Background: an optimization exercise with open tools, aiming at small area, a short achievable clock period and few clock cycles. Do not read the settings as production practice. At most, simulation tests tie the RTL to the original design; equivalence was not proved. The series may have gaps, and a smaller design here may also do less where the tests do not look. For runs 3 to 8, only the layout was checked, not whether the RTL still works.

`flow/config.mk`:
```
export PLATFORM = sky130hd
export DESIGN_NAME = kcpsmx
export DESIGN_NICKNAME = kcpsmx
export VERILOG_FILES = /design/flow/design.v
export SDC_FILE = /design/flow/constraint.sdc
export NUM_CORES = 4
export LEC_CHECK = 0
export CAP_MARGIN = 20
export CORE_MARGIN = 2
export CORE_UTILIZATION = 40
export SLEW_MARGIN = 20
```
`flow/constraint.sdc`:
```
create_clock -name core_clock -period 6.0 [get_ports {clk}]
set_input_delay 1.2000 -clock core_clock [delete_from_list [all_inputs] [get_ports {clk}]]
set_output_delay 1.2000 -clock core_clock [all_outputs]
set_load 0.01 [all_outputs]
```
`flow/design.v`:
```
package kcpsmx3_inc;
localparam OPERAND_WIDTH    = 8;                     
localparam CODE_WIDTH       = 18;
localparam CODE_DEPTH       = 10;                    
localparam CODE_SIZE        = (1 << CODE_DEPTH);     
localparam PORT_WIDTH       = OPERAND_WIDTH;         
localparam PORT_DEPTH       = OPERAND_WIDTH;         
localparam PORT_SIZE        = (1 << PORT_DEPTH);     
localparam STACK_WIDTH      = CODE_DEPTH;            
localparam STACK_DEPTH      = 5;                     
localparam STACK_SIZE       = (1 << STACK_DEPTH);    
localparam REGISTER_WIDTH   = OPERAND_WIDTH;         
localparam REGISTER_DEPTH   = 4;                     
localparam REGISTER_SIZE    = (1 << REGISTER_DEPTH); 
localparam SCRATCH_WIDTH    = OPERAND_WIDTH;         
localparam SCRATCH_DEPTH    = 6;                     
localparam SCRATCH_SIZE     = (1 << SCRATCH_DEPTH);  
localparam OPERATION_WIDTH  = 5;
localparam RESET_VECTOR     = 0;                     
localparam INTERRUPT_VECTOR = (CODE_SIZE - 1);        
typedef enum logic [1:0] {
    Z           = 2'b00,  
    NZ          = 2'b01,  
    C           = 2'b10,  
    NC          = 2'b11   
} cond_flag_t;
typedef enum logic [1:0] {
    SA          = 2'b00,  
    RL_SRX      = 2'b01,  
    RR_SLX      = 2'b10,  
    SC          = 2'b11  
} shift_op_t;
typedef enum logic [4:0] {
    LOAD        = 5'h00,
    INPUT       = 5'h02,
    FETCH       = 5'h03,
    AND         = 5'h05,
    OR          = 5'h06,
    XOR         = 5'h07,
    TEST        = 5'h09,
    COMPARE     = 5'h0a,
    ADD         = 5'h0c,
    ADDCY       = 5'h0d,
    SUB         = 5'h0e,
    SUBCY       = 5'h0f,
    RS          = 5'h10,
    RETURN      = 5'h15,
    OUTPUT      = 5'h16,
    STORE       = 5'h17,
    CALL        = 5'h18,
    JUMP        = 5'h1a,
    RETURNI     = 5'h1c,
    INTERRUPT   = 5'h1e
} opcode_t;
typedef struct packed {
    logic [11:8] x_addr;                 
    logic [7:4] y_addr;                  
    logic [3:0] padding;                 
} reg_reg_instr_t;
typedef struct packed {
    logic [11:8] x_addr;                 
    logic [7:0] constant;                
} reg_const_instr_t;
typedef struct packed {
    logic [11:8] x_addr;                 
    logic [7:6] padding;                 
    logic [5:0] scratch_addr;            
} scratch_instr_t;
typedef struct packed {
    logic [11:8] x_addr;                 
    logic [7:0] port_addr;               
} port_instr_t;
typedef struct packed {
    logic [11:8] x_addr;                 
    logic [7:4] padding;                 
    logic [3:3] dir;                     
    shift_op_t  op;                      
    logic [0:0] constant;                
} shift_instr_t;
typedef struct packed {
    cond_flag_t flags;                   
    logic [9:0] code_addr;               
} jump_instr_t;
typedef struct packed {
    logic [11:1] padding;
    logic [0:0] en;
} int_instr_t;
typedef struct packed {
    opcode_t    operation;           
    logic       op_cond_sel;         
    union packed {                   
        reg_reg_instr_t reg_reg;
        reg_const_instr_t reg_const;
        scratch_instr_t scratch;
        port_instr_t port;
        shift_instr_t shift;
        jump_instr_t jump;
        int_instr_t interrupt;
    } instr_type;
} instr_t;
endpackage
import kcpsmx3_inc::*;
module kcpsmx_idu(
	instruction_bits,
	operation,
	shift_operation, shift_direction, shift_constant,
	operand_selection,
	x_address, y_address,
	implied_value, port_address,
	scratch_address,
	code_address,
	conditional, condition_flags,
	interrupt_enable
);
input  [CODE_WIDTH-1:0] instruction_bits;                    
output logic [4:0] operation;                                
output logic [1:0] shift_operation;                          
output logic shift_direction;                                
output logic shift_constant;                                 
output logic operand_selection;                              
output logic [REGISTER_DEPTH-1:0] x_address, y_address;      
output logic [OPERAND_WIDTH-1:0] implied_value;              
output logic [PORT_DEPTH-1:0] port_address;                  
output logic [SCRATCH_DEPTH-1:0] scratch_address;            
output logic [CODE_DEPTH-1:0] code_address;                  
output logic conditional;                                    
output logic [1:0] condition_flags;                          
output logic interrupt_enable;                               
assign operation = instruction_bits[17:13];
assign x_address = instruction_bits[11:8];
assign y_address = instruction_bits[7:4];
assign operand_selection = instruction_bits[12];
assign interrupt_enable = instruction_bits[0];
assign scratch_address = instruction_bits[5:0];
assign shift_direction = instruction_bits[3];
assign shift_operation = instruction_bits[2:1];
assign shift_constant = instruction_bits[0];
assign conditional = instruction_bits[12];
assign condition_flags = instruction_bits[11:10];
assign implied_value = instruction_bits[7:0];
assign port_address = instruction_bits[7:0];
assign code_address = instruction_bits[9:0];
endmodule
import kcpsmx3_inc::*;
module kcpsmx_register(
    input clk, reset, w_write_enable,
    input  [REGISTER_DEPTH-1:0] w_address, x_address, y_address,
    input  [REGISTER_WIDTH-1:0] w_data_in,
    output [REGISTER_WIDTH-1:0] x_data_out, y_data_out
);
logic [REGISTER_WIDTH-1:0] dpr[0:REGISTER_SIZE-1];
assign x_data_out = dpr[x_address];
assign y_data_out = dpr[y_address];
always_ff @(negedge clk)
    if (w_write_enable) dpr[w_address] <= w_data_in;
endmodule
import kcpsmx3_inc::*;
module kcpsmx_alu(
    operation,
    shift_operation, shift_direction, shift_constant,
    result, operand_a, operand_b, carry_in,
    zero_out, carry_out
);
input [4:0]                     operation;				 
input [1:0]                     shift_operation;		 
input                           shift_direction;		 
input                           shift_constant;			 
output logic [OPERAND_WIDTH-1:0] result;				 
input [OPERAND_WIDTH-1:0]       operand_a, operand_b;	 
input                            carry_in;				 
output logic                     zero_out;				 
output logic                     carry_out;				 
wire [OPERAND_WIDTH-1:0] addsub_b =
    (operation == SUB
    || operation == SUBCY
    || operation == COMPARE
    ) ? (~operand_b) :
    operand_b;
wire addsub_carry =
    (operation == ADDCY) ? carry_in :
    (operation == SUB
    || operation == COMPARE
    ) ? 1 :                                          
    (operation == SUBCY) ? ~carry_in : 0;   
wire [OPERAND_WIDTH:0] addsub_result = operand_a + addsub_b + addsub_carry;
logic shift_bit;
always_comb
begin: shift_bit_mux
    case (shift_operation)
        RR_SLX: shift_bit = operand_a[0];
        RL_SRX: shift_bit = operand_a[7];
        SA:     shift_bit = carry_in;
        default:shift_bit = shift_constant;
    endcase
end
always_comb
begin: on_alu
    carry_out = 0;
    case (operation)
        ADD,
        ADDCY:
            {carry_out, result} = addsub_result;
        COMPARE,
        SUB,
        SUBCY:
            {carry_out, result} = {~addsub_result[8], addsub_result[7:0]};
        AND:
            result = operand_a & operand_b;
        OR:
            result = operand_a | operand_b;
        TEST:
            begin
                result = operand_a & operand_b; carry_out = ^result;
            end
        XOR:
            result = operand_a ^ operand_b;
        RS:
            if (shift_direction)                                 
                {result, carry_out} = {shift_bit, operand_a};
            else                                                 
                {carry_out, result} = {operand_a, shift_bit};
        default:
            result = operand_b;
    endcase
    zero_out = ~|result;
end
endmodule
import kcpsmx3_inc::*;
module kcpsmx_scratch(
	address, write_enable, data_in, data_out,
	reset, clk
);
input logic 	clk, reset, write_enable;
input logic  [SCRATCH_DEPTH-1:0] address;
input logic  [SCRATCH_WIDTH-1:0] data_in;
output logic [SCRATCH_WIDTH-1:0] data_out;
logic [SCRATCH_WIDTH-1:0] spr[0:SCRATCH_SIZE-1];
assign data_out = spr[address];
always_ff @ (posedge clk)
begin
    if (write_enable)
        spr[address] <= data_in;
end
endmodule
import kcpsmx3_inc::*;
module kcpsmx_stack(
	address, write_enable, data_in, data_out,
	reset, clk
);
input logic  clk, reset, write_enable;
input logic  [STACK_DEPTH-1:0] address;
input logic  [STACK_WIDTH-1:0] data_in;
output logic [STACK_WIDTH-1:0] data_out;
logic [STACK_WIDTH-1:0] spr[0: STACK_SIZE-1];
assign data_out = spr[address];
always_ff @(posedge clk)
begin
     if (write_enable) 
        spr[address] <= data_in;
end
endmodule
import kcpsmx3_inc::*;
module kcpsmx(
    output logic [PORT_DEPTH-1:0]   port_id,         
    output logic                    write_strobe,    
    output logic [PORT_WIDTH-1:0]   out_port,        
    output logic                    read_strobe,     
    input        [PORT_WIDTH-1:0]   in_port,         
    input                           interrupt,       
    output logic                    interrupt_ack,   
    input                           reset,           
    input                           clk,             
    output logic [CODE_DEPTH-1:0]   address,         
    input        [CODE_WIDTH-1:0]   instruction      
);
logic [CODE_DEPTH-1:0]      program_counter;
logic [CODE_DEPTH-1:0]      ifid_pcplus2;            
logic [STACK_DEPTH-1:0]     stack_pointer;           
logic                       stack_write_enable;
logic [CODE_DEPTH-1:0]      idex_pcplus2;            
logic [REGISTER_WIDTH-1:0]  idex_reg_x_out,          
                            idex_reg_y_out;          
logic [REGISTER_DEPTH-1:0]  idex_dst;                
logic                       register_write_enable;   
logic [1:0]                 idex_reg_source;         
logic                       scratch_write_enable;
logic [4:0]                 idex_operation;
logic [1:0]                 idex_shift_operation;
logic                       idex_shift_direction;
logic                       idex_shift_constant;
logic [REGISTER_DEPTH-1:0]  idex_x_address;
logic [REGISTER_DEPTH-1:0]  idex_y_address;
logic                       idex_operand_selection;
logic [REGISTER_WIDTH-1:0]  exwb_alu_result;
logic [PORT_WIDTH-1:0]      exwb_in_port;
logic [REGISTER_WIDTH-1:0]  exwb_scratch_out;
logic [REGISTER_DEPTH-1:0]  exwb_dst;
logic [1:0]                 exwb_reg_source;         
logic                       exwb_register_write;     
logic                       zero;                    
logic                       carry;                   
logic                       zero_carry_write_enable; 
logic interrupt_enable;                              
logic interrupt_latch;                               
wire zero_saved = 1'b0;                              
wire carry_saved = 1'b0;                             
logic [1:0] reset_latch;                             
wire internal_reset;                                 
wire conditional_match;                              
wire enable_PC, enable_IF, enable_EX, enable_WB;     
logic [CODE_WIDTH-1:0]           instruction_reg;         
wire [4:0]                  idu_operation;
wire [1:0]                  idu_shift_operation;
wire                        idu_shift_direction;
wire                        idu_shift_constant;
wire                        idu_operand_selection;
wire [REGISTER_DEPTH-1:0]   idu_x_address, idu_y_address;
wire [OPERAND_WIDTH-1:0]    idu_implied_value;
wire [PORT_DEPTH-1:0]       idu_port_address;
wire [SCRATCH_DEPTH-1:0]    idu_scratch_address;
wire [CODE_DEPTH-1:0]       idu_code_address;
wire                        idu_conditional;
wire [1:0]                 idu_condition_flags;
wire                        idu_interrupt_enable;
wire [OPERAND_WIDTH-1:0] alu_operand_a_in, alu_operand_b_in, alu_result;
wire alu_zero_out, alu_carry_out;
wire [STACK_WIDTH-1:0] stack_data_out;
wire [SCRATCH_DEPTH-1:0] scratch_address;
wire [SCRATCH_WIDTH-1:0] scratch_data_in, scratch_data_out;
wire [REGISTER_WIDTH-1:0] register_w_data_in, register_x_data_out, register_y_data_out;
assign address = program_counter;
always_ff @(posedge clk)
    if (internal_reset) instruction_reg <= 18'h02000;
    else if (enable_IF) instruction_reg <= instruction;
kcpsmx_idu idu(
    .instruction_bits(instruction_reg),
    .operation(idu_operation),
    .shift_operation(idu_shift_operation),
    .shift_direction(idu_shift_direction),
    .shift_constant(idu_shift_constant),
    .operand_selection(idu_operand_selection),
    .x_address(idu_x_address),
    .y_address(idu_y_address),
    .implied_value(idu_implied_value),
    .port_address(idu_port_address),
    .scratch_address(idu_scratch_address),
    .code_address(idu_code_address),
    .conditional(idu_conditional),
    .condition_flags(idu_condition_flags),
    .interrupt_enable(idu_interrupt_enable)
);
assign register_w_data_in =
    exwb_reg_source[1] ? exwb_scratch_out :
    exwb_reg_source[0] ? exwb_in_port : exwb_alu_result;
kcpsmx_register register(
    .w_address(exwb_dst),
    .w_write_enable(exwb_register_write),
    .w_data_in(register_w_data_in),
    .x_address(idu_x_address),
    .x_data_out(register_x_data_out),
    .y_address(idu_y_address),
    .y_data_out(register_y_data_out),
    .reset(reset),
    .clk(clk)
);
wire forward_alu_a_in = ((exwb_register_write == 1) && (exwb_dst == idex_x_address));
wire forward_alu_b_in = ((exwb_register_write == 1) && (exwb_dst == idex_y_address) && (idex_operand_selection == 1));
assign alu_operand_a_in = forward_alu_a_in ? register_w_data_in : idex_reg_x_out;
assign alu_operand_b_in = forward_alu_b_in ? register_w_data_in : idex_reg_y_out;
kcpsmx_alu alu(
    .operation(idex_operation),
    .shift_operation(idex_shift_operation),
    .shift_direction(idex_shift_direction),
    .shift_constant(idex_shift_constant),
    .result(alu_result),
    .operand_a(alu_operand_a_in),
    .operand_b(alu_operand_b_in),
    .carry_in(carry),
    .zero_out(alu_zero_out),
    .carry_out(alu_carry_out)
);
kcpsmx_stack stack(
    .address(stack_pointer),
    .write_enable(stack_write_enable),
    .data_in(idex_pcplus2),
    .data_out(stack_data_out),
    .reset(reset),
    .clk(clk)
);
assign scratch_address = alu_operand_b_in[SCRATCH_DEPTH-1:0];
assign scratch_data_in = alu_operand_a_in;
kcpsmx_scratch scratch(
    .address(scratch_address),
    .write_enable(scratch_write_enable),
    .data_in(scratch_data_in),
    .data_out(scratch_data_out),
    .reset(reset),
    .clk(clk)
);
assign conditional_match =
    (!idu_conditional
    || (idu_condition_flags == C && carry)
    || (idu_condition_flags == NC && ~carry)
    || (idu_condition_flags == Z && zero)
    || (idu_condition_flags == NZ && ~zero)
    ) ? 1 : 0;
assign port_id = (read_strobe || write_strobe) ? alu_operand_b_in : 0;
assign out_port = write_strobe ? alu_operand_a_in : 0;
always_ff @(posedge clk) begin: on_reset
    if (reset) reset_latch <= 'b11;
    else begin
        reset_latch[1] <= reset_latch[0];
        reset_latch[0] <= 0;
    end
end
assign internal_reset = reset_latch[1];
logic [0:3] enable_stage;
always_ff @(posedge clk) begin
    if (internal_reset) enable_stage <= 4'b1111;  
    else enable_stage <= {enable_stage[3],enable_stage[0:2]};  
end
assign {enable_PC, enable_IF, enable_EX, enable_WB} = enable_stage;
always_ff @(posedge clk) begin
    if (internal_reset) begin: on_internal_reset
        program_counter         <= RESET_VECTOR;
        stack_pointer           <= -1;  
        idex_operation          <= LOAD;
        idex_reg_x_out          <= 0;
        idex_reg_y_out          <= 0;
        idex_dst                <= 0;
        zero                    <= 0;
        carry                   <= 0;
        interrupt_ack           <= 0;
        interrupt_enable        <= 0;
        interrupt_latch         <= 0;
        write_strobe            <= 0;
        read_strobe             <= 0;
        register_write_enable   <= 0;
        exwb_register_write     <= 0;
        scratch_write_enable    <= 0;
        stack_write_enable      <= 0;
        zero_carry_write_enable <= 0;
    end
    else begin: on_run
        read_strobe             <= 0;
        write_strobe            <= 0;
        register_write_enable   <= 0;
        exwb_register_write     <= 0;
        scratch_write_enable    <= 0;
        stack_write_enable      <= 0;
        interrupt_ack           <= 0;
        zero_carry_write_enable <= 0;
        if (enable_PC) begin
            if (((idu_operation == JUMP) || (idu_operation == CALL)) && conditional_match)
                program_counter <= idu_code_address;
            else if (((idu_operation == RETURN) || (idu_operation == RETURNI)) && conditional_match)
                program_counter <= stack_data_out;
            else
                program_counter <= program_counter + 1;
        end
        if (enable_IF) begin  
            ifid_pcplus2 <= program_counter + 2;  
        end
        if (enable_EX) begin  
            idex_reg_x_out  <= register_x_data_out;
            idex_reg_y_out  <= (idu_operand_selection == 0) ? idu_implied_value : register_y_data_out;
            idex_pcplus2    <= ifid_pcplus2;
            idex_dst        <= idu_x_address;
            idex_reg_source <= {(idu_operation == FETCH),(idu_operation == INPUT)};
            idex_operation       <= idu_operation;
            idex_shift_operation <= idu_shift_operation;
            idex_shift_direction <= idu_shift_direction;
            idex_shift_constant  <= idu_shift_constant;
            execute(idu_operation);
                idex_x_address         <= idu_x_address;
                idex_y_address         <= idu_y_address;
                idex_operand_selection <= idu_operand_selection;
        end
        if (enable_WB) begin  
            exwb_alu_result     <= alu_result;
            exwb_scratch_out    <= scratch_data_out;
            exwb_dst            <= idex_dst;
            exwb_register_write <= register_write_enable;
            exwb_reg_source     <= idex_reg_source;
            exwb_in_port        <= in_port;
            if (zero_carry_write_enable) begin
                zero            <= alu_zero_out;
                carry           <= alu_carry_out;
            end
        end
    end  
end  
task execute;
input [4:0] operation;
begin
    case (operation)
        LOAD: register_write_enable <= 1;
        AND,
        OR,
        XOR,
        ADD,
        ADDCY,
        SUB,
        SUBCY,
        RS: begin
                register_write_enable   <= 1;  
                zero_carry_write_enable <= 1;  
            end
        CALL:
            if (conditional_match) begin
                stack_write_enable <= 1;
                stack_pointer      <= stack_pointer + 1;
            end
        RETURN:
            if (conditional_match) stack_pointer <= stack_pointer - 1;  
        RETURNI: begin
                stack_pointer    <= stack_pointer - 1;  
                zero             <= zero_saved;
                carry            <= carry_saved;
                interrupt_enable <= idu_interrupt_enable;
            end
        INTERRUPT: interrupt_enable <= idu_interrupt_enable;
        INPUT: begin
                read_strobe <= 1;
                register_write_enable <= 1;
            end
        OUTPUT: begin
                write_strobe <= 1;
            end
        COMPARE:
            zero_carry_write_enable <= 1;
        TEST:
            zero_carry_write_enable <= 1;
        FETCH:
            register_write_enable <= 1;  
        STORE:
            scratch_write_enable <= 1;   
        default: ;
    endcase
end
endtask
endmodule
```
`flow/run.sh`:
```
#!/bin/bash
# synth_recipe.tcl (not shown) runs the flow's synth.tcl, then flattens the netlist and writes it again
# the make line also repeats each setting of config.mk as NAME=value (left out here)
make -C /OpenROAD-flow-scripts/flow DESIGN_CONFIG=/design/flow/config.mk WORK_HOME=/design/flow/orfs CLKGATE_MAP_FILE= SYNTH_SCRIPT=/design/flow/synth_recipe.tcl finish
```
Figure 1. PDN straps and rails (run 1).
Scale bar: 100 um. Pins as bars on the die edge. Tap cells in grey.
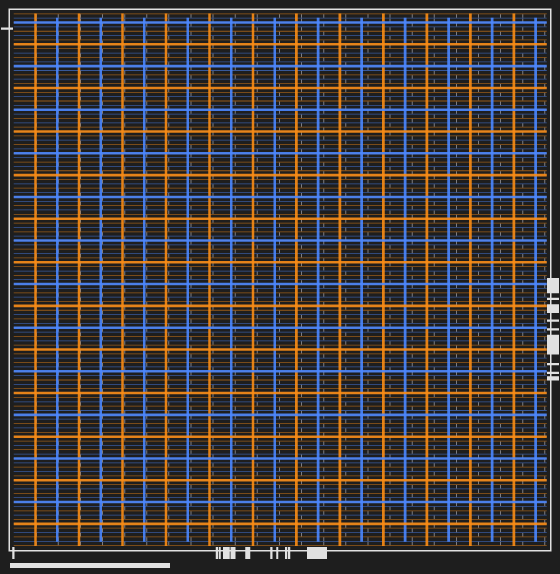
orange -> VSS
blue -> VDD
tap cells = 1488
rows = 122
Die Span Y: 337 um
Die Wd: 337 um
core box area: 0.110 mm^2

Figure 2. Placement by cell class (run 1).
Fill, decap, tap and diode cells in grey.
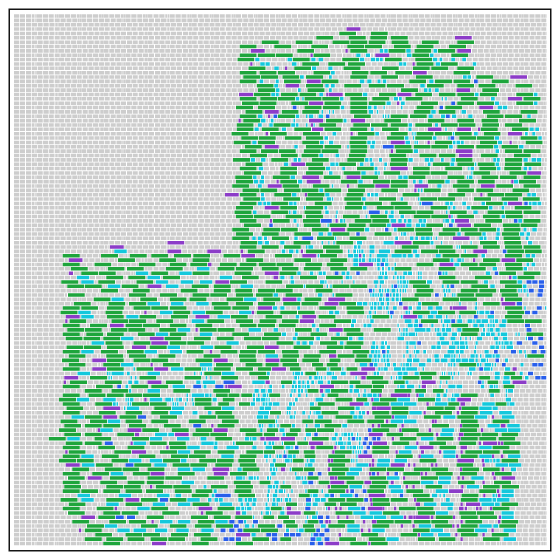
green -> flops  # cells 1103
cyan -> combinational and other logic  # cells 1300
purple -> clock drivers and dummy loads  # cells 331
blue -> other buffers and delay cells  # cells 136

==> metrics.csv, run 1 <==
metric,value,unit
ioPinCount,58,
critical_path_class,register to register,
cp_data_required_time,6620,ps
rows,122,
stdcell_area,0.0512,mm^2
yosysMostFrequentCell,edfxtp_1,
numCtsBuffers,110,
yosysTopAreaCell,edfxtp_1,
synth-seq-cells,1103,
min_from,ifid_pcplus2[0],
multi_input_gates,1269,
postCtsHoldBufs,0,
layout_commonest_cell,edfxtp_1,
hold_depth,0,
critPathLaunch,exwb_reg_source[0],
antenna_found_initial,0,
grt_first_pass_wirelength,166,mm
synthTopCellsByArea,"edfxtp_1 69%, mux4_2 9.0%, dfxtp_1 3.5%",
synth_compound_area_share,8.01,%
cts.clk_slew.worst_paths,70,ps
finalNonFillerCells,4358,
dr.pass1.iters,6,
path_max_fanout,23,
design.seq.count,1103,
cts.sinks,1103,
place_inst,4018,
outcome,timing/DRC/antenna clean,
relSlewSlack,21.3,%
cp_top_family,simple AND/OR/NAND/NOR gates,
busiest_layer,met2,
synthAdderAreaFrac,0.926,%
finalHoldViolations,0,
taps,1488,
grt.total_usage,19.7,%
pre_cts_slack,580,ps
cp-start-kind,register,
min_to,idex_pcplus2[0],
seq_share,63.2,%
n_fill_cell,9281,
routedWlPerCell,25.7,um
syn_area_per_cell,17.4,um^2
ctsResizeCount,0,
grtUsageMet1,26.9,%
maxSlewViolCount,0,
place_area,0.0468,mm^2
largest_reg_flops,512,
syn_inst,2553,
postSynthNetCount,2613,
Testbench counts for the RTL of run 1, summed over its fixed seeds: cycles 295,275.
Figure 3. Clock wires, drivers and flops (run 1).
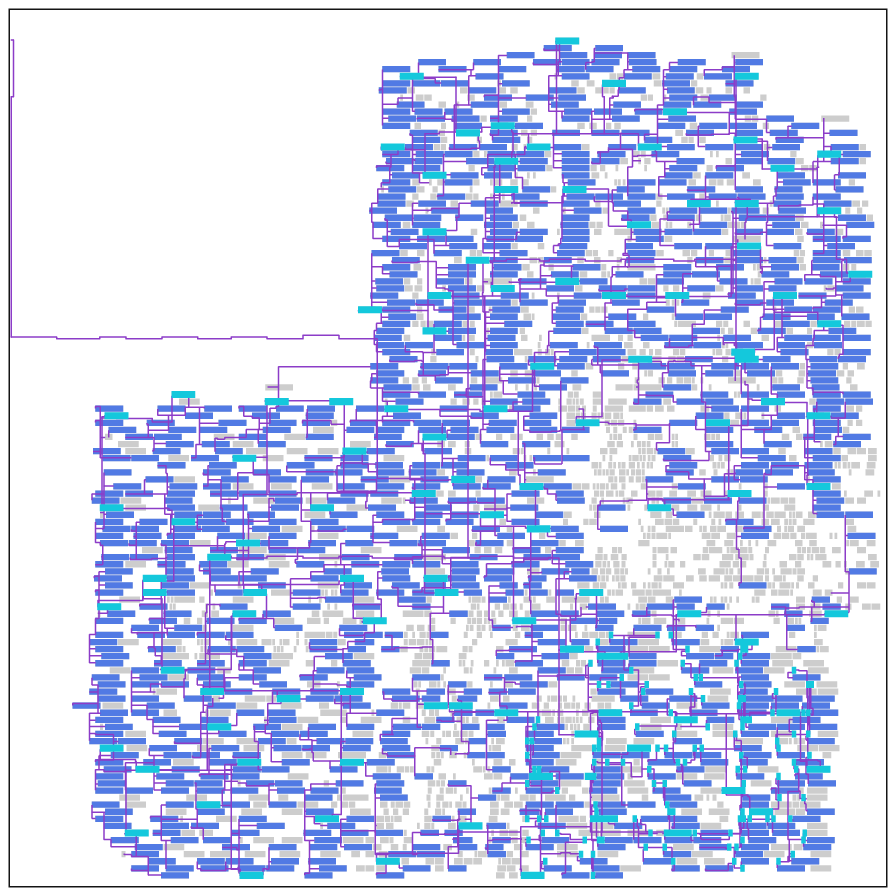
blue -> flip-flops  # count 1103
purple -> clock wires  # length 12900 um
cyan -> clock drivers  # count 238
flops lie = all over the die
Layout Skew: 49.2 ps
latest clock arrival within the worst-skew pair: 730 ps

Figure 4. Wiring by layer (run 1).
Two of the layers only.
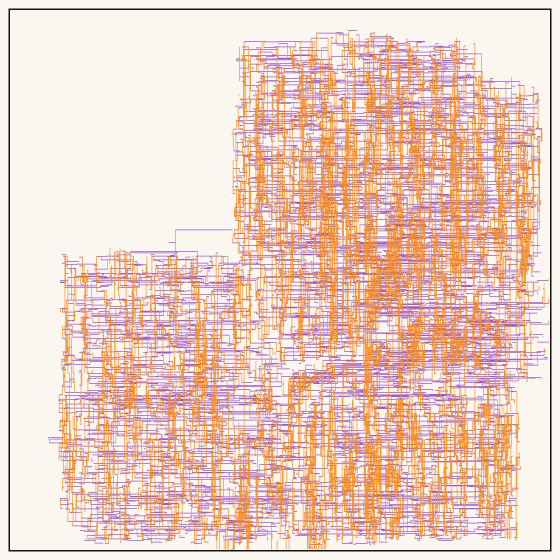

==> inputs of run 2 (changes only) <==
--- a/flow/config.mk
+++ b/flow/config.mk
@@ -5,7 +5,9 @@
 export SDC_FILE = /design/flow/constraint.sdc
 export NUM_CORES = 4
 export LEC_CHECK = 0
+export ABC_CLOCK_PERIOD_IN_PS = 3000
 export CAP_MARGIN = 20
 export CORE_MARGIN = 2
-export CORE_UTILIZATION = 40
+export CORE_UTILIZATION = 50
+export SETUP_SLACK_MARGIN = 2.5
 export SLEW_MARGIN = 20
Figure 5. Wiring by layer (run 2).
Two of the layers only.
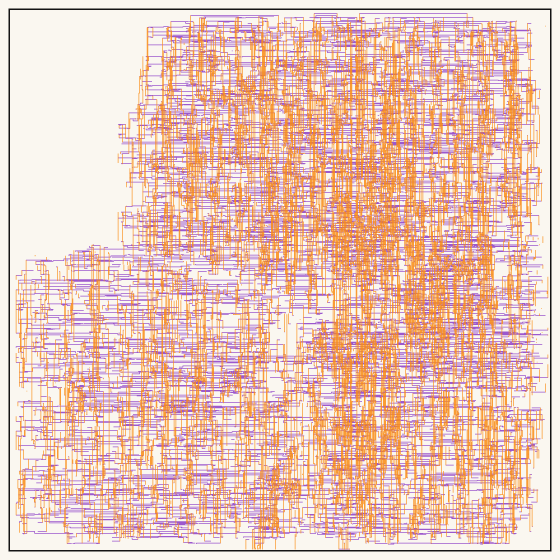
purple -> metal 1  # wire length 51.2 mm
orange -> metal 2  # wire length 57.2 mm
DR WL/cell: 29.2 um
Post-Route WL: 124 mm

Figure 6. Placement by cell class (run 2).
Fill, decap, tap and diode cells in grey.
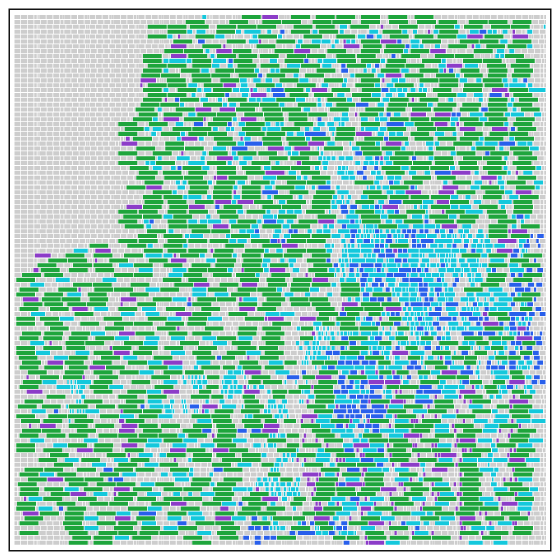
cyan -> combinational and other logic  # cells 1309
purple -> clock drivers and dummy loads  # cells 333
green -> flops  # cells 1103
blue -> other buffers and delay cells  # cells 348

==> metrics.csv, run 2 <==
metric,value,unit
outcome,timing/DRC/antenna clean,
min_to,exwb_reg_source[1],
synth_compound_area_share,8.01,%
busiest_layer,met1,
cts.clk_slew.worst_paths,60,ps
grt.total_usage,26.3,%
antenna_found_initial,0,
maxSlewViolCount,0,
synthTopCellsByArea,"edfxtp_1 69%, mux4_2 9.0%, dfxtp_1 3.5%",
synthAdderAreaFrac,0.926,%
synth-seq-cells,1103,
ioPinCount,58,
numCtsBuffers,113,
taps,1165,
cp_data_required_time,6550,ps
ctsResizeCount,442,
grt_first_pass_wirelength,175,mm
largest_reg_flops,512,
grtUsageMet1,39.5,%
multi_input_gates,1273,
postCtsHoldBufs,0,
place_area,0.0466,mm^2
syn_area_per_cell,17.4,um^2
path_max_fanout,2,
min_from,idex_reg_source[1],
dr.pass1.iters,8,
rows,109,
critical_path_class,register to register,
seq_share,58.0,%
critPathLaunch,register.dpr[4][1],
yosysMostFrequentCell,edfxtp_1,
pre_cts_slack,946,ps
postSynthNetCount,2613,
hold_depth,0,
Figure 7. Clock wires, drivers and flops (run 2).
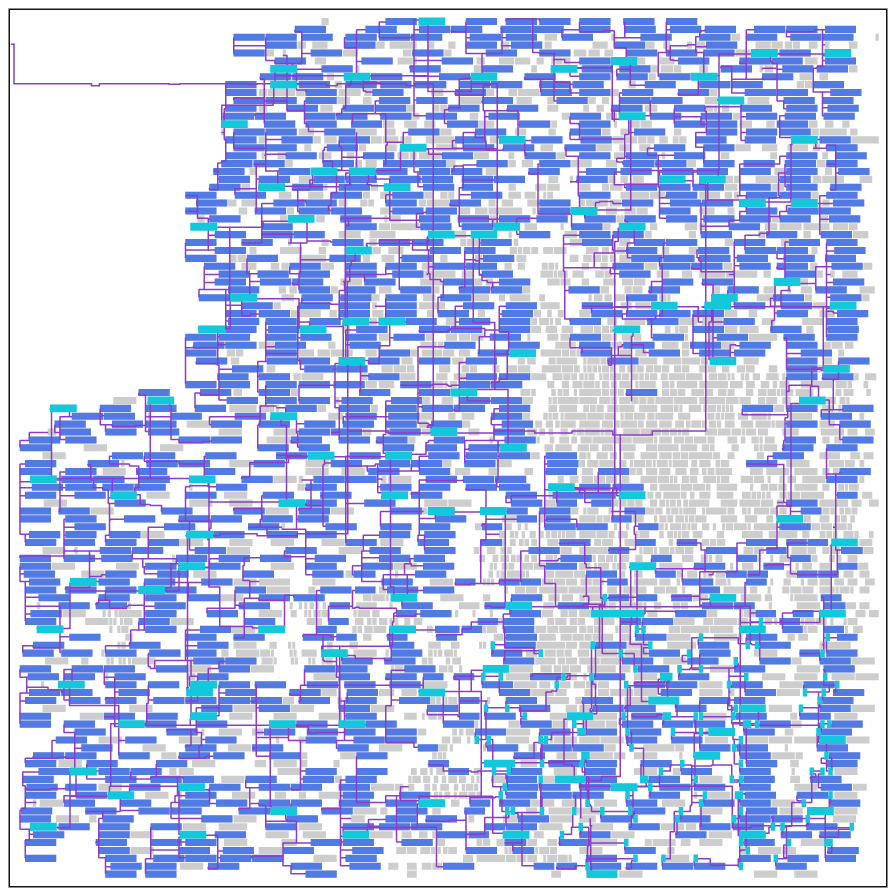
blue -> flip-flops  # count 1103
cyan -> clock drivers  # count 241
purple -> clock wires  # length 12700 um
routed clock nets = 242
Layout Skew: 24.9 ps
latest clock arrival within the worst-skew pair: 720 ps

Figure 8. PDN straps and rails (run 2).
Scale bar: 100 um. Pins as bars on the die edge. Tap cells in grey.
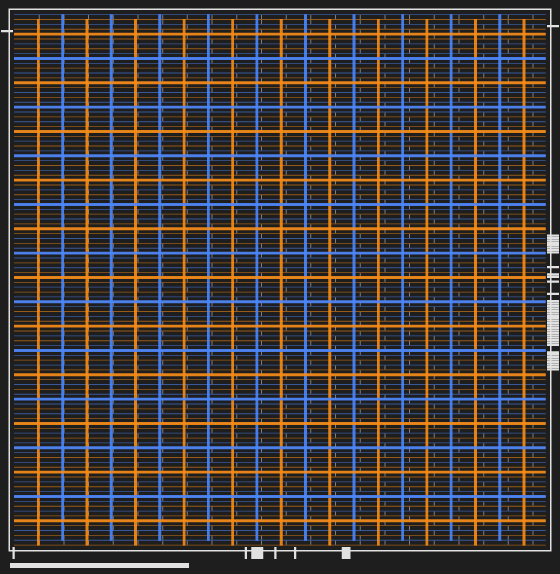
blue -> VDD
orange -> VSS
met5 straps = 21
tap cells = 1165
Die Wd: 302 um
core box area: 0.0881 mm^2
Die Span Y: 302 um

Figure 9. Track usage over the die (run 2).
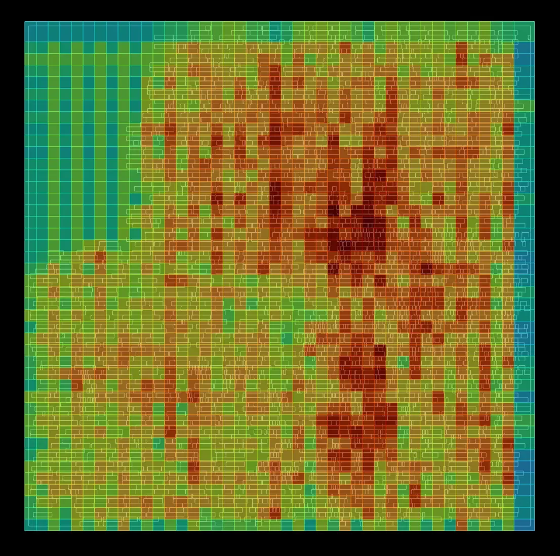

--- run 3 (changed files replaced; the others as in run 2) ---
==> flow/design.v <==
package kcpsmx3_inc;
localparam OPERAND_WIDTH    = 8;                     
localparam CODE_WIDTH       = 18;
localparam CODE_DEPTH       = 10;                    
localparam CODE_SIZE        = (1 << CODE_DEPTH);     
localparam PORT_WIDTH       = OPERAND_WIDTH;         
localparam PORT_DEPTH       = OPERAND_WIDTH;         
localparam PORT_SIZE        = (1 << PORT_DEPTH);     
localparam STACK_WIDTH      = CODE_DEPTH;            
localparam STACK_DEPTH      = 5;                     
localparam STACK_SIZE       = (1 << STACK_DEPTH);    
localparam REGISTER_WIDTH   = OPERAND_WIDTH;         
localparam REGISTER_DEPTH   = 4;                     
localparam REGISTER_SIZE    = (1 << REGISTER_DEPTH); 
localparam SCRATCH_WIDTH    = OPERAND_WIDTH;         
localparam SCRATCH_DEPTH    = 6;                     
localparam SCRATCH_SIZE     = (1 << SCRATCH_DEPTH);  
localparam OPERATION_WIDTH  = 5;
localparam RESET_VECTOR     = 0;                     
localparam INTERRUPT_VECTOR = (CODE_SIZE - 1);        
typedef enum logic [1:0] {
    Z           = 2'b00,  
    NZ          = 2'b01,  
    C           = 2'b10,  
    NC          = 2'b11   
} cond_flag_t;
typedef enum logic [1:0] {
    SA          = 2'b00,  
    RL_SRX      = 2'b01,  
    RR_SLX      = 2'b10,  
    SC          = 2'b11  
} shift_op_t;
typedef enum logic [4:0] {
    LOAD        = 5'h00,
    INPUT       = 5'h02,
    FETCH       = 5'h03,
    AND         = 5'h05,
    OR          = 5'h06,
    XOR         = 5'h07,
    TEST        = 5'h09,
    COMPARE     = 5'h0a,
    ADD         = 5'h0c,
    ADDCY       = 5'h0d,
    SUB         = 5'h0e,
    SUBCY       = 5'h0f,
    RS          = 5'h10,
    RETURN      = 5'h15,
    OUTPUT      = 5'h16,
    STORE       = 5'h17,
    CALL        = 5'h18,
    JUMP        = 5'h1a,
    RETURNI     = 5'h1c,
    INTERRUPT   = 5'h1e
} opcode_t;
typedef struct packed {
    logic [11:8] x_addr;                 
    logic [7:4] y_addr;                  
    logic [3:0] padding;                 
} reg_reg_instr_t;
typedef struct packed {
    logic [11:8] x_addr;                 
    logic [7:0] constant;                
} reg_const_instr_t;
typedef struct packed {
    logic [11:8] x_addr;                 
    logic [7:6] padding;                 
    logic [5:0] scratch_addr;            
} scratch_instr_t;
typedef struct packed {
    logic [11:8] x_addr;                 
    logic [7:0] port_addr;               
} port_instr_t;
typedef struct packed {
    logic [11:8] x_addr;                 
    logic [7:4] padding;                 
    logic [3:3] dir;                     
    shift_op_t  op;                      
    logic [0:0] constant;                
} shift_instr_t;
typedef struct packed {
    cond_flag_t flags;                   
    logic [9:0] code_addr;               
} jump_instr_t;
typedef struct packed {
    logic [11:1] padding;
    logic [0:0] en;
} int_instr_t;
typedef struct packed {
    opcode_t    operation;           
    logic       op_cond_sel;         
    union packed {                   
        reg_reg_instr_t reg_reg;
        reg_const_instr_t reg_const;
        scratch_instr_t scratch;
        port_instr_t port;
        shift_instr_t shift;
        jump_instr_t jump;
        int_instr_t interrupt;
    } instr_type;
} instr_t;
endpackage
import kcpsmx3_inc::*;
module kcpsmx(
    output logic [PORT_DEPTH-1:0]   port_id,         
    output logic                    write_strobe,    
    output logic [PORT_WIDTH-1:0]   out_port,        
    output logic                    read_strobe,     
    input        [PORT_WIDTH-1:0]   in_port,         
    input                           interrupt,       
    output logic                    interrupt_ack,   
    input                           reset,           
    input                           clk,             
    output logic [CODE_DEPTH-1:0]   address,         
    input        [CODE_WIDTH-1:0]   instruction      
);
assign interrupt_ack = 1'b0;
logic [9:0]  pc;
logic [17:0] ir;
logic [7:0]  rf  [0:15];         
logic [7:0]  spr [0:63];         
logic [9:0]  stk [0:31];         
logic [4:0]  sp;                 
logic [9:0]  tos;                
logic        carry, zero;
logic [7:0]  e_a, e_b;
logic        e_fa, e_fb;         
logic [3:0]  e_dst;
logic        e_regwrite, e_flagwrite;
logic        e_input, e_output, e_store, e_reti, e_push;
logic        e_sub;
logic [1:0]  e_cin;              
logic        e_sel_add, e_sel_and, e_sel_or, e_sel_xor, e_sel_sh, e_sel_b, e_sel_scr;
logic        e_test;
logic        e_sdir;
logic [1:0]  e_sop;
logic        e_sconst;
logic [9:0]  e_pushdata;
logic [7:0]  res;
logic [3:0]  w_dst;
logic        w_regwrite, w_input, w_flagwrite, w_zclr;
assign address = pc;
wire [4:0] op = ir[17:13];
wire d_load    = (op == LOAD);
wire d_input   = (op == INPUT);
wire d_fetch   = (op == FETCH);
wire d_and     = (op == AND);
wire d_or      = (op == OR);
wire d_xor     = (op == XOR);
wire d_test    = (op == TEST);
wire d_cmp     = (op == COMPARE);
wire d_add     = (op == ADD);
wire d_addcy   = (op == ADDCY);
wire d_sub     = (op == SUB);
wire d_subcy   = (op == SUBCY);
wire d_rs      = (op == RS);
wire d_ret     = (op == RETURN);
wire d_output  = (op == OUTPUT);
wire d_store   = (op == STORE);
wire d_call    = (op == CALL);
wire d_jump    = (op == JUMP);
wire d_reti    = (op == RETURNI);
wire d_arith     = d_add | d_addcy | d_sub | d_subcy | d_cmp;
wire d_regwrite  = d_load | d_input | d_fetch | d_and | d_or | d_xor |
                   d_add | d_addcy | d_sub | d_subcy | d_rs;
wire d_flagwrite = d_and | d_or | d_xor | d_test | d_arith | d_rs;
wire d_usex      = d_and | d_or | d_xor | d_test | d_arith | d_rs | d_output | d_store;
wire d_usey      = ir[12] & (d_load | d_input | d_fetch | d_and | d_or | d_xor | d_test |
                             d_arith | d_output | d_store);
wire [7:0] wb_data = w_input ? in_port : res;
wire z_eff = w_flagwrite ? ~|res : (w_zclr ? 1'b0 : zero);
wire cond_ok = ~ir[12] | (ir[11] ? (carry ^ ir[10]) : (z_eff ^ ir[10]));
wire d_jmp  = (d_jump | d_call) & cond_ok;
wire d_retk = (d_ret & cond_ok) | d_reti;
wire d_push = d_call & cond_ok;
wire stall = e_input & ((d_usex & (ir[11:8] == e_dst)) | (d_usey & (ir[7:4] == e_dst)));
wire [9:0] pc_inc = pc + 10'd1;
wire [3:0] xa = ir[11:8];
wire [3:0] ya = ir[7:4];
wire [7:0] xv = (w_regwrite && w_dst == xa) ? wb_data : rf[xa];
wire [7:0] yv = (w_regwrite && w_dst == ya) ? wb_data : rf[ya];
always_ff @(posedge clk) begin
    if (reset) begin
        pc <= 10'd0;
        ir <= 18'h02000;         
        sp <= 5'd31;
    end else if (!stall) begin
        ir <= instruction;
        if (d_jmp)       pc <= ir[9:0];
        else if (d_retk) pc <= tos;
        else             pc <= pc_inc;
        if (d_push)      sp <= sp + 5'd1;
        else if (d_retk) sp <= sp - 5'd1;
    end
end
always_ff @(posedge clk) begin
    e_a   <= xv;
    e_b   <= ir[12] ? yv : ir[7:0];
    e_dst <= xa;
    e_fa  <= e_regwrite & (e_dst == xa);
    e_fb  <= ir[12] & e_regwrite & (e_dst == ya);
    e_sub <= d_sub | d_subcy | d_cmp;
    e_cin <= d_addcy ? 2'd2 : d_subcy ? 2'd3 : (d_sub | d_cmp) ? 2'd1 : 2'd0;
    e_sel_add <= d_arith;
    e_sel_and <= d_and | d_test;
    e_sel_or  <= d_or;
    e_sel_xor <= d_xor;
    e_sel_sh  <= d_rs;
    e_sel_b   <= d_load;
    e_sel_scr <= d_fetch;
    e_test    <= d_test;
    e_sdir    <= ir[3];
    e_sop     <= ir[2:1];
    e_sconst  <= ir[0];
    e_pushdata <= pc_inc;        
    if (reset || stall) begin
        e_regwrite  <= 1'b0;
        e_flagwrite <= 1'b0;
        e_input     <= 1'b0;
        e_output    <= 1'b0;
        e_store     <= 1'b0;
        e_reti      <= 1'b0;
        e_push      <= 1'b0;
    end else begin
        e_regwrite  <= d_regwrite;
        e_flagwrite <= d_flagwrite;
        e_input     <= d_input;
        e_output    <= d_output;
        e_store     <= d_store;
        e_reti      <= d_reti;
        e_push      <= d_push;
    end
end
wire [7:0] a = e_fa ? res : e_a;
wire [7:0] b = e_fb ? res : e_b;
wire [7:0] bx  = b ^ {8{e_sub}};
wire       cin = e_cin[1] ? (carry ^ e_cin[0]) : e_cin[0];
wire [8:0] sum = {1'b0, a} + {1'b0, bx} + {8'd0, cin};
wire sbit = (e_sop == 2'b10) ? a[0] :
            (e_sop == 2'b01) ? a[7] :
            (e_sop == 2'b00) ? carry : e_sconst;
wire [7:0] shres = e_sdir ? {sbit, a[7:1]} : {a[6:0], sbit};
wire       shout = e_sdir ? a[0] : a[7];
wire [7:0] andv = a & b;
wire [7:0] scr  = spr[b[5:0]];
wire [7:0] result = ({8{e_sel_add}} & sum[7:0]) |
                    ({8{e_sel_and}} & andv)     |
                    ({8{e_sel_or }} & (a | b))  |
                    ({8{e_sel_xor}} & (a ^ b))  |
                    ({8{e_sel_sh }} & shres)    |
                    ({8{e_sel_b  }} & b)        |
                    ({8{e_sel_scr}} & scr);
wire c_new = (e_sel_add & (sum[8] ^ e_sub)) |
             (e_test    & (^andv))           |
             (e_sel_sh  & shout);
always_ff @(posedge clk) begin
    if (e_store) spr[b[5:0]] <= a;
    if (e_push)  stk[sp] <= e_pushdata;
    tos <= e_push ? e_pushdata : stk[sp];
end
always_ff @(posedge clk) begin
    res      <= result;
    w_dst    <= e_dst;
    port_id  <= b;
    out_port <= a;
    if (reset) begin
        carry        <= 1'b0;
        w_regwrite   <= 1'b0;
        w_input      <= 1'b0;
        w_flagwrite  <= 1'b0;
        w_zclr       <= 1'b0;
        read_strobe  <= 1'b0;
        write_strobe <= 1'b0;
    end else begin
        if (e_flagwrite)                carry <= c_new;
        else if (e_reti && !w_flagwrite) carry <= 1'b0;
        w_regwrite   <= e_regwrite;
        w_input      <= e_input;
        w_flagwrite  <= e_flagwrite;
        w_zclr       <= e_reti & ~w_flagwrite;
        read_strobe  <= e_input;
        write_strobe <= e_output;
    end
end
always_ff @(posedge clk) begin
    if (w_regwrite) rf[w_dst] <= wb_data;
end
always_ff @(posedge clk) begin
    if (reset) zero <= 1'b0;
    else       zero <= z_eff;
end
endmodule
==> flow/config.mk <==
export PLATFORM = sky130hd
export DESIGN_NAME = kcpsmx
export DESIGN_NICKNAME = kcpsmx
export VERILOG_FILES = /design/flow/design.v
export SDC_FILE = /design/flow/constraint.sdc
export NUM_CORES = 4
export LEC_CHECK = 0
export ABC_CLOCK_PERIOD_IN_PS = 2000
export CAP_MARGIN = 20
export CORE_MARGIN = 2
export CORE_UTILIZATION = 40
export SETUP_SLACK_MARGIN = 4.0
export SLEW_MARGIN = 20
Figure 10. Track usage over the die (run 3).
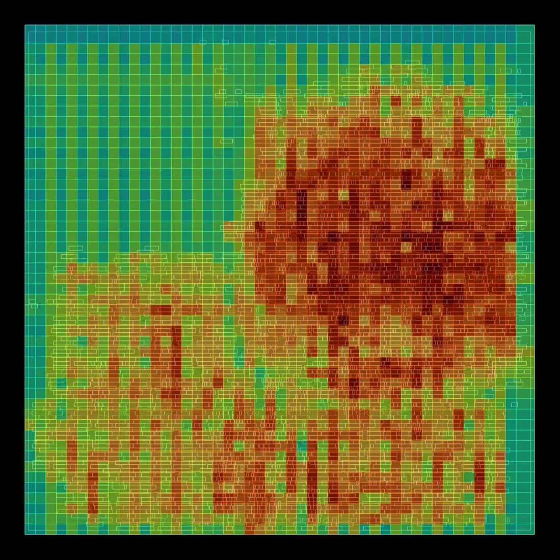
Final Util: 53.6%
Most Crowded Layer GR: met2

Figure 11. Clock wires, drivers and flops (run 3).
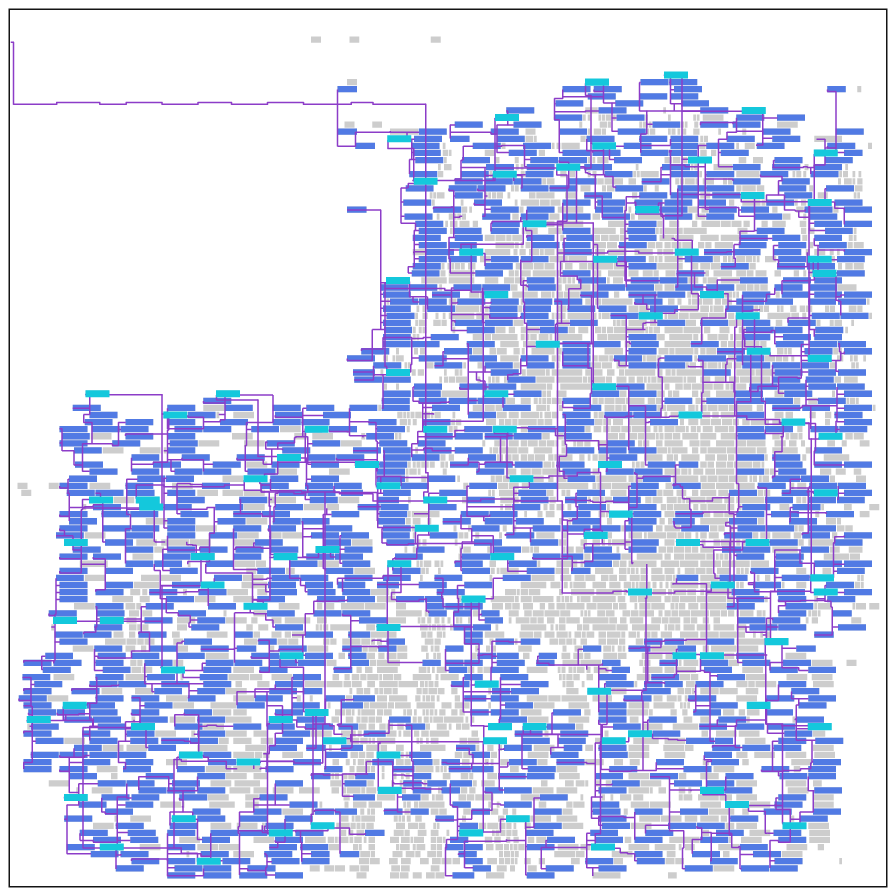
cyan -> clock drivers  # count 108
purple -> clock wires  # length 12800 um
blue -> flip-flops  # count 1083
flops lie = all over the die
routed clock nets = 109
latest clock arrival within the worst-skew pair: 730 ps
Layout Skew: 47.9 ps

Figure 12. Placement by cell class (run 3).
Fill, decap, tap and diode cells in grey.
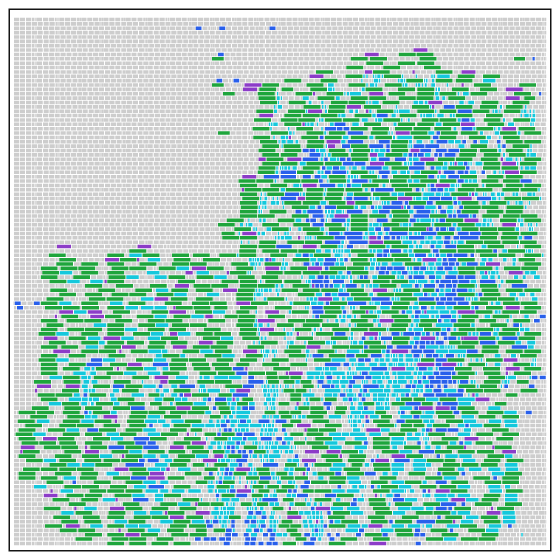
blue -> other buffers and delay cells  # cells 530
cyan -> combinational and other logic  # cells 1568
purple -> clock drivers and dummy loads  # cells 196
green -> flops  # cells 1083
Rows: 121
sequential share of cell area: 53.7%
core box area: 0.109 mm^2

Figure 13. Wiring by layer (run 3).
Two of the layers only.
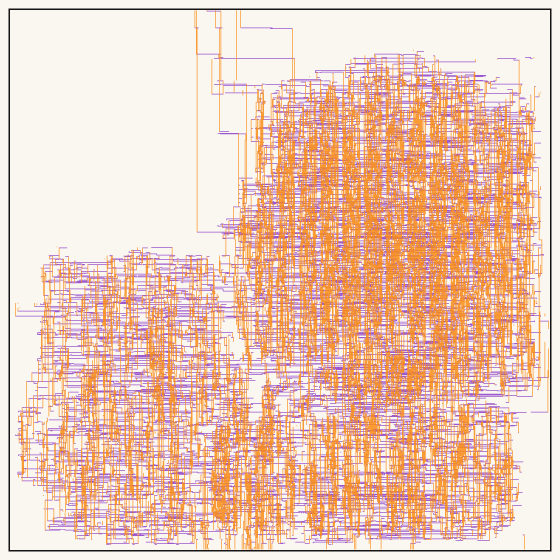
orange -> metal 2  # wire length 67.5 mm
purple -> metal 1  # wire length 53.2 mm
DR WL/cell: 30.6 um
gr usage total: 24.4%
vias: 30.0k

==> metrics.csv, run 3 <==
metric,value,unit
layout_commonest_cell,edfxtp_1,
min_from,ir[11],
cts.sinks,1083,
synthTopCellsByArea,"edfxtp_1 65%, mux4_2 8.8%, dfxtp_1 5.6%",
place_area,0.0464,mm^2
pre_cts_slack,1470,ps
syn_inst,2817,
ctsResizeCount,777,
multi_input_area_share,23.9,%
grtUsageMet1,32.0,%
critical_path_class,register to register,
die_h,336,um
cts.clk_slew.worst_paths,60,ps
finalHoldViolations,0,
yosysMostFrequentCell,edfxtp_1,
outcome,timing/DRC/antenna clean,
hold_depth,0,
min_to,e_dst[3],
path_max_fanout,7,
yosysTopAreaCell,edfxtp_1,
routed_wl,148,mm
numPortBuffers,55,
insertedDiodeCount,2,
relSlewSlack,29.8,%
synth_compound_area_share,6.41,%
grt_first_pass_wirelength,201,mm
worst_slack,2480,ps
largest_reg_flops,512,
taps,1476,
cts_tree,done,
multi_input_gates,1518,
ioPinCount,58,
antenna_found_initial,9,
n_fill_cell,8187,
maxSlewViolCount,0,
postSynthNetCount,2876,
design.seq.count,1083,
dr.pass1.iters,9,
syn_area_per_cell,15.7,um^2
finalNonFillerCells,4855,
synthAdderAreaFrac,0.900,%
cp-start-kind,register,
cp_data_required_time,6580,ps
synth-seq-cells,1083,
stdcell_area,0.0585,mm^2
critPathLaunch,e_dst[0],
==> inputs of run 4 (changes only) <==
==> flow/config.mk (replaced) <==
export PLATFORM = sky130hd
export DESIGN_NAME = kcpsmx
export DESIGN_NICKNAME = kcpsmx
export VERILOG_FILES = /design/flow/design.v
export SDC_FILE = /design/flow/constraint.sdc
export NUM_CORES = 4
export LEC_CHECK = 0
export ABC_CLOCK_PERIOD_IN_PS = 2500
export CAP_MARGIN = 20
export CORE_MARGIN = 2
export CORE_UTILIZATION = 40
export SETUP_SLACK_MARGIN = 3.5
export SLEW_MARGIN = 20
Figure 14. Wiring by layer (run 4).
Two of the layers only.
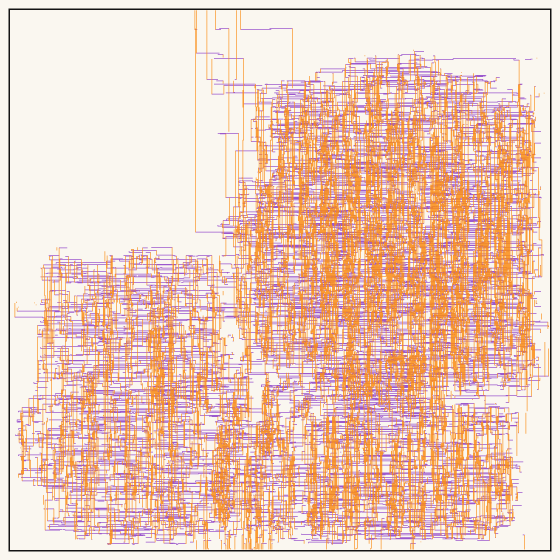
orange -> metal 2  # wire length 62.2 mm
purple -> metal 1  # wire length 51.7 mm

Figure 15. PDN straps and rails (run 4).
Scale bar: 100 um. Pins as bars on the die edge. Tap cells in grey.
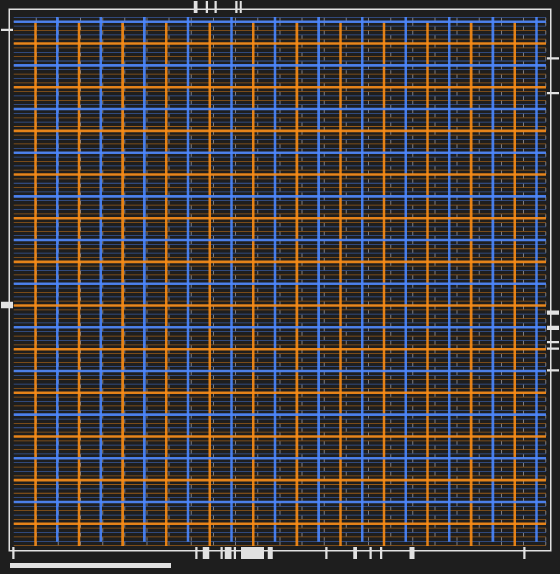
blue -> VDD
orange -> VSS
met1 rails = 122
rows = 121
signal pins = 58
met5 straps = 24
Die Wd: 336 um

Figure 16. Placement by cell class (run 4).
Fill, decap, tap and diode cells in grey.
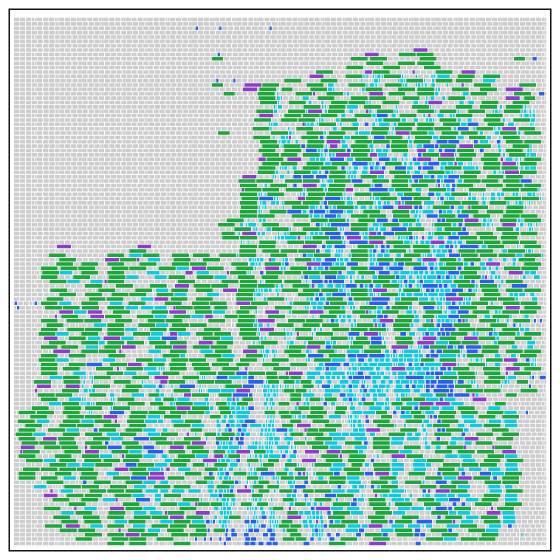
purple -> clock drivers and dummy loads  # cells 196
blue -> other buffers and delay cells  # cells 382
green -> flops  # cells 1083
cyan -> combinational and other logic  # cells 1565
sequential share of cell area: 56.7%
Final Util: 50.7%
final instance area: 0.0553 mm^2

Figure 17. Track usage over the die (run 4).
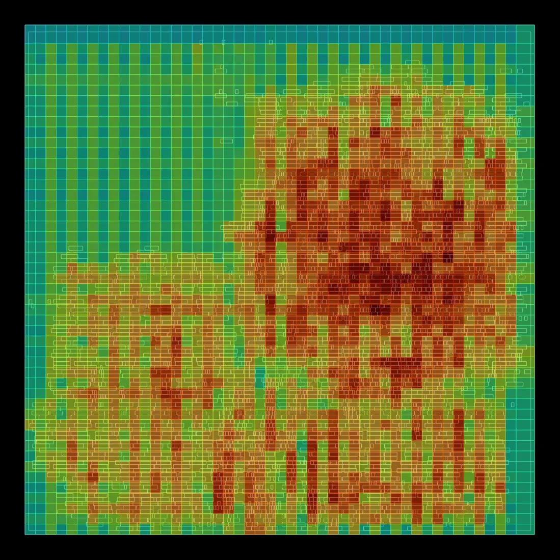
DR WL/cell: 28.4 um
M3 GR Usage: 4.15%

==> metrics.csv, run 4 <==
metric,value,unit
outcome,timing/DRC/antenna clean,
syn_area_per_cell,15.7,um^2
numCtsBuffers,108,
n_fill_cell,8631,
postCtsHoldBufs,0,
cts_tree,done,
layout_commonest_cell,edfxtp_1,
taps,1476,
place_area,0.0464,mm^2
cp_top_family,compound AO/OA/AOI/OAI gates,
critPathLaunch,e_dst[0],
grt.total_usage,22.4,%
path_max_fanout,6,
min_from,ir[11],
postSynthNetCount,2876,
multi_input_area_share,24.3,%
cts.sinks,1083,
coreArea,0.109,mm^2
dr_total_vias,28000,
pre_cts_slack,1470,ps
yosysTopAreaCell,edfxtp_1,
min_to,e_dst[3],
grtUsageMet1,30.1,%
place_inst,4224,
antenna_found_initial,4,
finalNonFillerCells,4704,
cp-start-kind,register,
critical_path_class,register to register,
design.seq.count,1083,
routed_wl,133,mm
synthAdderAreaFrac,0.900,%
relSlewSlack,22.3,%
rows,121,
hold_depth,0,
cts.clk_slew.worst_paths,60,ps
Figure 18. Clock wires, drivers and flops (run 4).
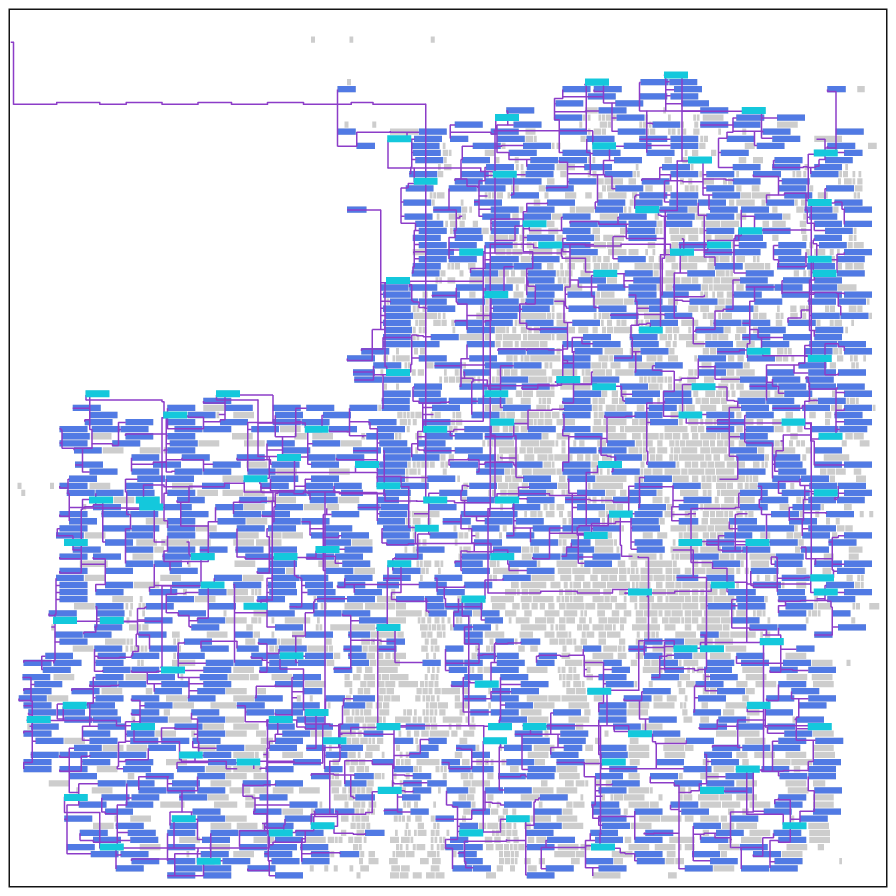

==> inputs of run 5 (changes only) <==
--- a/flow/design.v
+++ b/flow/design.v
@@ -116,9 +116,9 @@
 assign interrupt_ack = 1'b0;
 logic [9:0]  pc;
 logic [17:0] ir;
-logic [7:0]  rf  [0:15];         
-logic [7:0]  spr [0:63];         
-logic [9:0]  stk [0:31];         
+logic [15:0][7:0] rf;            
+logic [63:0][7:0] spr;           
+logic [31:0][9:0] stk;           
 logic [4:0]  sp;                 
 logic [9:0]  tos;                
 logic        carry, zero;
@@ -253,8 +253,10 @@
              (e_test    & (^andv))           |
              (e_sel_sh  & shout);
 always_ff @(posedge clk) begin
-    if (e_store) spr[b[5:0]] <= a;
-    if (e_push)  stk[sp] <= e_pushdata;
+    for (int k = 0; k < 64; k++)
+        if (e_store && b[5:0] == k) spr[k] <= a;
+    for (int k = 0; k < 32; k++)
+        if (e_push && sp == k) stk[k] <= e_pushdata;
     tos <= e_push ? e_pushdata : stk[sp];
 end
 always_ff @(posedge clk) begin
@@ -282,7 +284,8 @@
     end
 end
 always_ff @(posedge clk) begin
-    if (w_regwrite) rf[w_dst] <= wb_data;
+    for (int k = 0; k < 16; k++)
+        if (w_regwrite && w_dst == k) rf[k] <= wb_data;
 end
 always_ff @(posedge clk) begin
     if (reset) zero <= 1'b0;
==> flow/config.mk (replaced) <==
export PLATFORM = sky130hd
export DESIGN_NAME = kcpsmx
export DESIGN_NICKNAME = kcpsmx
export VERILOG_FILES = /design/flow/design.v
export SDC_FILE = /design/flow/constraint.sdc
export NUM_CORES = 4
export LEC_CHECK = 0
export ABC_CLOCK_PERIOD_IN_PS = 2200
export CAP_MARGIN = 20
export CORE_MARGIN = 2
export CORE_UTILIZATION = 60
export SETUP_SLACK_MARGIN = 3.8
export SLEW_MARGIN = 20
export TNS_END_PERCENT = 20
Figure 19. Clock wires, drivers and flops (run 5).
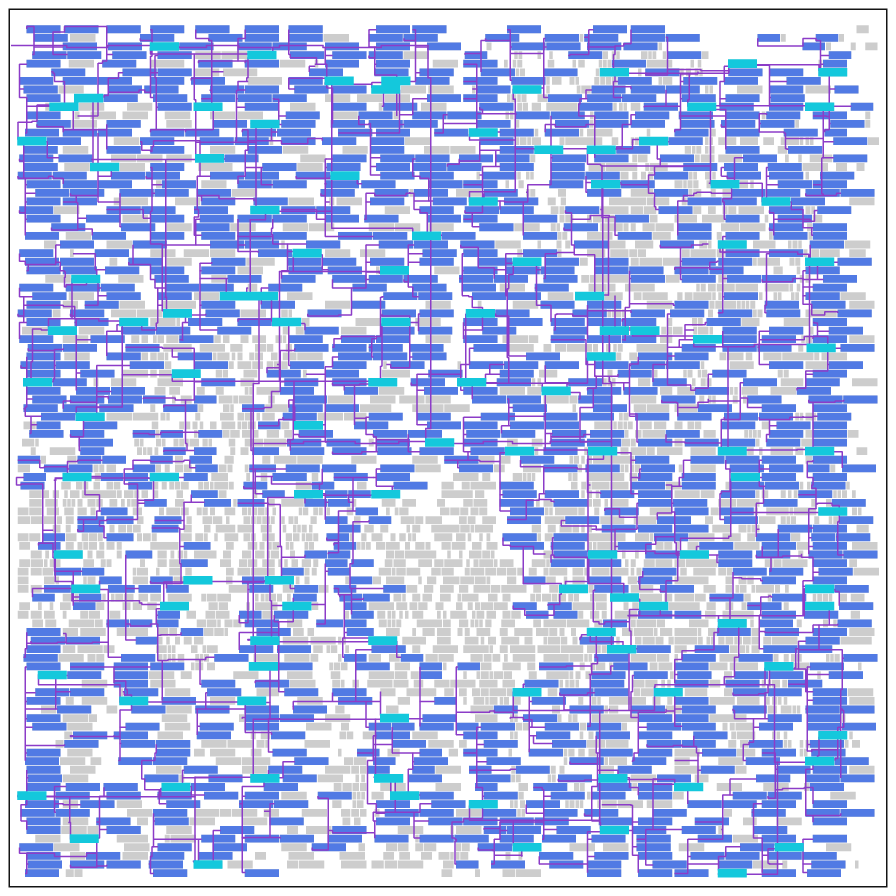
purple -> clock wires  # length 11700 um
blue -> flip-flops  # count 1092
cyan -> clock drivers  # count 109
routed clock nets = 110
Layout Skew: 18.3 ps
latest clock arrival within the worst-skew pair: 670 ps

Figure 20. Wiring by layer (run 5).
Two of the layers only.
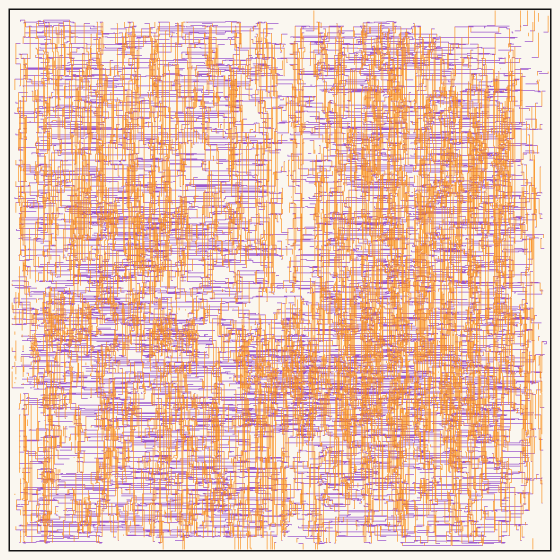
purple -> metal 1  # wire length 45.6 mm
orange -> metal 2  # wire length 57.4 mm
DR WL/cell: 29.6 um
vias: 26.3k
Post-Route WL: 118 mm

Figure 21. PDN straps and rails (run 5).
Scale bar: 100 um. Pins as bars on the die edge. Tap cells in grey.
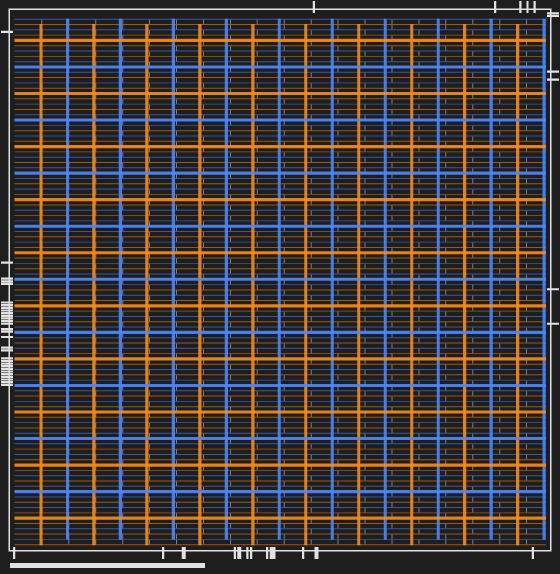
blue -> VDD
orange -> VSS
met4 straps = 20
tap cells = 959

Figure 22. Track usage over the die (run 5).
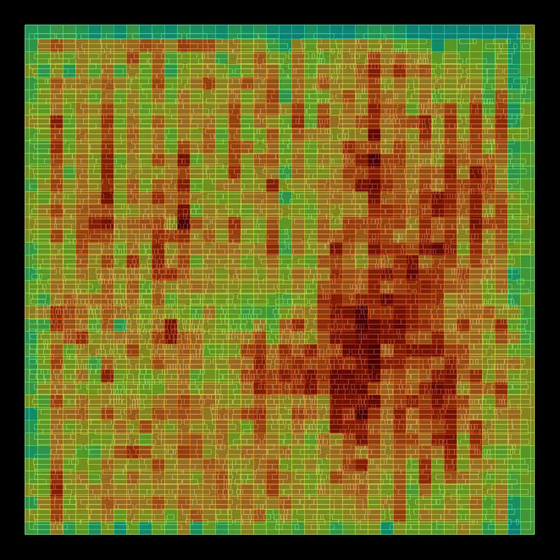
M3 GR Usage: 5.10%
gr usage total: 30.3%
Final Util: 73.3%
met1 Use GR: 42.1%
GR Util met2: 48.7%

==> metrics.csv, run 5 <==
metric,value,unit
outcome,timing/DRC/antenna clean,
fp.dieW,277,um
numPortBuffers,55,
postSynthNetCount,2758,
coreArea,0.0733,mm^2
n_fill_cell,4454,
largest_reg_flops,512,
path_max_fanout,48,
taps,959,
min_from,e_dst[1],
cts.clk_slew.worst_paths,60,ps
place_inst,3610,
maxSlewViolCount,0,
finalNonFillerCells,3994,
numCtsBuffers,109,
cp_top_family,compound AO/OA/AOI/OAI gates,
post-route-drc-count,0,
cp-start-kind,register,
stdcell_area,0.0537,mm^2
cts.sinks,1092,
synthTopCellsByArea,"edfxtp_1 65%, mux4_2 12%, dfxtp_1 5.9%",
dr.pass1.iters,8,
busiest_layer,met2,
layout_commonest_cell,edfxtp_1,
yosysTopAreaCell,edfxtp_1,
synth_compound_area_share,4.37,%
hold_depth,0,
grt_first_pass_wirelength,170,mm
tightest_slew,1120,ps
yosysMostFrequentCell,edfxtp_1,
postCtsHoldBufs,0,
synthAdderAreaFrac,0.959,%
cp_data_required_time,6570,ps
seq_share,58.8,%
setup_viol,0,
die_h,277,um
critical_path_class,register to register,
syn_area_per_cell,16.6,um^2
rows,99,
cts_tree,done,
multi_input_gates,1393,
min_to,w_dst[1],
ioPinCount,58,
pre_cts_slack,1870,ps
multi_input_area_share,25.5,%
finalHoldViolations,0,
place_area,0.0465,mm^2
htree_levels,3,
ctsResizeCount,238,
final-nonclk-buf-share,6.27,%
Figure 23. Placement by cell class (run 5).
Fill, decap, tap and diode cells in grey.
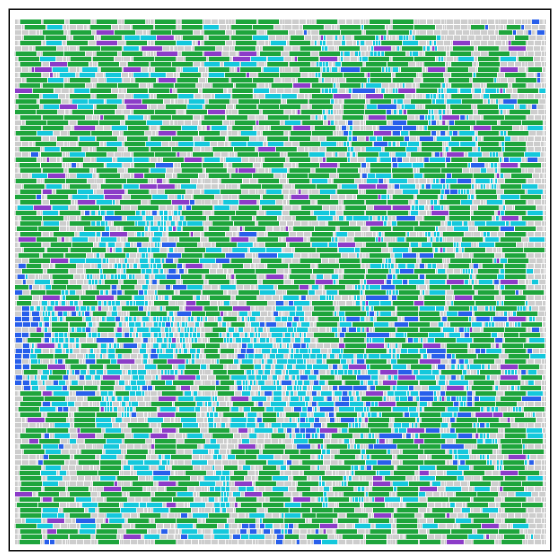

==> inputs of run 6 (changes only) <==
--- a/flow/config.mk
+++ b/flow/config.mk
@@ -9,6 +9,5 @@
 export CAP_MARGIN = 20
 export CORE_MARGIN = 2
 export CORE_UTILIZATION = 60
-export SETUP_SLACK_MARGIN = 3.8
+export SETUP_SLACK_MARGIN = 3.0
 export SLEW_MARGIN = 20
-export TNS_END_PERCENT = 20
Figure 24. Placement by cell class (run 6).
Fill, decap, tap and diode cells in grey.
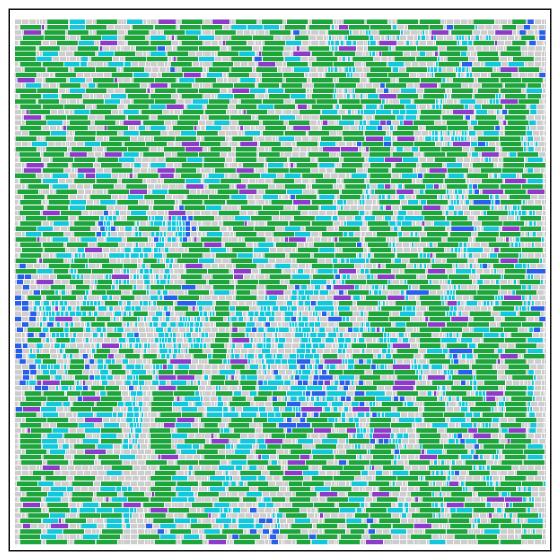
green -> flops  # cells 1092
cyan -> combinational and other logic  # cells 1438
blue -> other buffers and delay cells  # cells 172
purple -> clock drivers and dummy loads  # cells 203

Figure 25. Wiring by layer (run 6).
Two of the layers only.
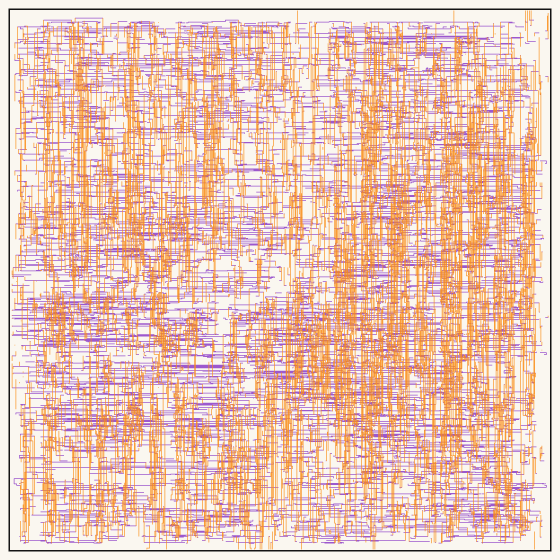
purple -> metal 1  # wire length 44.0 mm
orange -> metal 2  # wire length 55.1 mm
gr usage total: 29.2%
Post-Route WL: 112 mm
DR WL/cell: 28.9 um
vias: 25.2k

Figure 26. PDN straps and rails (run 6).
Scale bar: 100 um. Pins as bars on the die edge. Tap cells in grey.
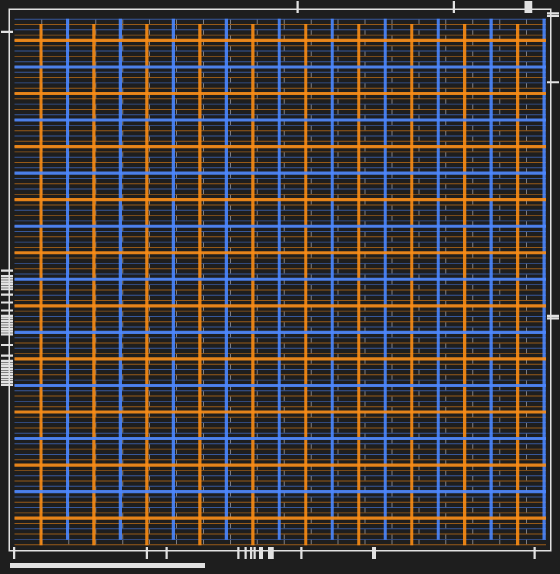
blue -> VDD
orange -> VSS
met5 straps = 19
rows = 99
met1 rails = 100
signal pins = 58
met4 straps = 20
core box area: 0.0733 mm^2
Die Wd: 277 um
Die Span Y: 277 um

Figure 27. Clock wires, drivers and flops (run 6).
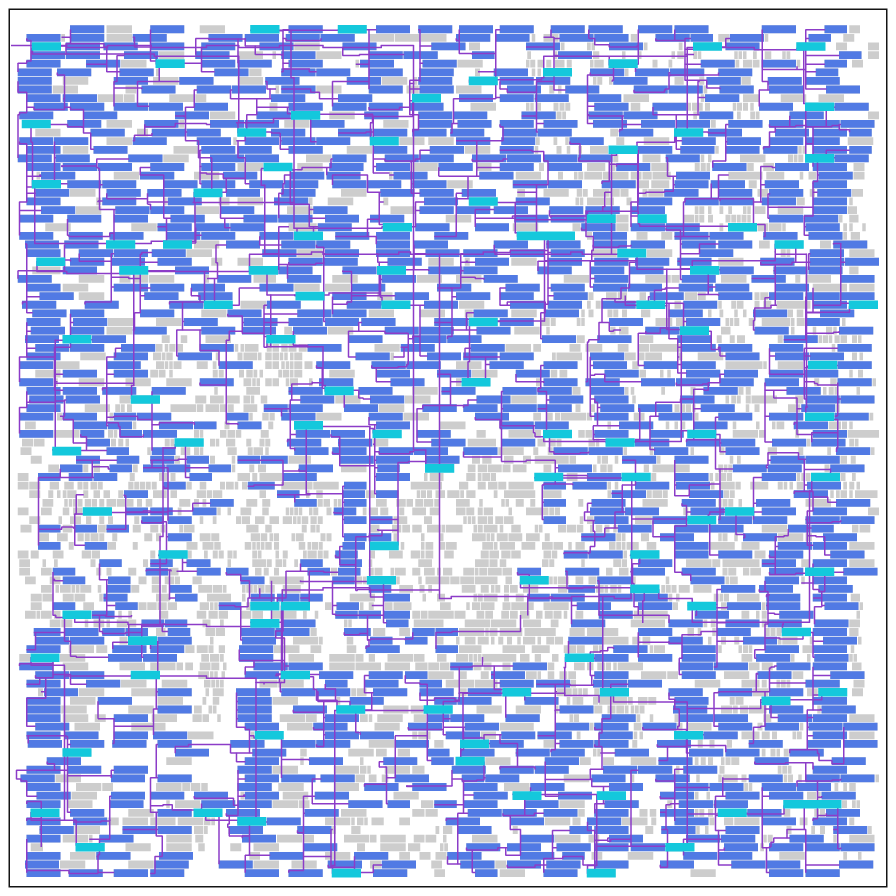
purple -> clock wires  # length 11900 um
blue -> flip-flops  # count 1092
cyan -> clock drivers  # count 107
routed clock nets = 108
Layout Skew: 20.3 ps
latest clock arrival within the worst-skew pair: 680 ps

==> metrics.csv, run 6 <==
metric,value,unit
numCtsBuffers,107,
synth_compound_area_share,4.37,%
multi_input_gates,1393,
place_inst,3616,
min_from,e_dst[1],
critPathLaunch,e_fb,
cts_tree,done,
htree_levels,3,
min_to,w_dst[1],
cp-start-kind,register,
hold_depth,0,
numPortBuffers,55,
yosysMostFrequentCell,edfxtp_1,
post-route-drc-count,0,
cp_top_family,compound AO/OA/AOI/OAI gates,
pre_cts_slack,1950,ps
path_max_fanout,23,
grt_first_pass_wirelength,164,mm
insertedDiodeCount,0,
design.seq.count,1092,
grtUsageMet1,40.3,%
tightest_slew,1140,ps
cts.sinks,1092,
maxSlewViolCount,0,
rows,99,
antenna_found_initial,0,
relSlewSlack,24.0,%
largest_reg_flops,512,
finalHoldViolations,0,
syn_area_per_cell,16.6,um^2
synth-seq-cells,1092,
n_fill_cell,4791,
grt_use_met3,5.33,%
critical_path_class,register to register,
postLayoutCoreUtil,69.7,%
ioPinCount,58,
multi_input_area_share,25.1,%
ctsResizeCount,91,
grtUsageMet2,47.7,%
outcome,timing/DRC/antenna clean,
finalNonFillerCells,3864,
final-nonclk-buf-share,3.40,%
layout_commonest_cell,edfxtp_1,
worst_slack,2940,ps
seq_share,61.7,%
postSynthNetCount,2758,
place_area,0.0464,mm^2
taps,959,
syn_inst,2696,
dr.pass1.iters,6,
Figure 28. Track usage over the die (run 6).
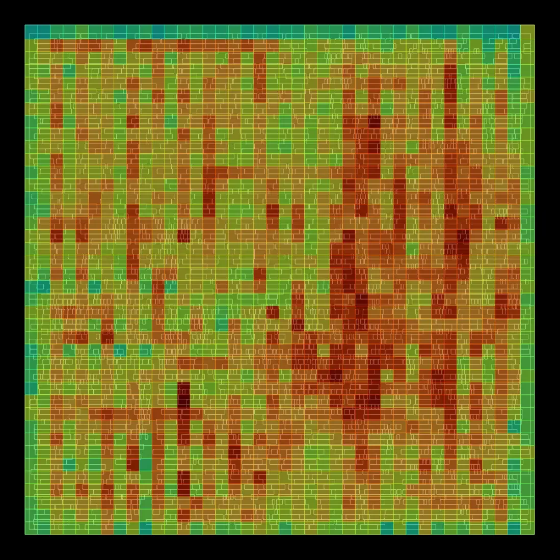

==> inputs of run 7 (changes only) <==
--- a/flow/design.v
+++ b/flow/design.v
@@ -123,6 +123,7 @@
 logic [9:0]  tos;                
 logic        carry, zero;
 logic [7:0]  e_a, e_b;
+logic [5:0]  e_saddr;            
 logic        e_fa, e_fb;         
 logic [3:0]  e_dst;
 logic        e_regwrite, e_flagwrite;
@@ -172,7 +173,10 @@
 wire d_jmp  = (d_jump | d_call) & cond_ok;
 wire d_retk = (d_ret & cond_ok) | d_reti;
 wire d_push = d_call & cond_ok;
-wire stall = e_input & ((d_usex & (ir[11:8] == e_dst)) | (d_usey & (ir[7:4] == e_dst)));
+wire d_memport = d_input | d_output | d_fetch | d_store;
+wire stall = (e_input & ((d_usex & (ir[11:8] == e_dst)) | (d_usey & (ir[7:4] == e_dst)))) |
+             (e_regwrite & ((d_memport & ir[12] & (ir[7:4] == e_dst)) |
+                            (d_store & (ir[11:8] == e_dst))));
 wire [9:0] pc_inc = pc + 10'd1;
 wire [3:0] xa = ir[11:8];
 wire [3:0] ya = ir[7:4];
@@ -195,6 +199,7 @@
 always_ff @(posedge clk) begin
     e_a   <= xv;
     e_b   <= ir[12] ? yv : ir[7:0];
+    e_saddr <= ir[12] ? yv[5:0] : ir[5:0];
     e_dst <= xa;
     e_fa  <= e_regwrite & (e_dst == xa);
     e_fb  <= ir[12] & e_regwrite & (e_dst == ya);
@@ -241,7 +246,7 @@
 wire [7:0] shres = e_sdir ? {sbit, a[7:1]} : {a[6:0], sbit};
 wire       shout = e_sdir ? a[0] : a[7];
 wire [7:0] andv = a & b;
-wire [7:0] scr  = spr[b[5:0]];
+wire [7:0] scr  = spr[e_saddr];
 wire [7:0] result = ({8{e_sel_add}} & sum[7:0]) |
                     ({8{e_sel_and}} & andv)     |
                     ({8{e_sel_or }} & (a | b))  |
@@ -254,7 +259,7 @@
              (e_sel_sh  & shout);
 always_ff @(posedge clk) begin
     for (int k = 0; k < 64; k++)
-        if (e_store && b[5:0] == k) spr[k] <= a;
+        if (e_store && e_saddr == k) spr[k] <= e_a;
     for (int k = 0; k < 32; k++)
         if (e_push && sp == k) stk[k] <= e_pushdata;
     tos <= e_push ? e_pushdata : stk[sp];
@@ -262,7 +267,7 @@
 always_ff @(posedge clk) begin
     res      <= result;
     w_dst    <= e_dst;
-    port_id  <= b;
+    port_id  <= e_b;
     out_port <= a;
     if (reset) begin
         carry        <= 1'b0;
--- a/flow/config.mk
+++ b/flow/config.mk
@@ -9,5 +9,6 @@
 export CAP_MARGIN = 20
 export CORE_MARGIN = 2
 export CORE_UTILIZATION = 60
-export SETUP_SLACK_MARGIN = 3.0
+export SETUP_SLACK_MARGIN = 3.5
 export SLEW_MARGIN = 20
+export TNS_END_PERCENT = 30
Figure 29. Track usage over the die (run 7).
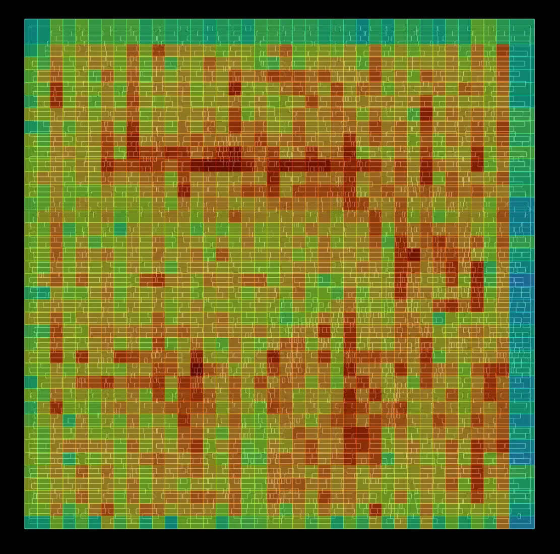
gr usage total: 27.9%
DR WL/cell: 29.7 um
Final Util: 69.6%

Figure 30. PDN straps and rails (run 7).
Scale bar: 100 um. Pins as bars on the die edge. Tap cells in grey.
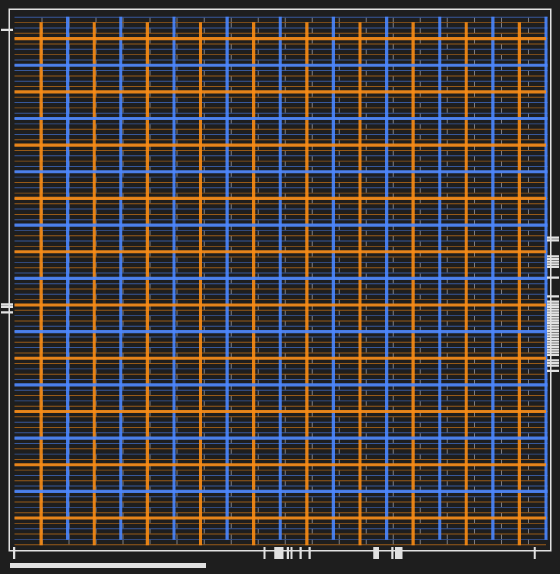
orange -> VSS
blue -> VDD
tap cells = 959
signal pins = 58
met1 rails = 100
met4 straps = 20

==> metrics.csv, run 7 <==
metric,value,unit
maxSlewViolCount,0,
synthTopCellsByArea,"edfxtp_1 65%, mux4_2 17%, dfxtp_1 6.0%",
min_from,e_b[7],
relSlewSlack,24.2,%
taps,959,
synthAdderAreaFrac,0.966,%
synth-seq-cells,1092,
pre_cts_slack,2500,ps
rows,99,
antenna_found_initial,1,
cp-start-kind,register,
final-nonclk-buf-share,4.03,%
path_max_fanout,3,
dr_total_vias,22700,
outcome,timing/DRC/antenna clean,
numPortBuffers,55,
htree_levels,3,
postCtsHoldBufs,0,
critical_path_class,register to register,
insertion_delay,680,ps
finalNonFillerCells,3495,
postSynthNetCount,2370,
ioPinCount,58,
syn_inst,2308,
tightest_slew,1130,ps
coreArea,0.0731,mm^2
syn_area_per_cell,19.2,um^2
cts.sinks,1092,
critPathLaunch,e_a[0],
design.seq.count,1092,
place_inst,3222,
cts_tree,done,
grtUsageMet2,42.7,%
Figure 31. Clock wires, drivers and flops (run 7).
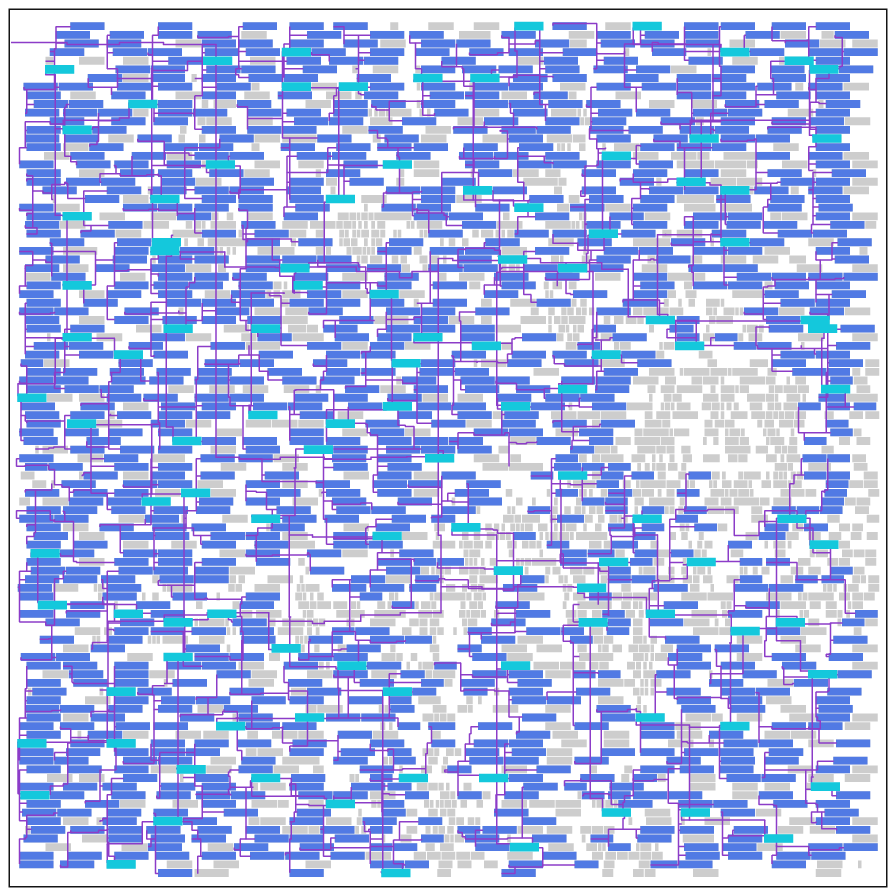
purple -> clock wires  # length 11600 um
cyan -> clock drivers  # count 108
blue -> flip-flops  # count 1092
routed clock nets = 109
flops lie = all over the die
Layout Skew: 25.5 ps

Figure 32. Wiring by layer (run 7).
Two of the layers only.
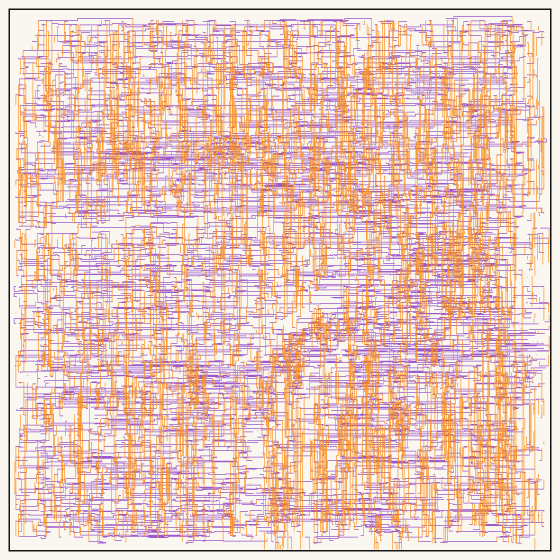
orange -> metal 2  # wire length 48.6 mm
purple -> metal 1  # wire length 44.1 mm

Figure 33. Placement by cell class (run 7).
Fill, decap, tap and diode cells in grey.
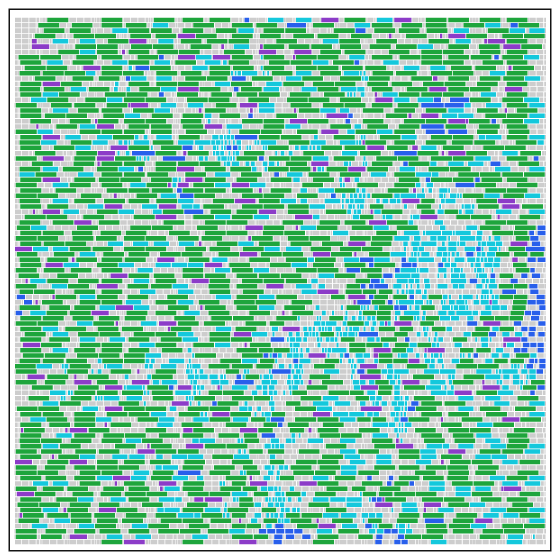

==> inputs of run 8 (changes only) <==
--- a/flow/config.mk
+++ b/flow/config.mk
@@ -9,6 +9,5 @@
 export CAP_MARGIN = 20
 export CORE_MARGIN = 2
 export CORE_UTILIZATION = 60
-export SETUP_SLACK_MARGIN = 3.5
+export SETUP_SLACK_MARGIN = 3.8
 export SLEW_MARGIN = 20
-export TNS_END_PERCENT = 30
Figure 34. Placement by cell class (run 8).
Fill, decap, tap and diode cells in grey.
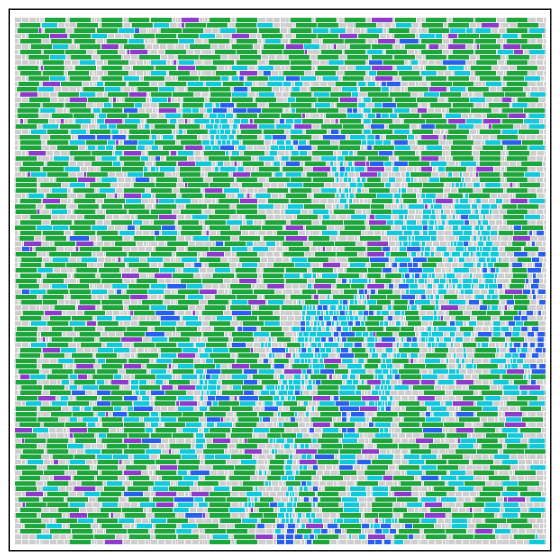
purple -> clock drivers and dummy loads  # cells 207
blue -> other buffers and delay cells  # cells 245
green -> flops  # cells 1092
cyan -> combinational and other logic  # cells 1081

Figure 35. PDN straps and rails (run 8).
Scale bar: 100 um. Pins as bars on the die edge. Tap cells in grey.
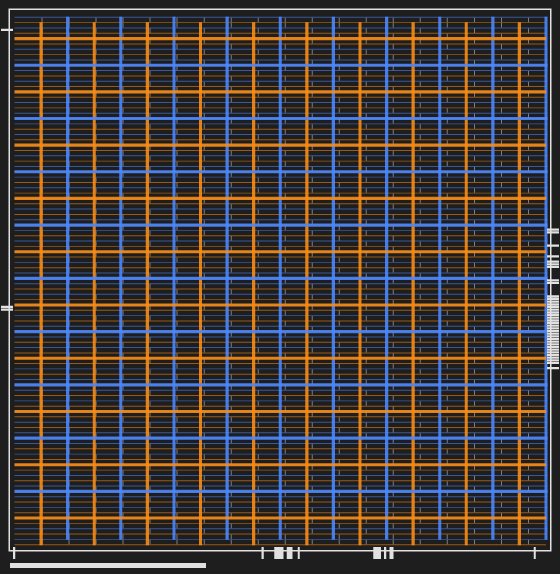
blue -> VDD
orange -> VSS
met4 straps = 20
met5 straps = 19
Die Span Y: 276 um
Die Wd: 276 um
core box area: 0.0731 mm^2

Figure 36. Wiring by layer (run 8).
Two of the layers only.
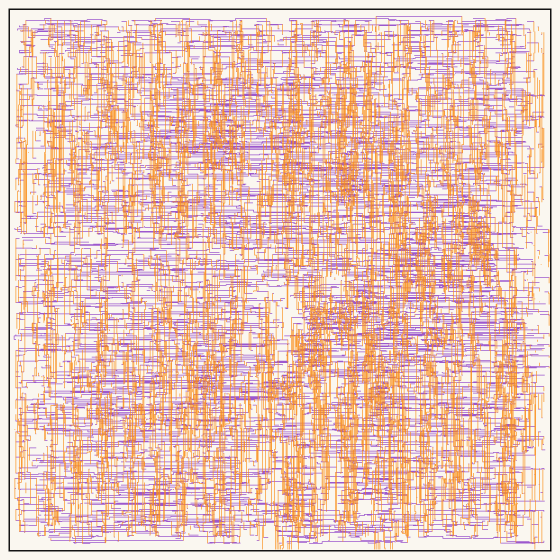
orange -> metal 2  # wire length 50.9 mm
purple -> metal 1  # wire length 46.0 mm

Figure 37. Clock wires, drivers and flops (run 8).
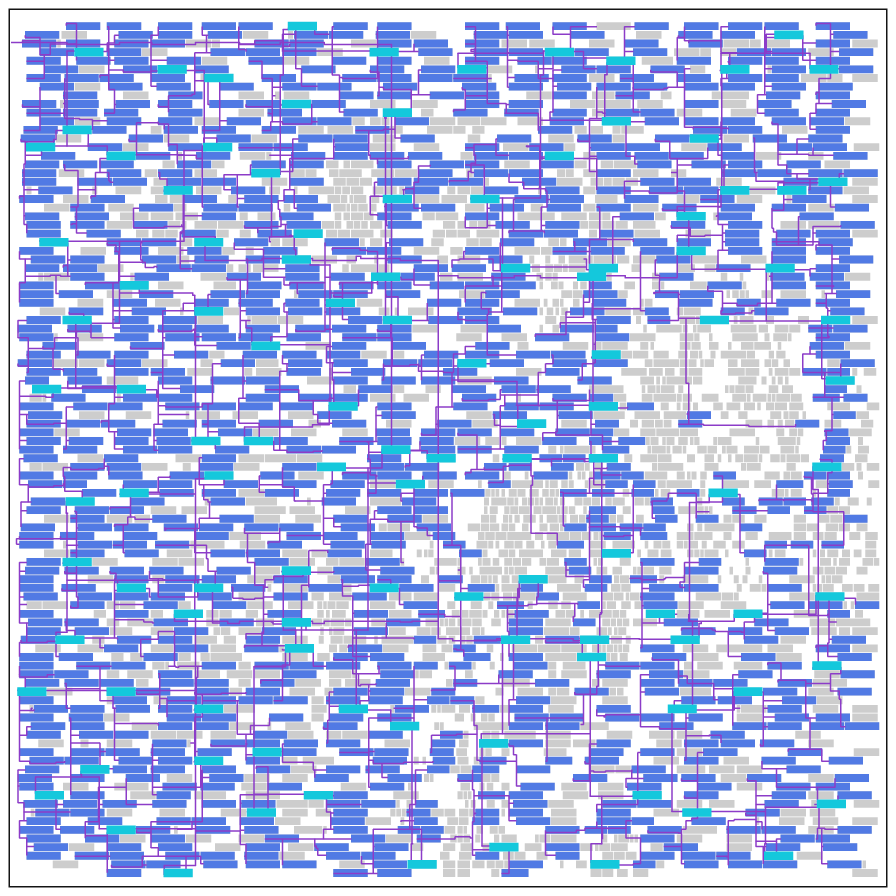
cyan -> clock drivers  # count 110
purple -> clock wires  # length 11900 um
blue -> flip-flops  # count 1092
flops lie = all over the die
routed clock nets = 111
Layout Skew: 28.1 ps

==> metrics.csv, run 8 <==
metric,value,unit
yosysTopAreaCell,edfxtp_1,
ctsResizeCount,465,
stdcell_area,0.0533,mm^2
antenna_found_initial,1,
n_fill_cell,4300,
path_max_fanout,2,
yosysMostFrequentCell,edfxtp_1,
pre_cts_slack,2520,ps
hold_depth,0,
design.seq.count,1092,
finalHoldViolations,0,
multi_input_area_share,25.3,%
synth_compound_area_share,2.25,%
routed_wl,108,mm
worst_slack,3010,ps
routedWlPerCell,30.1,um
final-nonclk-buf-share,6.12,%
cp_data_required_time,6520,ps
grt.total_usage,28.6,%
postLayoutCoreUtil,73.0,%
grtUsageMet2,43.9,%
postCtsHoldBufs,0,
synth-seq-cells,1092,
htree_levels,3,
critPathLaunch,e_fb,
outcome,timing/DRC/antenna clean,
grtUsageMet1,44.3,%
busiest_layer,met1,
tightest_slew,1180,ps
post-route-drc-count,0,
Figure 38. Track usage over the die (run 8).
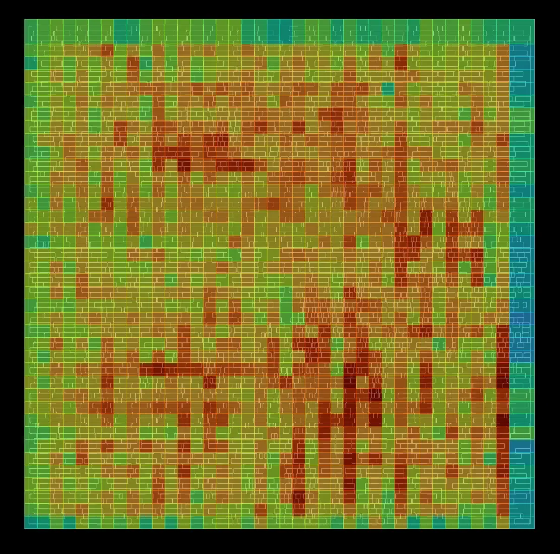

==> inputs of run 9 (changes only) <==
--- a/flow/design.v
+++ b/flow/design.v
@@ -122,8 +122,9 @@
 logic [4:0]  sp;                 
 logic [9:0]  tos;                
 logic        carry, zero;
-logic [7:0]  e_a, e_b;
+logic [7:0]  e_a, e_bx;          
 logic [5:0]  e_saddr;            
+logic [7:0]  e_sd;               
 logic        e_fa, e_fb;         
 logic [3:0]  e_dst;
 logic        e_regwrite, e_flagwrite;
@@ -198,8 +199,9 @@
 end
 always_ff @(posedge clk) begin
     e_a   <= xv;
-    e_b   <= ir[12] ? yv : ir[7:0];
+    e_bx  <= (ir[12] ? yv : ir[7:0]) ^ {8{d_sub | d_subcy | d_cmp}};
     e_saddr <= ir[12] ? yv[5:0] : ir[5:0];
+    if (d_store) e_sd <= xv;
     e_dst <= xa;
     e_fa  <= e_regwrite & (e_dst == xa);
     e_fb  <= ir[12] & e_regwrite & (e_dst == ya);
@@ -235,11 +237,12 @@
         e_push      <= d_push;
     end
 end
-wire [7:0] a = e_fa ? res : e_a;
-wire [7:0] b = e_fb ? res : e_b;
-wire [7:0] bx  = b ^ {8{e_sub}};
+wire [7:0] a  = e_fa ? res : e_a;
+wire [7:0] bx = e_fb ? (res ^ {8{e_sub}}) : e_bx;
+wire [7:0] b  = bx;              
 wire       cin = e_cin[1] ? (carry ^ e_cin[0]) : e_cin[0];
-wire [8:0] sum = {1'b0, a} + {1'b0, bx} + {8'd0, cin};
+wire [9:0] sum2 = {1'b0, a, 1'b1} + {1'b0, bx, cin};
+wire [8:0] sum  = sum2[9:1];
 wire sbit = (e_sop == 2'b10) ? a[0] :
             (e_sop == 2'b01) ? a[7] :
             (e_sop == 2'b00) ? carry : e_sconst;
@@ -259,7 +262,7 @@
              (e_sel_sh  & shout);
 always_ff @(posedge clk) begin
     for (int k = 0; k < 64; k++)
-        if (e_store && e_saddr == k) spr[k] <= e_a;
+        if (e_store && e_saddr == k) spr[k] <= e_sd;
     for (int k = 0; k < 32; k++)
         if (e_push && sp == k) stk[k] <= e_pushdata;
     tos <= e_push ? e_pushdata : stk[sp];
@@ -267,7 +270,7 @@
 always_ff @(posedge clk) begin
     res      <= result;
     w_dst    <= e_dst;
-    port_id  <= e_b;
+    port_id  <= e_bx;
     out_port <= a;
     if (reset) begin
         carry        <= 1'b0;
--- a/flow/config.mk
+++ b/flow/config.mk
@@ -9,5 +9,6 @@
 export CAP_MARGIN = 20
 export CORE_MARGIN = 2
 export CORE_UTILIZATION = 60
-export SETUP_SLACK_MARGIN = 3.8
+export SETUP_SLACK_MARGIN = 3.5
 export SLEW_MARGIN = 20
+export TNS_END_PERCENT = 30
Figure 39. Track usage over the die (run 9).
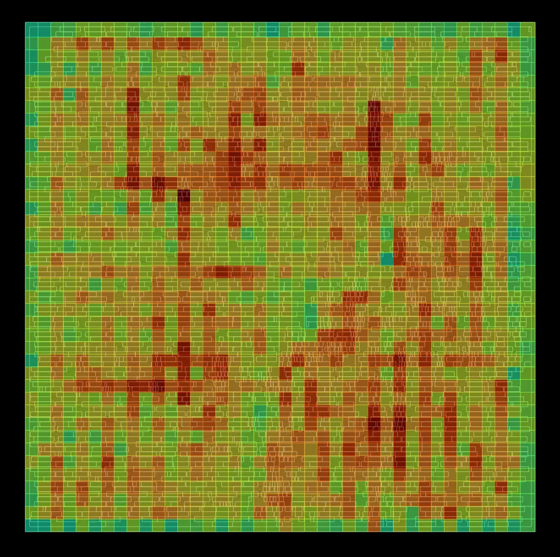
Most Crowded Layer GR: met1
Final Util: 68.7%

Figure 40. Placement by cell class (run 9).
Fill, decap, tap and diode cells in grey.
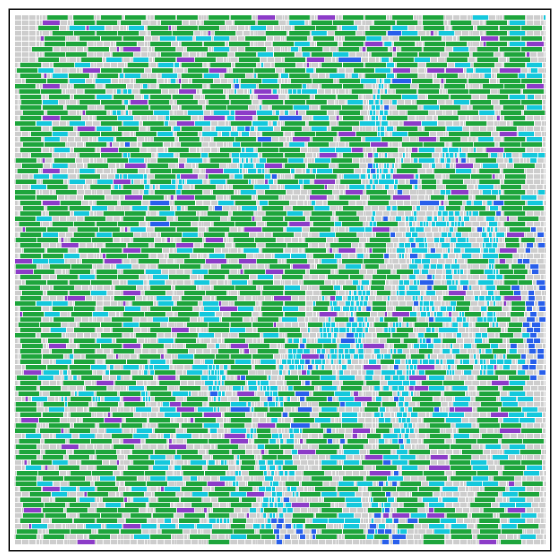
cyan -> combinational and other logic  # cells 1112
green -> flops  # cells 1106
purple -> clock drivers and dummy loads  # cells 206
blue -> other buffers and delay cells  # cells 131
core box area: 0.0742 mm^2
sequential share of cell area: 62.6%

==> metrics.csv, run 9 <==
metric,value,unit
outcome,timing/DRC/antenna clean,
place_area,0.0462,mm^2
htree_levels,3,
n_fill_cell,4752,
postCtsHoldBufs,0,
dr.pass1.iters,5,
worst_slack,3250,ps
finalNonFillerCells,3524,
stdcell_area,0.0509,mm^2
final-nonclk-buf-share,2.76,%
syn_area_per_cell,19.0,um^2
synth_compound_area_share,2.54,%
cts_tree,done,
cts.clk_slew.worst_paths,70,ps
pre_cts_slack,2440,ps
critPathLaunch,e_saddr[0],
yosysMostFrequentCell,edfxtp_1,
synthTopCellsByArea,"edfxtp_1 65%, mux4_2 17%, dfxtp_1 6.2%",
critical_path_class,register to register,
ctsResizeCount,127,
numCtsBuffers,110,
grt_first_pass_wirelength,153,mm
multi_input_gates,1074,
finClkSkew,27.1,ps
numPortBuffers,55,
layout_commonest_cell,edfxtp_1,
cp_data_required_time,6290,ps
finalHoldViolations,0,
taps,969,
insertion_delay,690,ps
cp_top_family,simple AND/OR/NAND/NOR gates,
path_max_fanout,23,
Testbench counts for the RTL of run 9, summed over its fixed seeds: cycles 296,784.
Figure 41. Wiring by layer (run 9).
Two of the layers only.
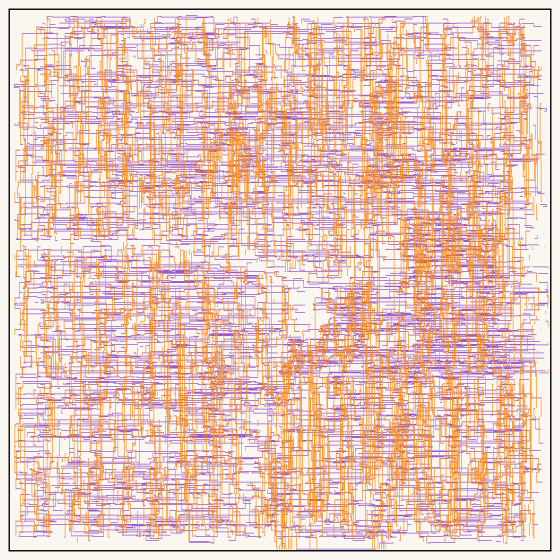
orange -> metal 2  # wire length 47.7 mm
purple -> metal 1  # wire length 44.8 mm
Post-Route WL: 102 mm
gr usage total: 27.1%
vias: 23.0k
DR WL/cell: 29.0 um

Figure 42. PDN straps and rails (run 9).
Scale bar: 100 um. Pins as bars on the die edge. Tap cells in grey.
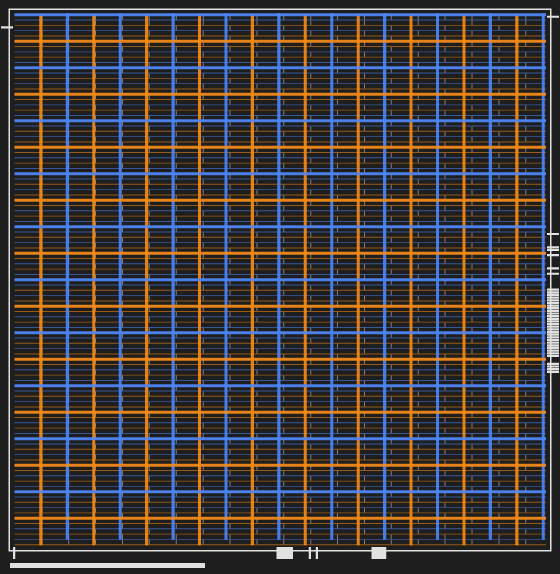
blue -> VDD
orange -> VSS
rows = 100
tap cells = 969
Die Span Y: 277 um
Die Wd: 277 um

Figure 43. Clock wires, drivers and flops (run 9).
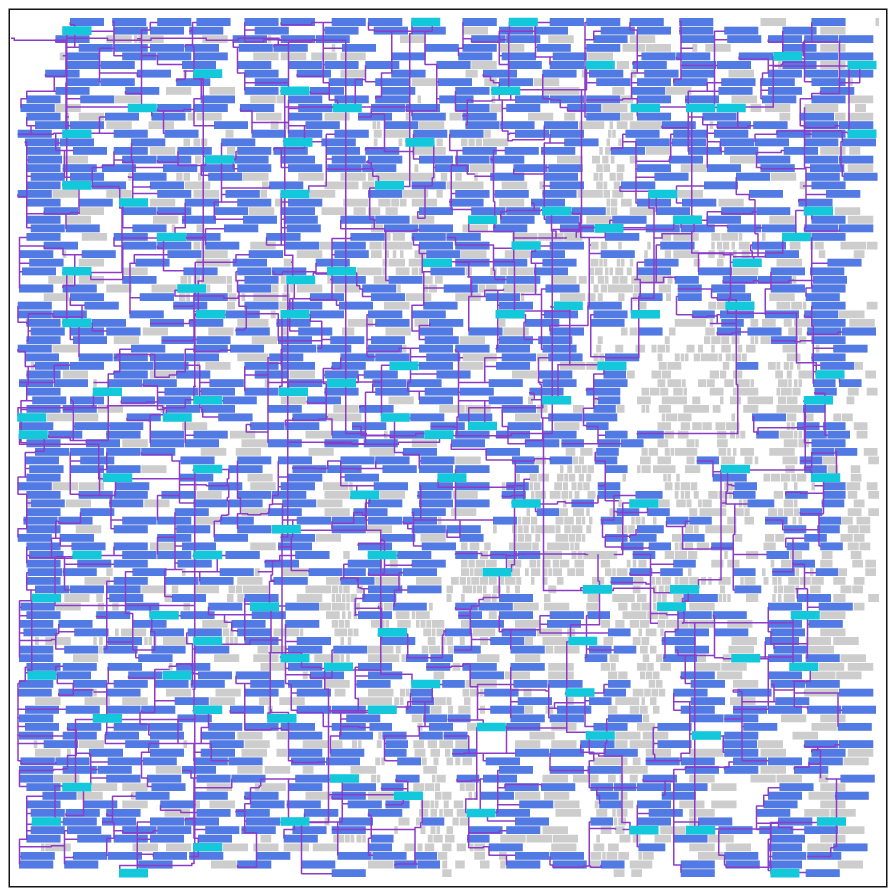

==> inputs of run 10 (changes only) <==
--- a/flow/config.mk
+++ b/flow/config.mk
@@ -9,6 +9,7 @@
 export CAP_MARGIN = 20
 export CORE_MARGIN = 2
 export CORE_UTILIZATION = 60
+export CTS_BUF_LIST = sky130_fd_sc_hd__clkbuf_8
 export SETUP_SLACK_MARGIN = 3.5
 export SLEW_MARGIN = 20
 export TNS_END_PERCENT = 30
Figure 44. Clock wires, drivers and flops (run 10).
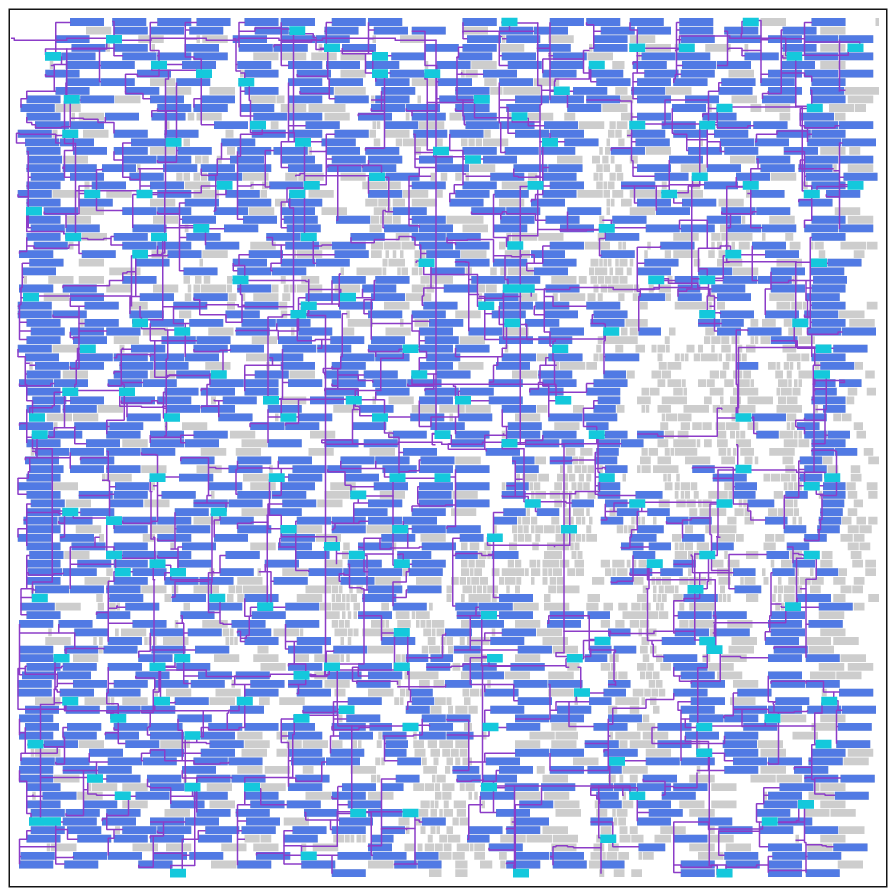
cyan -> clock drivers  # count 174
purple -> clock wires  # length 12800 um
blue -> flip-flops  # count 1106
routed clock nets = 175
flops lie = all over the die

Figure 45. Placement by cell class (run 10).
Fill, decap, tap and diode cells in grey.
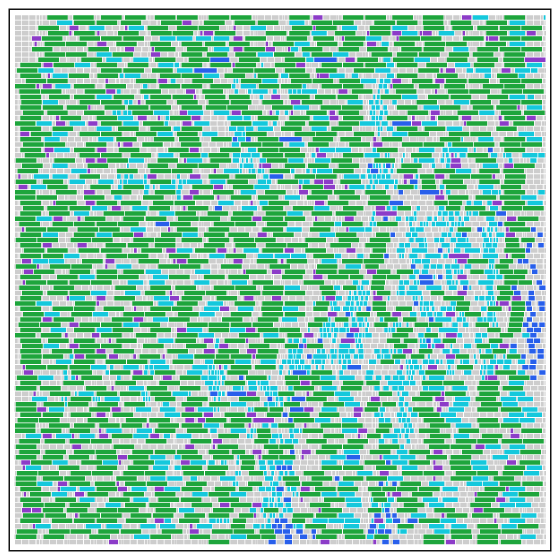
blue -> other buffers and delay cells  # cells 127
green -> flops  # cells 1106
purple -> clock drivers and dummy loads  # cells 324
cyan -> combinational and other logic  # cells 1112

Figure 46. Track usage over the die (run 10).
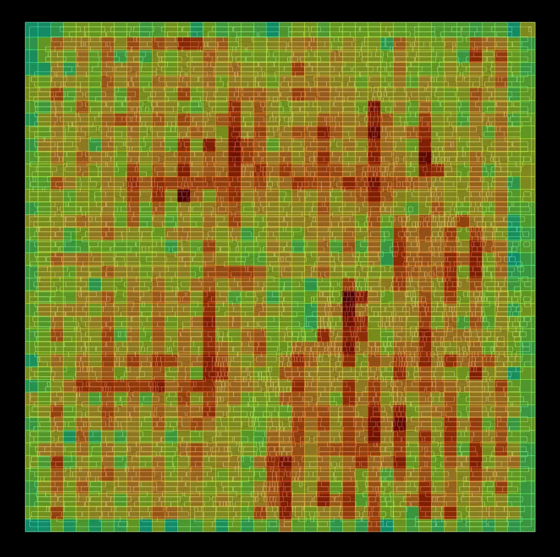
M3 GR Usage: 5.31%
met1 Use GR: 42.1%
gr usage total: 27.5%
GR Util met2: 40.9%
Final Util: 68.3%

Figure 47. Wiring by layer (run 10).
Two of the layers only.
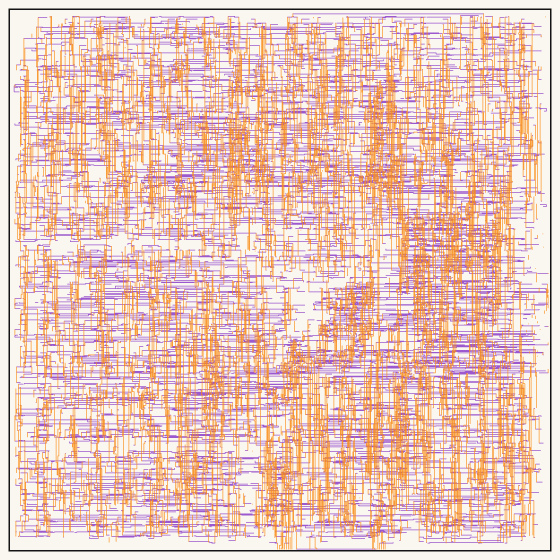
orange -> metal 2  # wire length 48.4 mm
purple -> metal 1  # wire length 44.4 mm
vias: 23.3k
DR WL/cell: 28.3 um
Post-Route WL: 103 mm

==> metrics.csv, run 10 <==
metric,value,unit
grt_first_pass_wirelength,154,mm
synth-seq-cells,1106,
synthAdderAreaFrac,0.715,%
ioPinCount,58,
pre_cts_slack,2440,ps
syn_area_per_cell,19.0,um^2
cts_tree,done,
cp_top_family,simple AND/OR/NAND/NOR gates,
synthTopCellsByArea,"edfxtp_1 65%, mux4_2 17%, dfxtp_1 6.2%",
finalHoldViolations,0,
insertedDiodeCount,1,
cp_data_required_time,6420,ps
maxSlewViolCount,0,
antenna_found_initial,1,
ctsResizeCount,192,
place_inst,3271,
critPathLaunch,e_saddr[5],
place_area,0.0462,mm^2
setup_viol,0,
die_h,277,um
final-nonclk-buf-share,2.75,%
layout_commonest_cell,edfxtp_1,
busiest_layer,met1,
stdcell_area,0.0507,mm^2
yosysTopAreaCell,edfxtp_1,
multi_input_gates,1074,
synth_compound_area_share,2.54,%
numPortBuffers,55,
worst_slack,3350,ps
path_max_fanout,24,
relSlewSlack,21.3,%
taps,969,
finClkSkew,63.4,ps
largest_reg_flops,512,
dr.pass1.iters,5,
multi_input_area_share,25.1,%
syn_inst,2358,
fp.dieW,277,um
numCtsBuffers,174,
yosysMostFrequentCell,edfxtp_1,
htree_levels,4,
critical_path_class,register to register,
finalNonFillerCells,3639,
post-route-drc-count,0,
design.seq.count,1106,
min_from,e_bx[1],
coreArea,0.0742,mm^2
outcome,timing/DRC/antenna clean,
==> inputs of run 11 (changes only) <==
--- a/flow/config.mk
+++ b/flow/config.mk
@@ -8,7 +8,7 @@
 export ABC_CLOCK_PERIOD_IN_PS = 2200
 export CAP_MARGIN = 20
 export CORE_MARGIN = 2
-export CORE_UTILIZATION = 60
+export CORE_UTILIZATION = 75
 export CTS_BUF_LIST = sky130_fd_sc_hd__clkbuf_8
 export SETUP_SLACK_MARGIN = 3.5
 export SLEW_MARGIN = 20
Figure 48. Clock wires, drivers and flops (run 11).
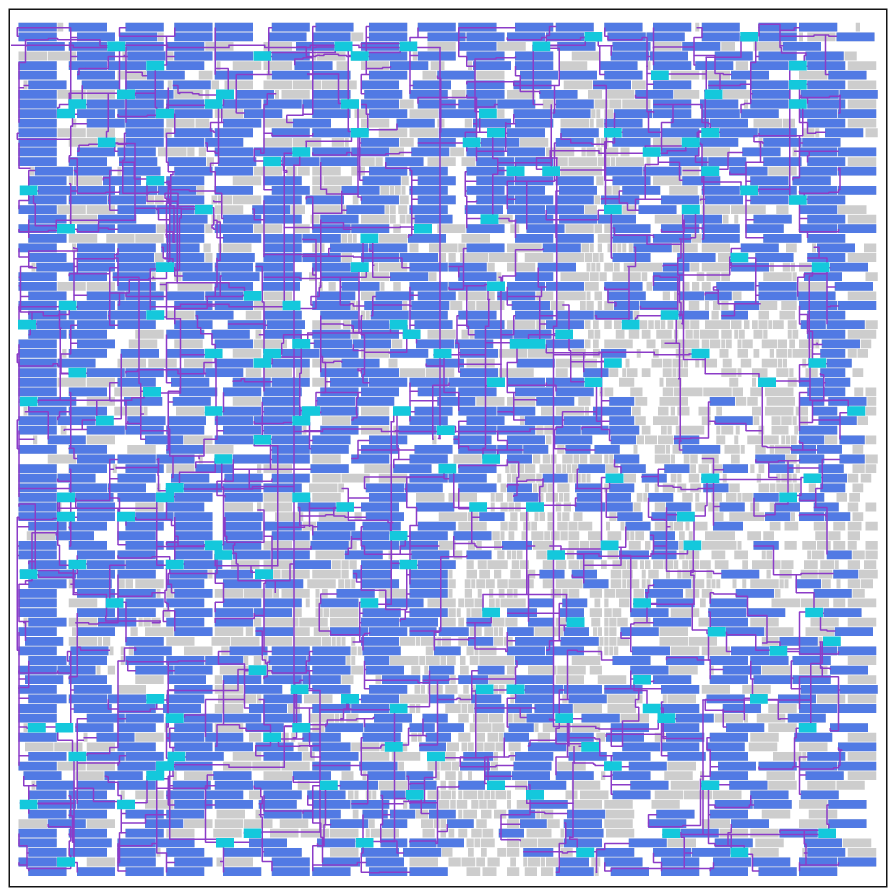
blue -> flip-flops  # count 1106
purple -> clock wires  # length 12400 um
cyan -> clock drivers  # count 163
routed clock nets = 164
flops lie = all over the die
latest clock arrival within the worst-skew pair: 830 ps
Layout Skew: 53.0 ps

Figure 49. Placement by cell class (run 11).
Fill, decap, tap and diode cells in grey.
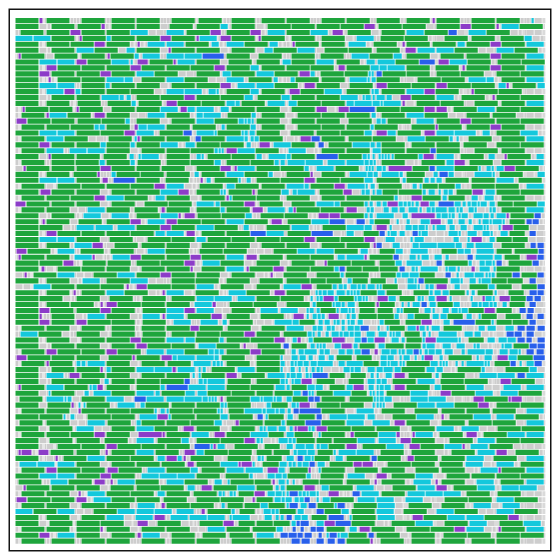
green -> flops  # cells 1106
blue -> other buffers and delay cells  # cells 121
cyan -> combinational and other logic  # cells 1112
purple -> clock drivers and dummy loads  # cells 293

==> metrics.csv, run 11 <==
metric,value,unit
ctsResizeCount,201,
grtUsageMet1,52.9,%
finalHoldViolations,0,
insertedDiodeCount,1,
worst_slack,3350,ps
n_fill_cell,2464,
post-route-drc-count,0,
critPathLaunch,e_saddr[1],
grtUsageMet2,55.7,%
dr_total_vias,24500,
finalNonFillerCells,3406,
yosysMostFrequentCell,edfxtp_1,
critical_path_class,register to register,
seq_share,63.7,%
outcome,timing/DRC/antenna clean,
rows,89,
ioPinCount,58,
multi_input_gates,1074,
multi_input_area_share,25.3,%
cp-start-kind,register,
synth-seq-cells,1106,
yosysTopAreaCell,edfxtp_1,
tightest_slew,1180,ps
place_inst,3077,
cts.sinks,1106,
stdcell_area,0.0501,mm^2
maxSlewViolCount,0,
cts.clk_slew.worst_paths,60,ps
postLayoutCoreUtil,84.9,%
Figure 50. PDN straps and rails (run 11).
Scale bar: 50 um. Pins as bars on the die edge. Tap cells in grey.
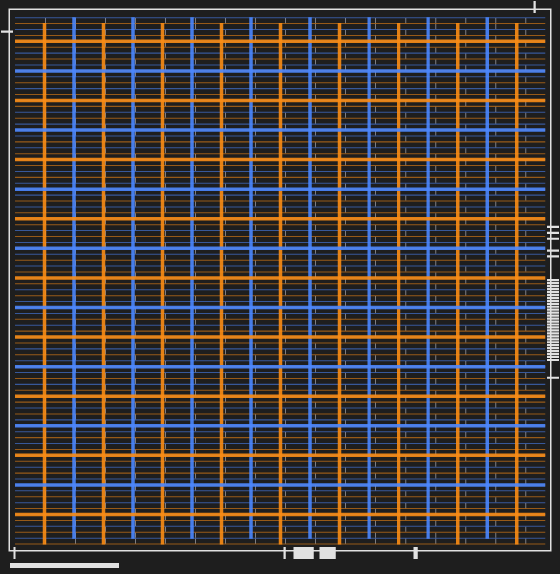
orange -> VSS
blue -> VDD
rows = 89
met5 straps = 17
met1 rails = 90
met4 straps = 17
signal pins = 58
Die Wd: 248 um
Die Span Y: 248 um
core box area: 0.0590 mm^2

Figure 51. Track usage over the die (run 11).
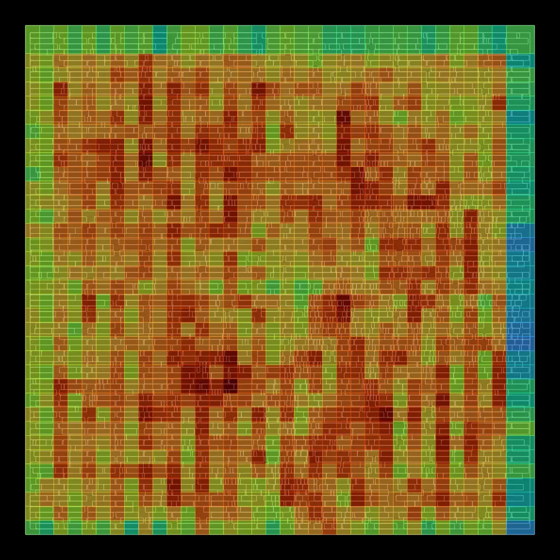
M3 GR Usage: 9.30%
gr usage total: 36.5%
DR WL/cell: 31.9 um

separate check: timing with driven ports:
How much do the figures lean on ideal ports? The routed layouts below were timed once more, with nothing changed but the port constraints.
Step 1 sets driving cells, clkbuf_16 on the clock port and buf_2 on the other inputs (assumed; they add their load-dependent delay and slew).
Step 2 moves the port delays by t, midway between the first and last clock arrival at a register: inputs arrive t later, outputs are due t later. That takes back most of the time a late clock gives input paths.
a / b / c = ideal ports / drivers / drivers and shift; a / b = the first two.
| run | t (ns) | setup WS [ns] | worst setup path after step 2 |
|---|---|---|---|
| run 3 | 0.780 | 2.482 / 2.482 / 2.482 | register to register |
| run 4 | 0.774 | 2.536 / 2.536 / 2.536 | register to register |
| run 5 | 0.732 | 3.028 / 3.028 / 3.028 | register to register |
| run 6 | 0.741 | 2.943 / 2.943 / 2.943 | register to register |
| run 7 | 0.734 | 3.036 / 3.036 / 3.036 | register to register |
| run 8 | 0.730 | 3.010 / 3.010 / 3.010 | register to register |
| run 9 | 0.737 | 3.250 / 3.224 / 2.937 | input to register |
| run 10 | 0.869 | 3.350 / 3.350 / 2.923 | input to register |
| run 11 | 0.859 | 3.352 / 3.352 / 2.884 | input to register |
After both steps every run listed still meets setup and hold. For run 11, which loses most, drivers alone change the setup slack by 0.000 ns; drivers and shift together by -0.468 ns.
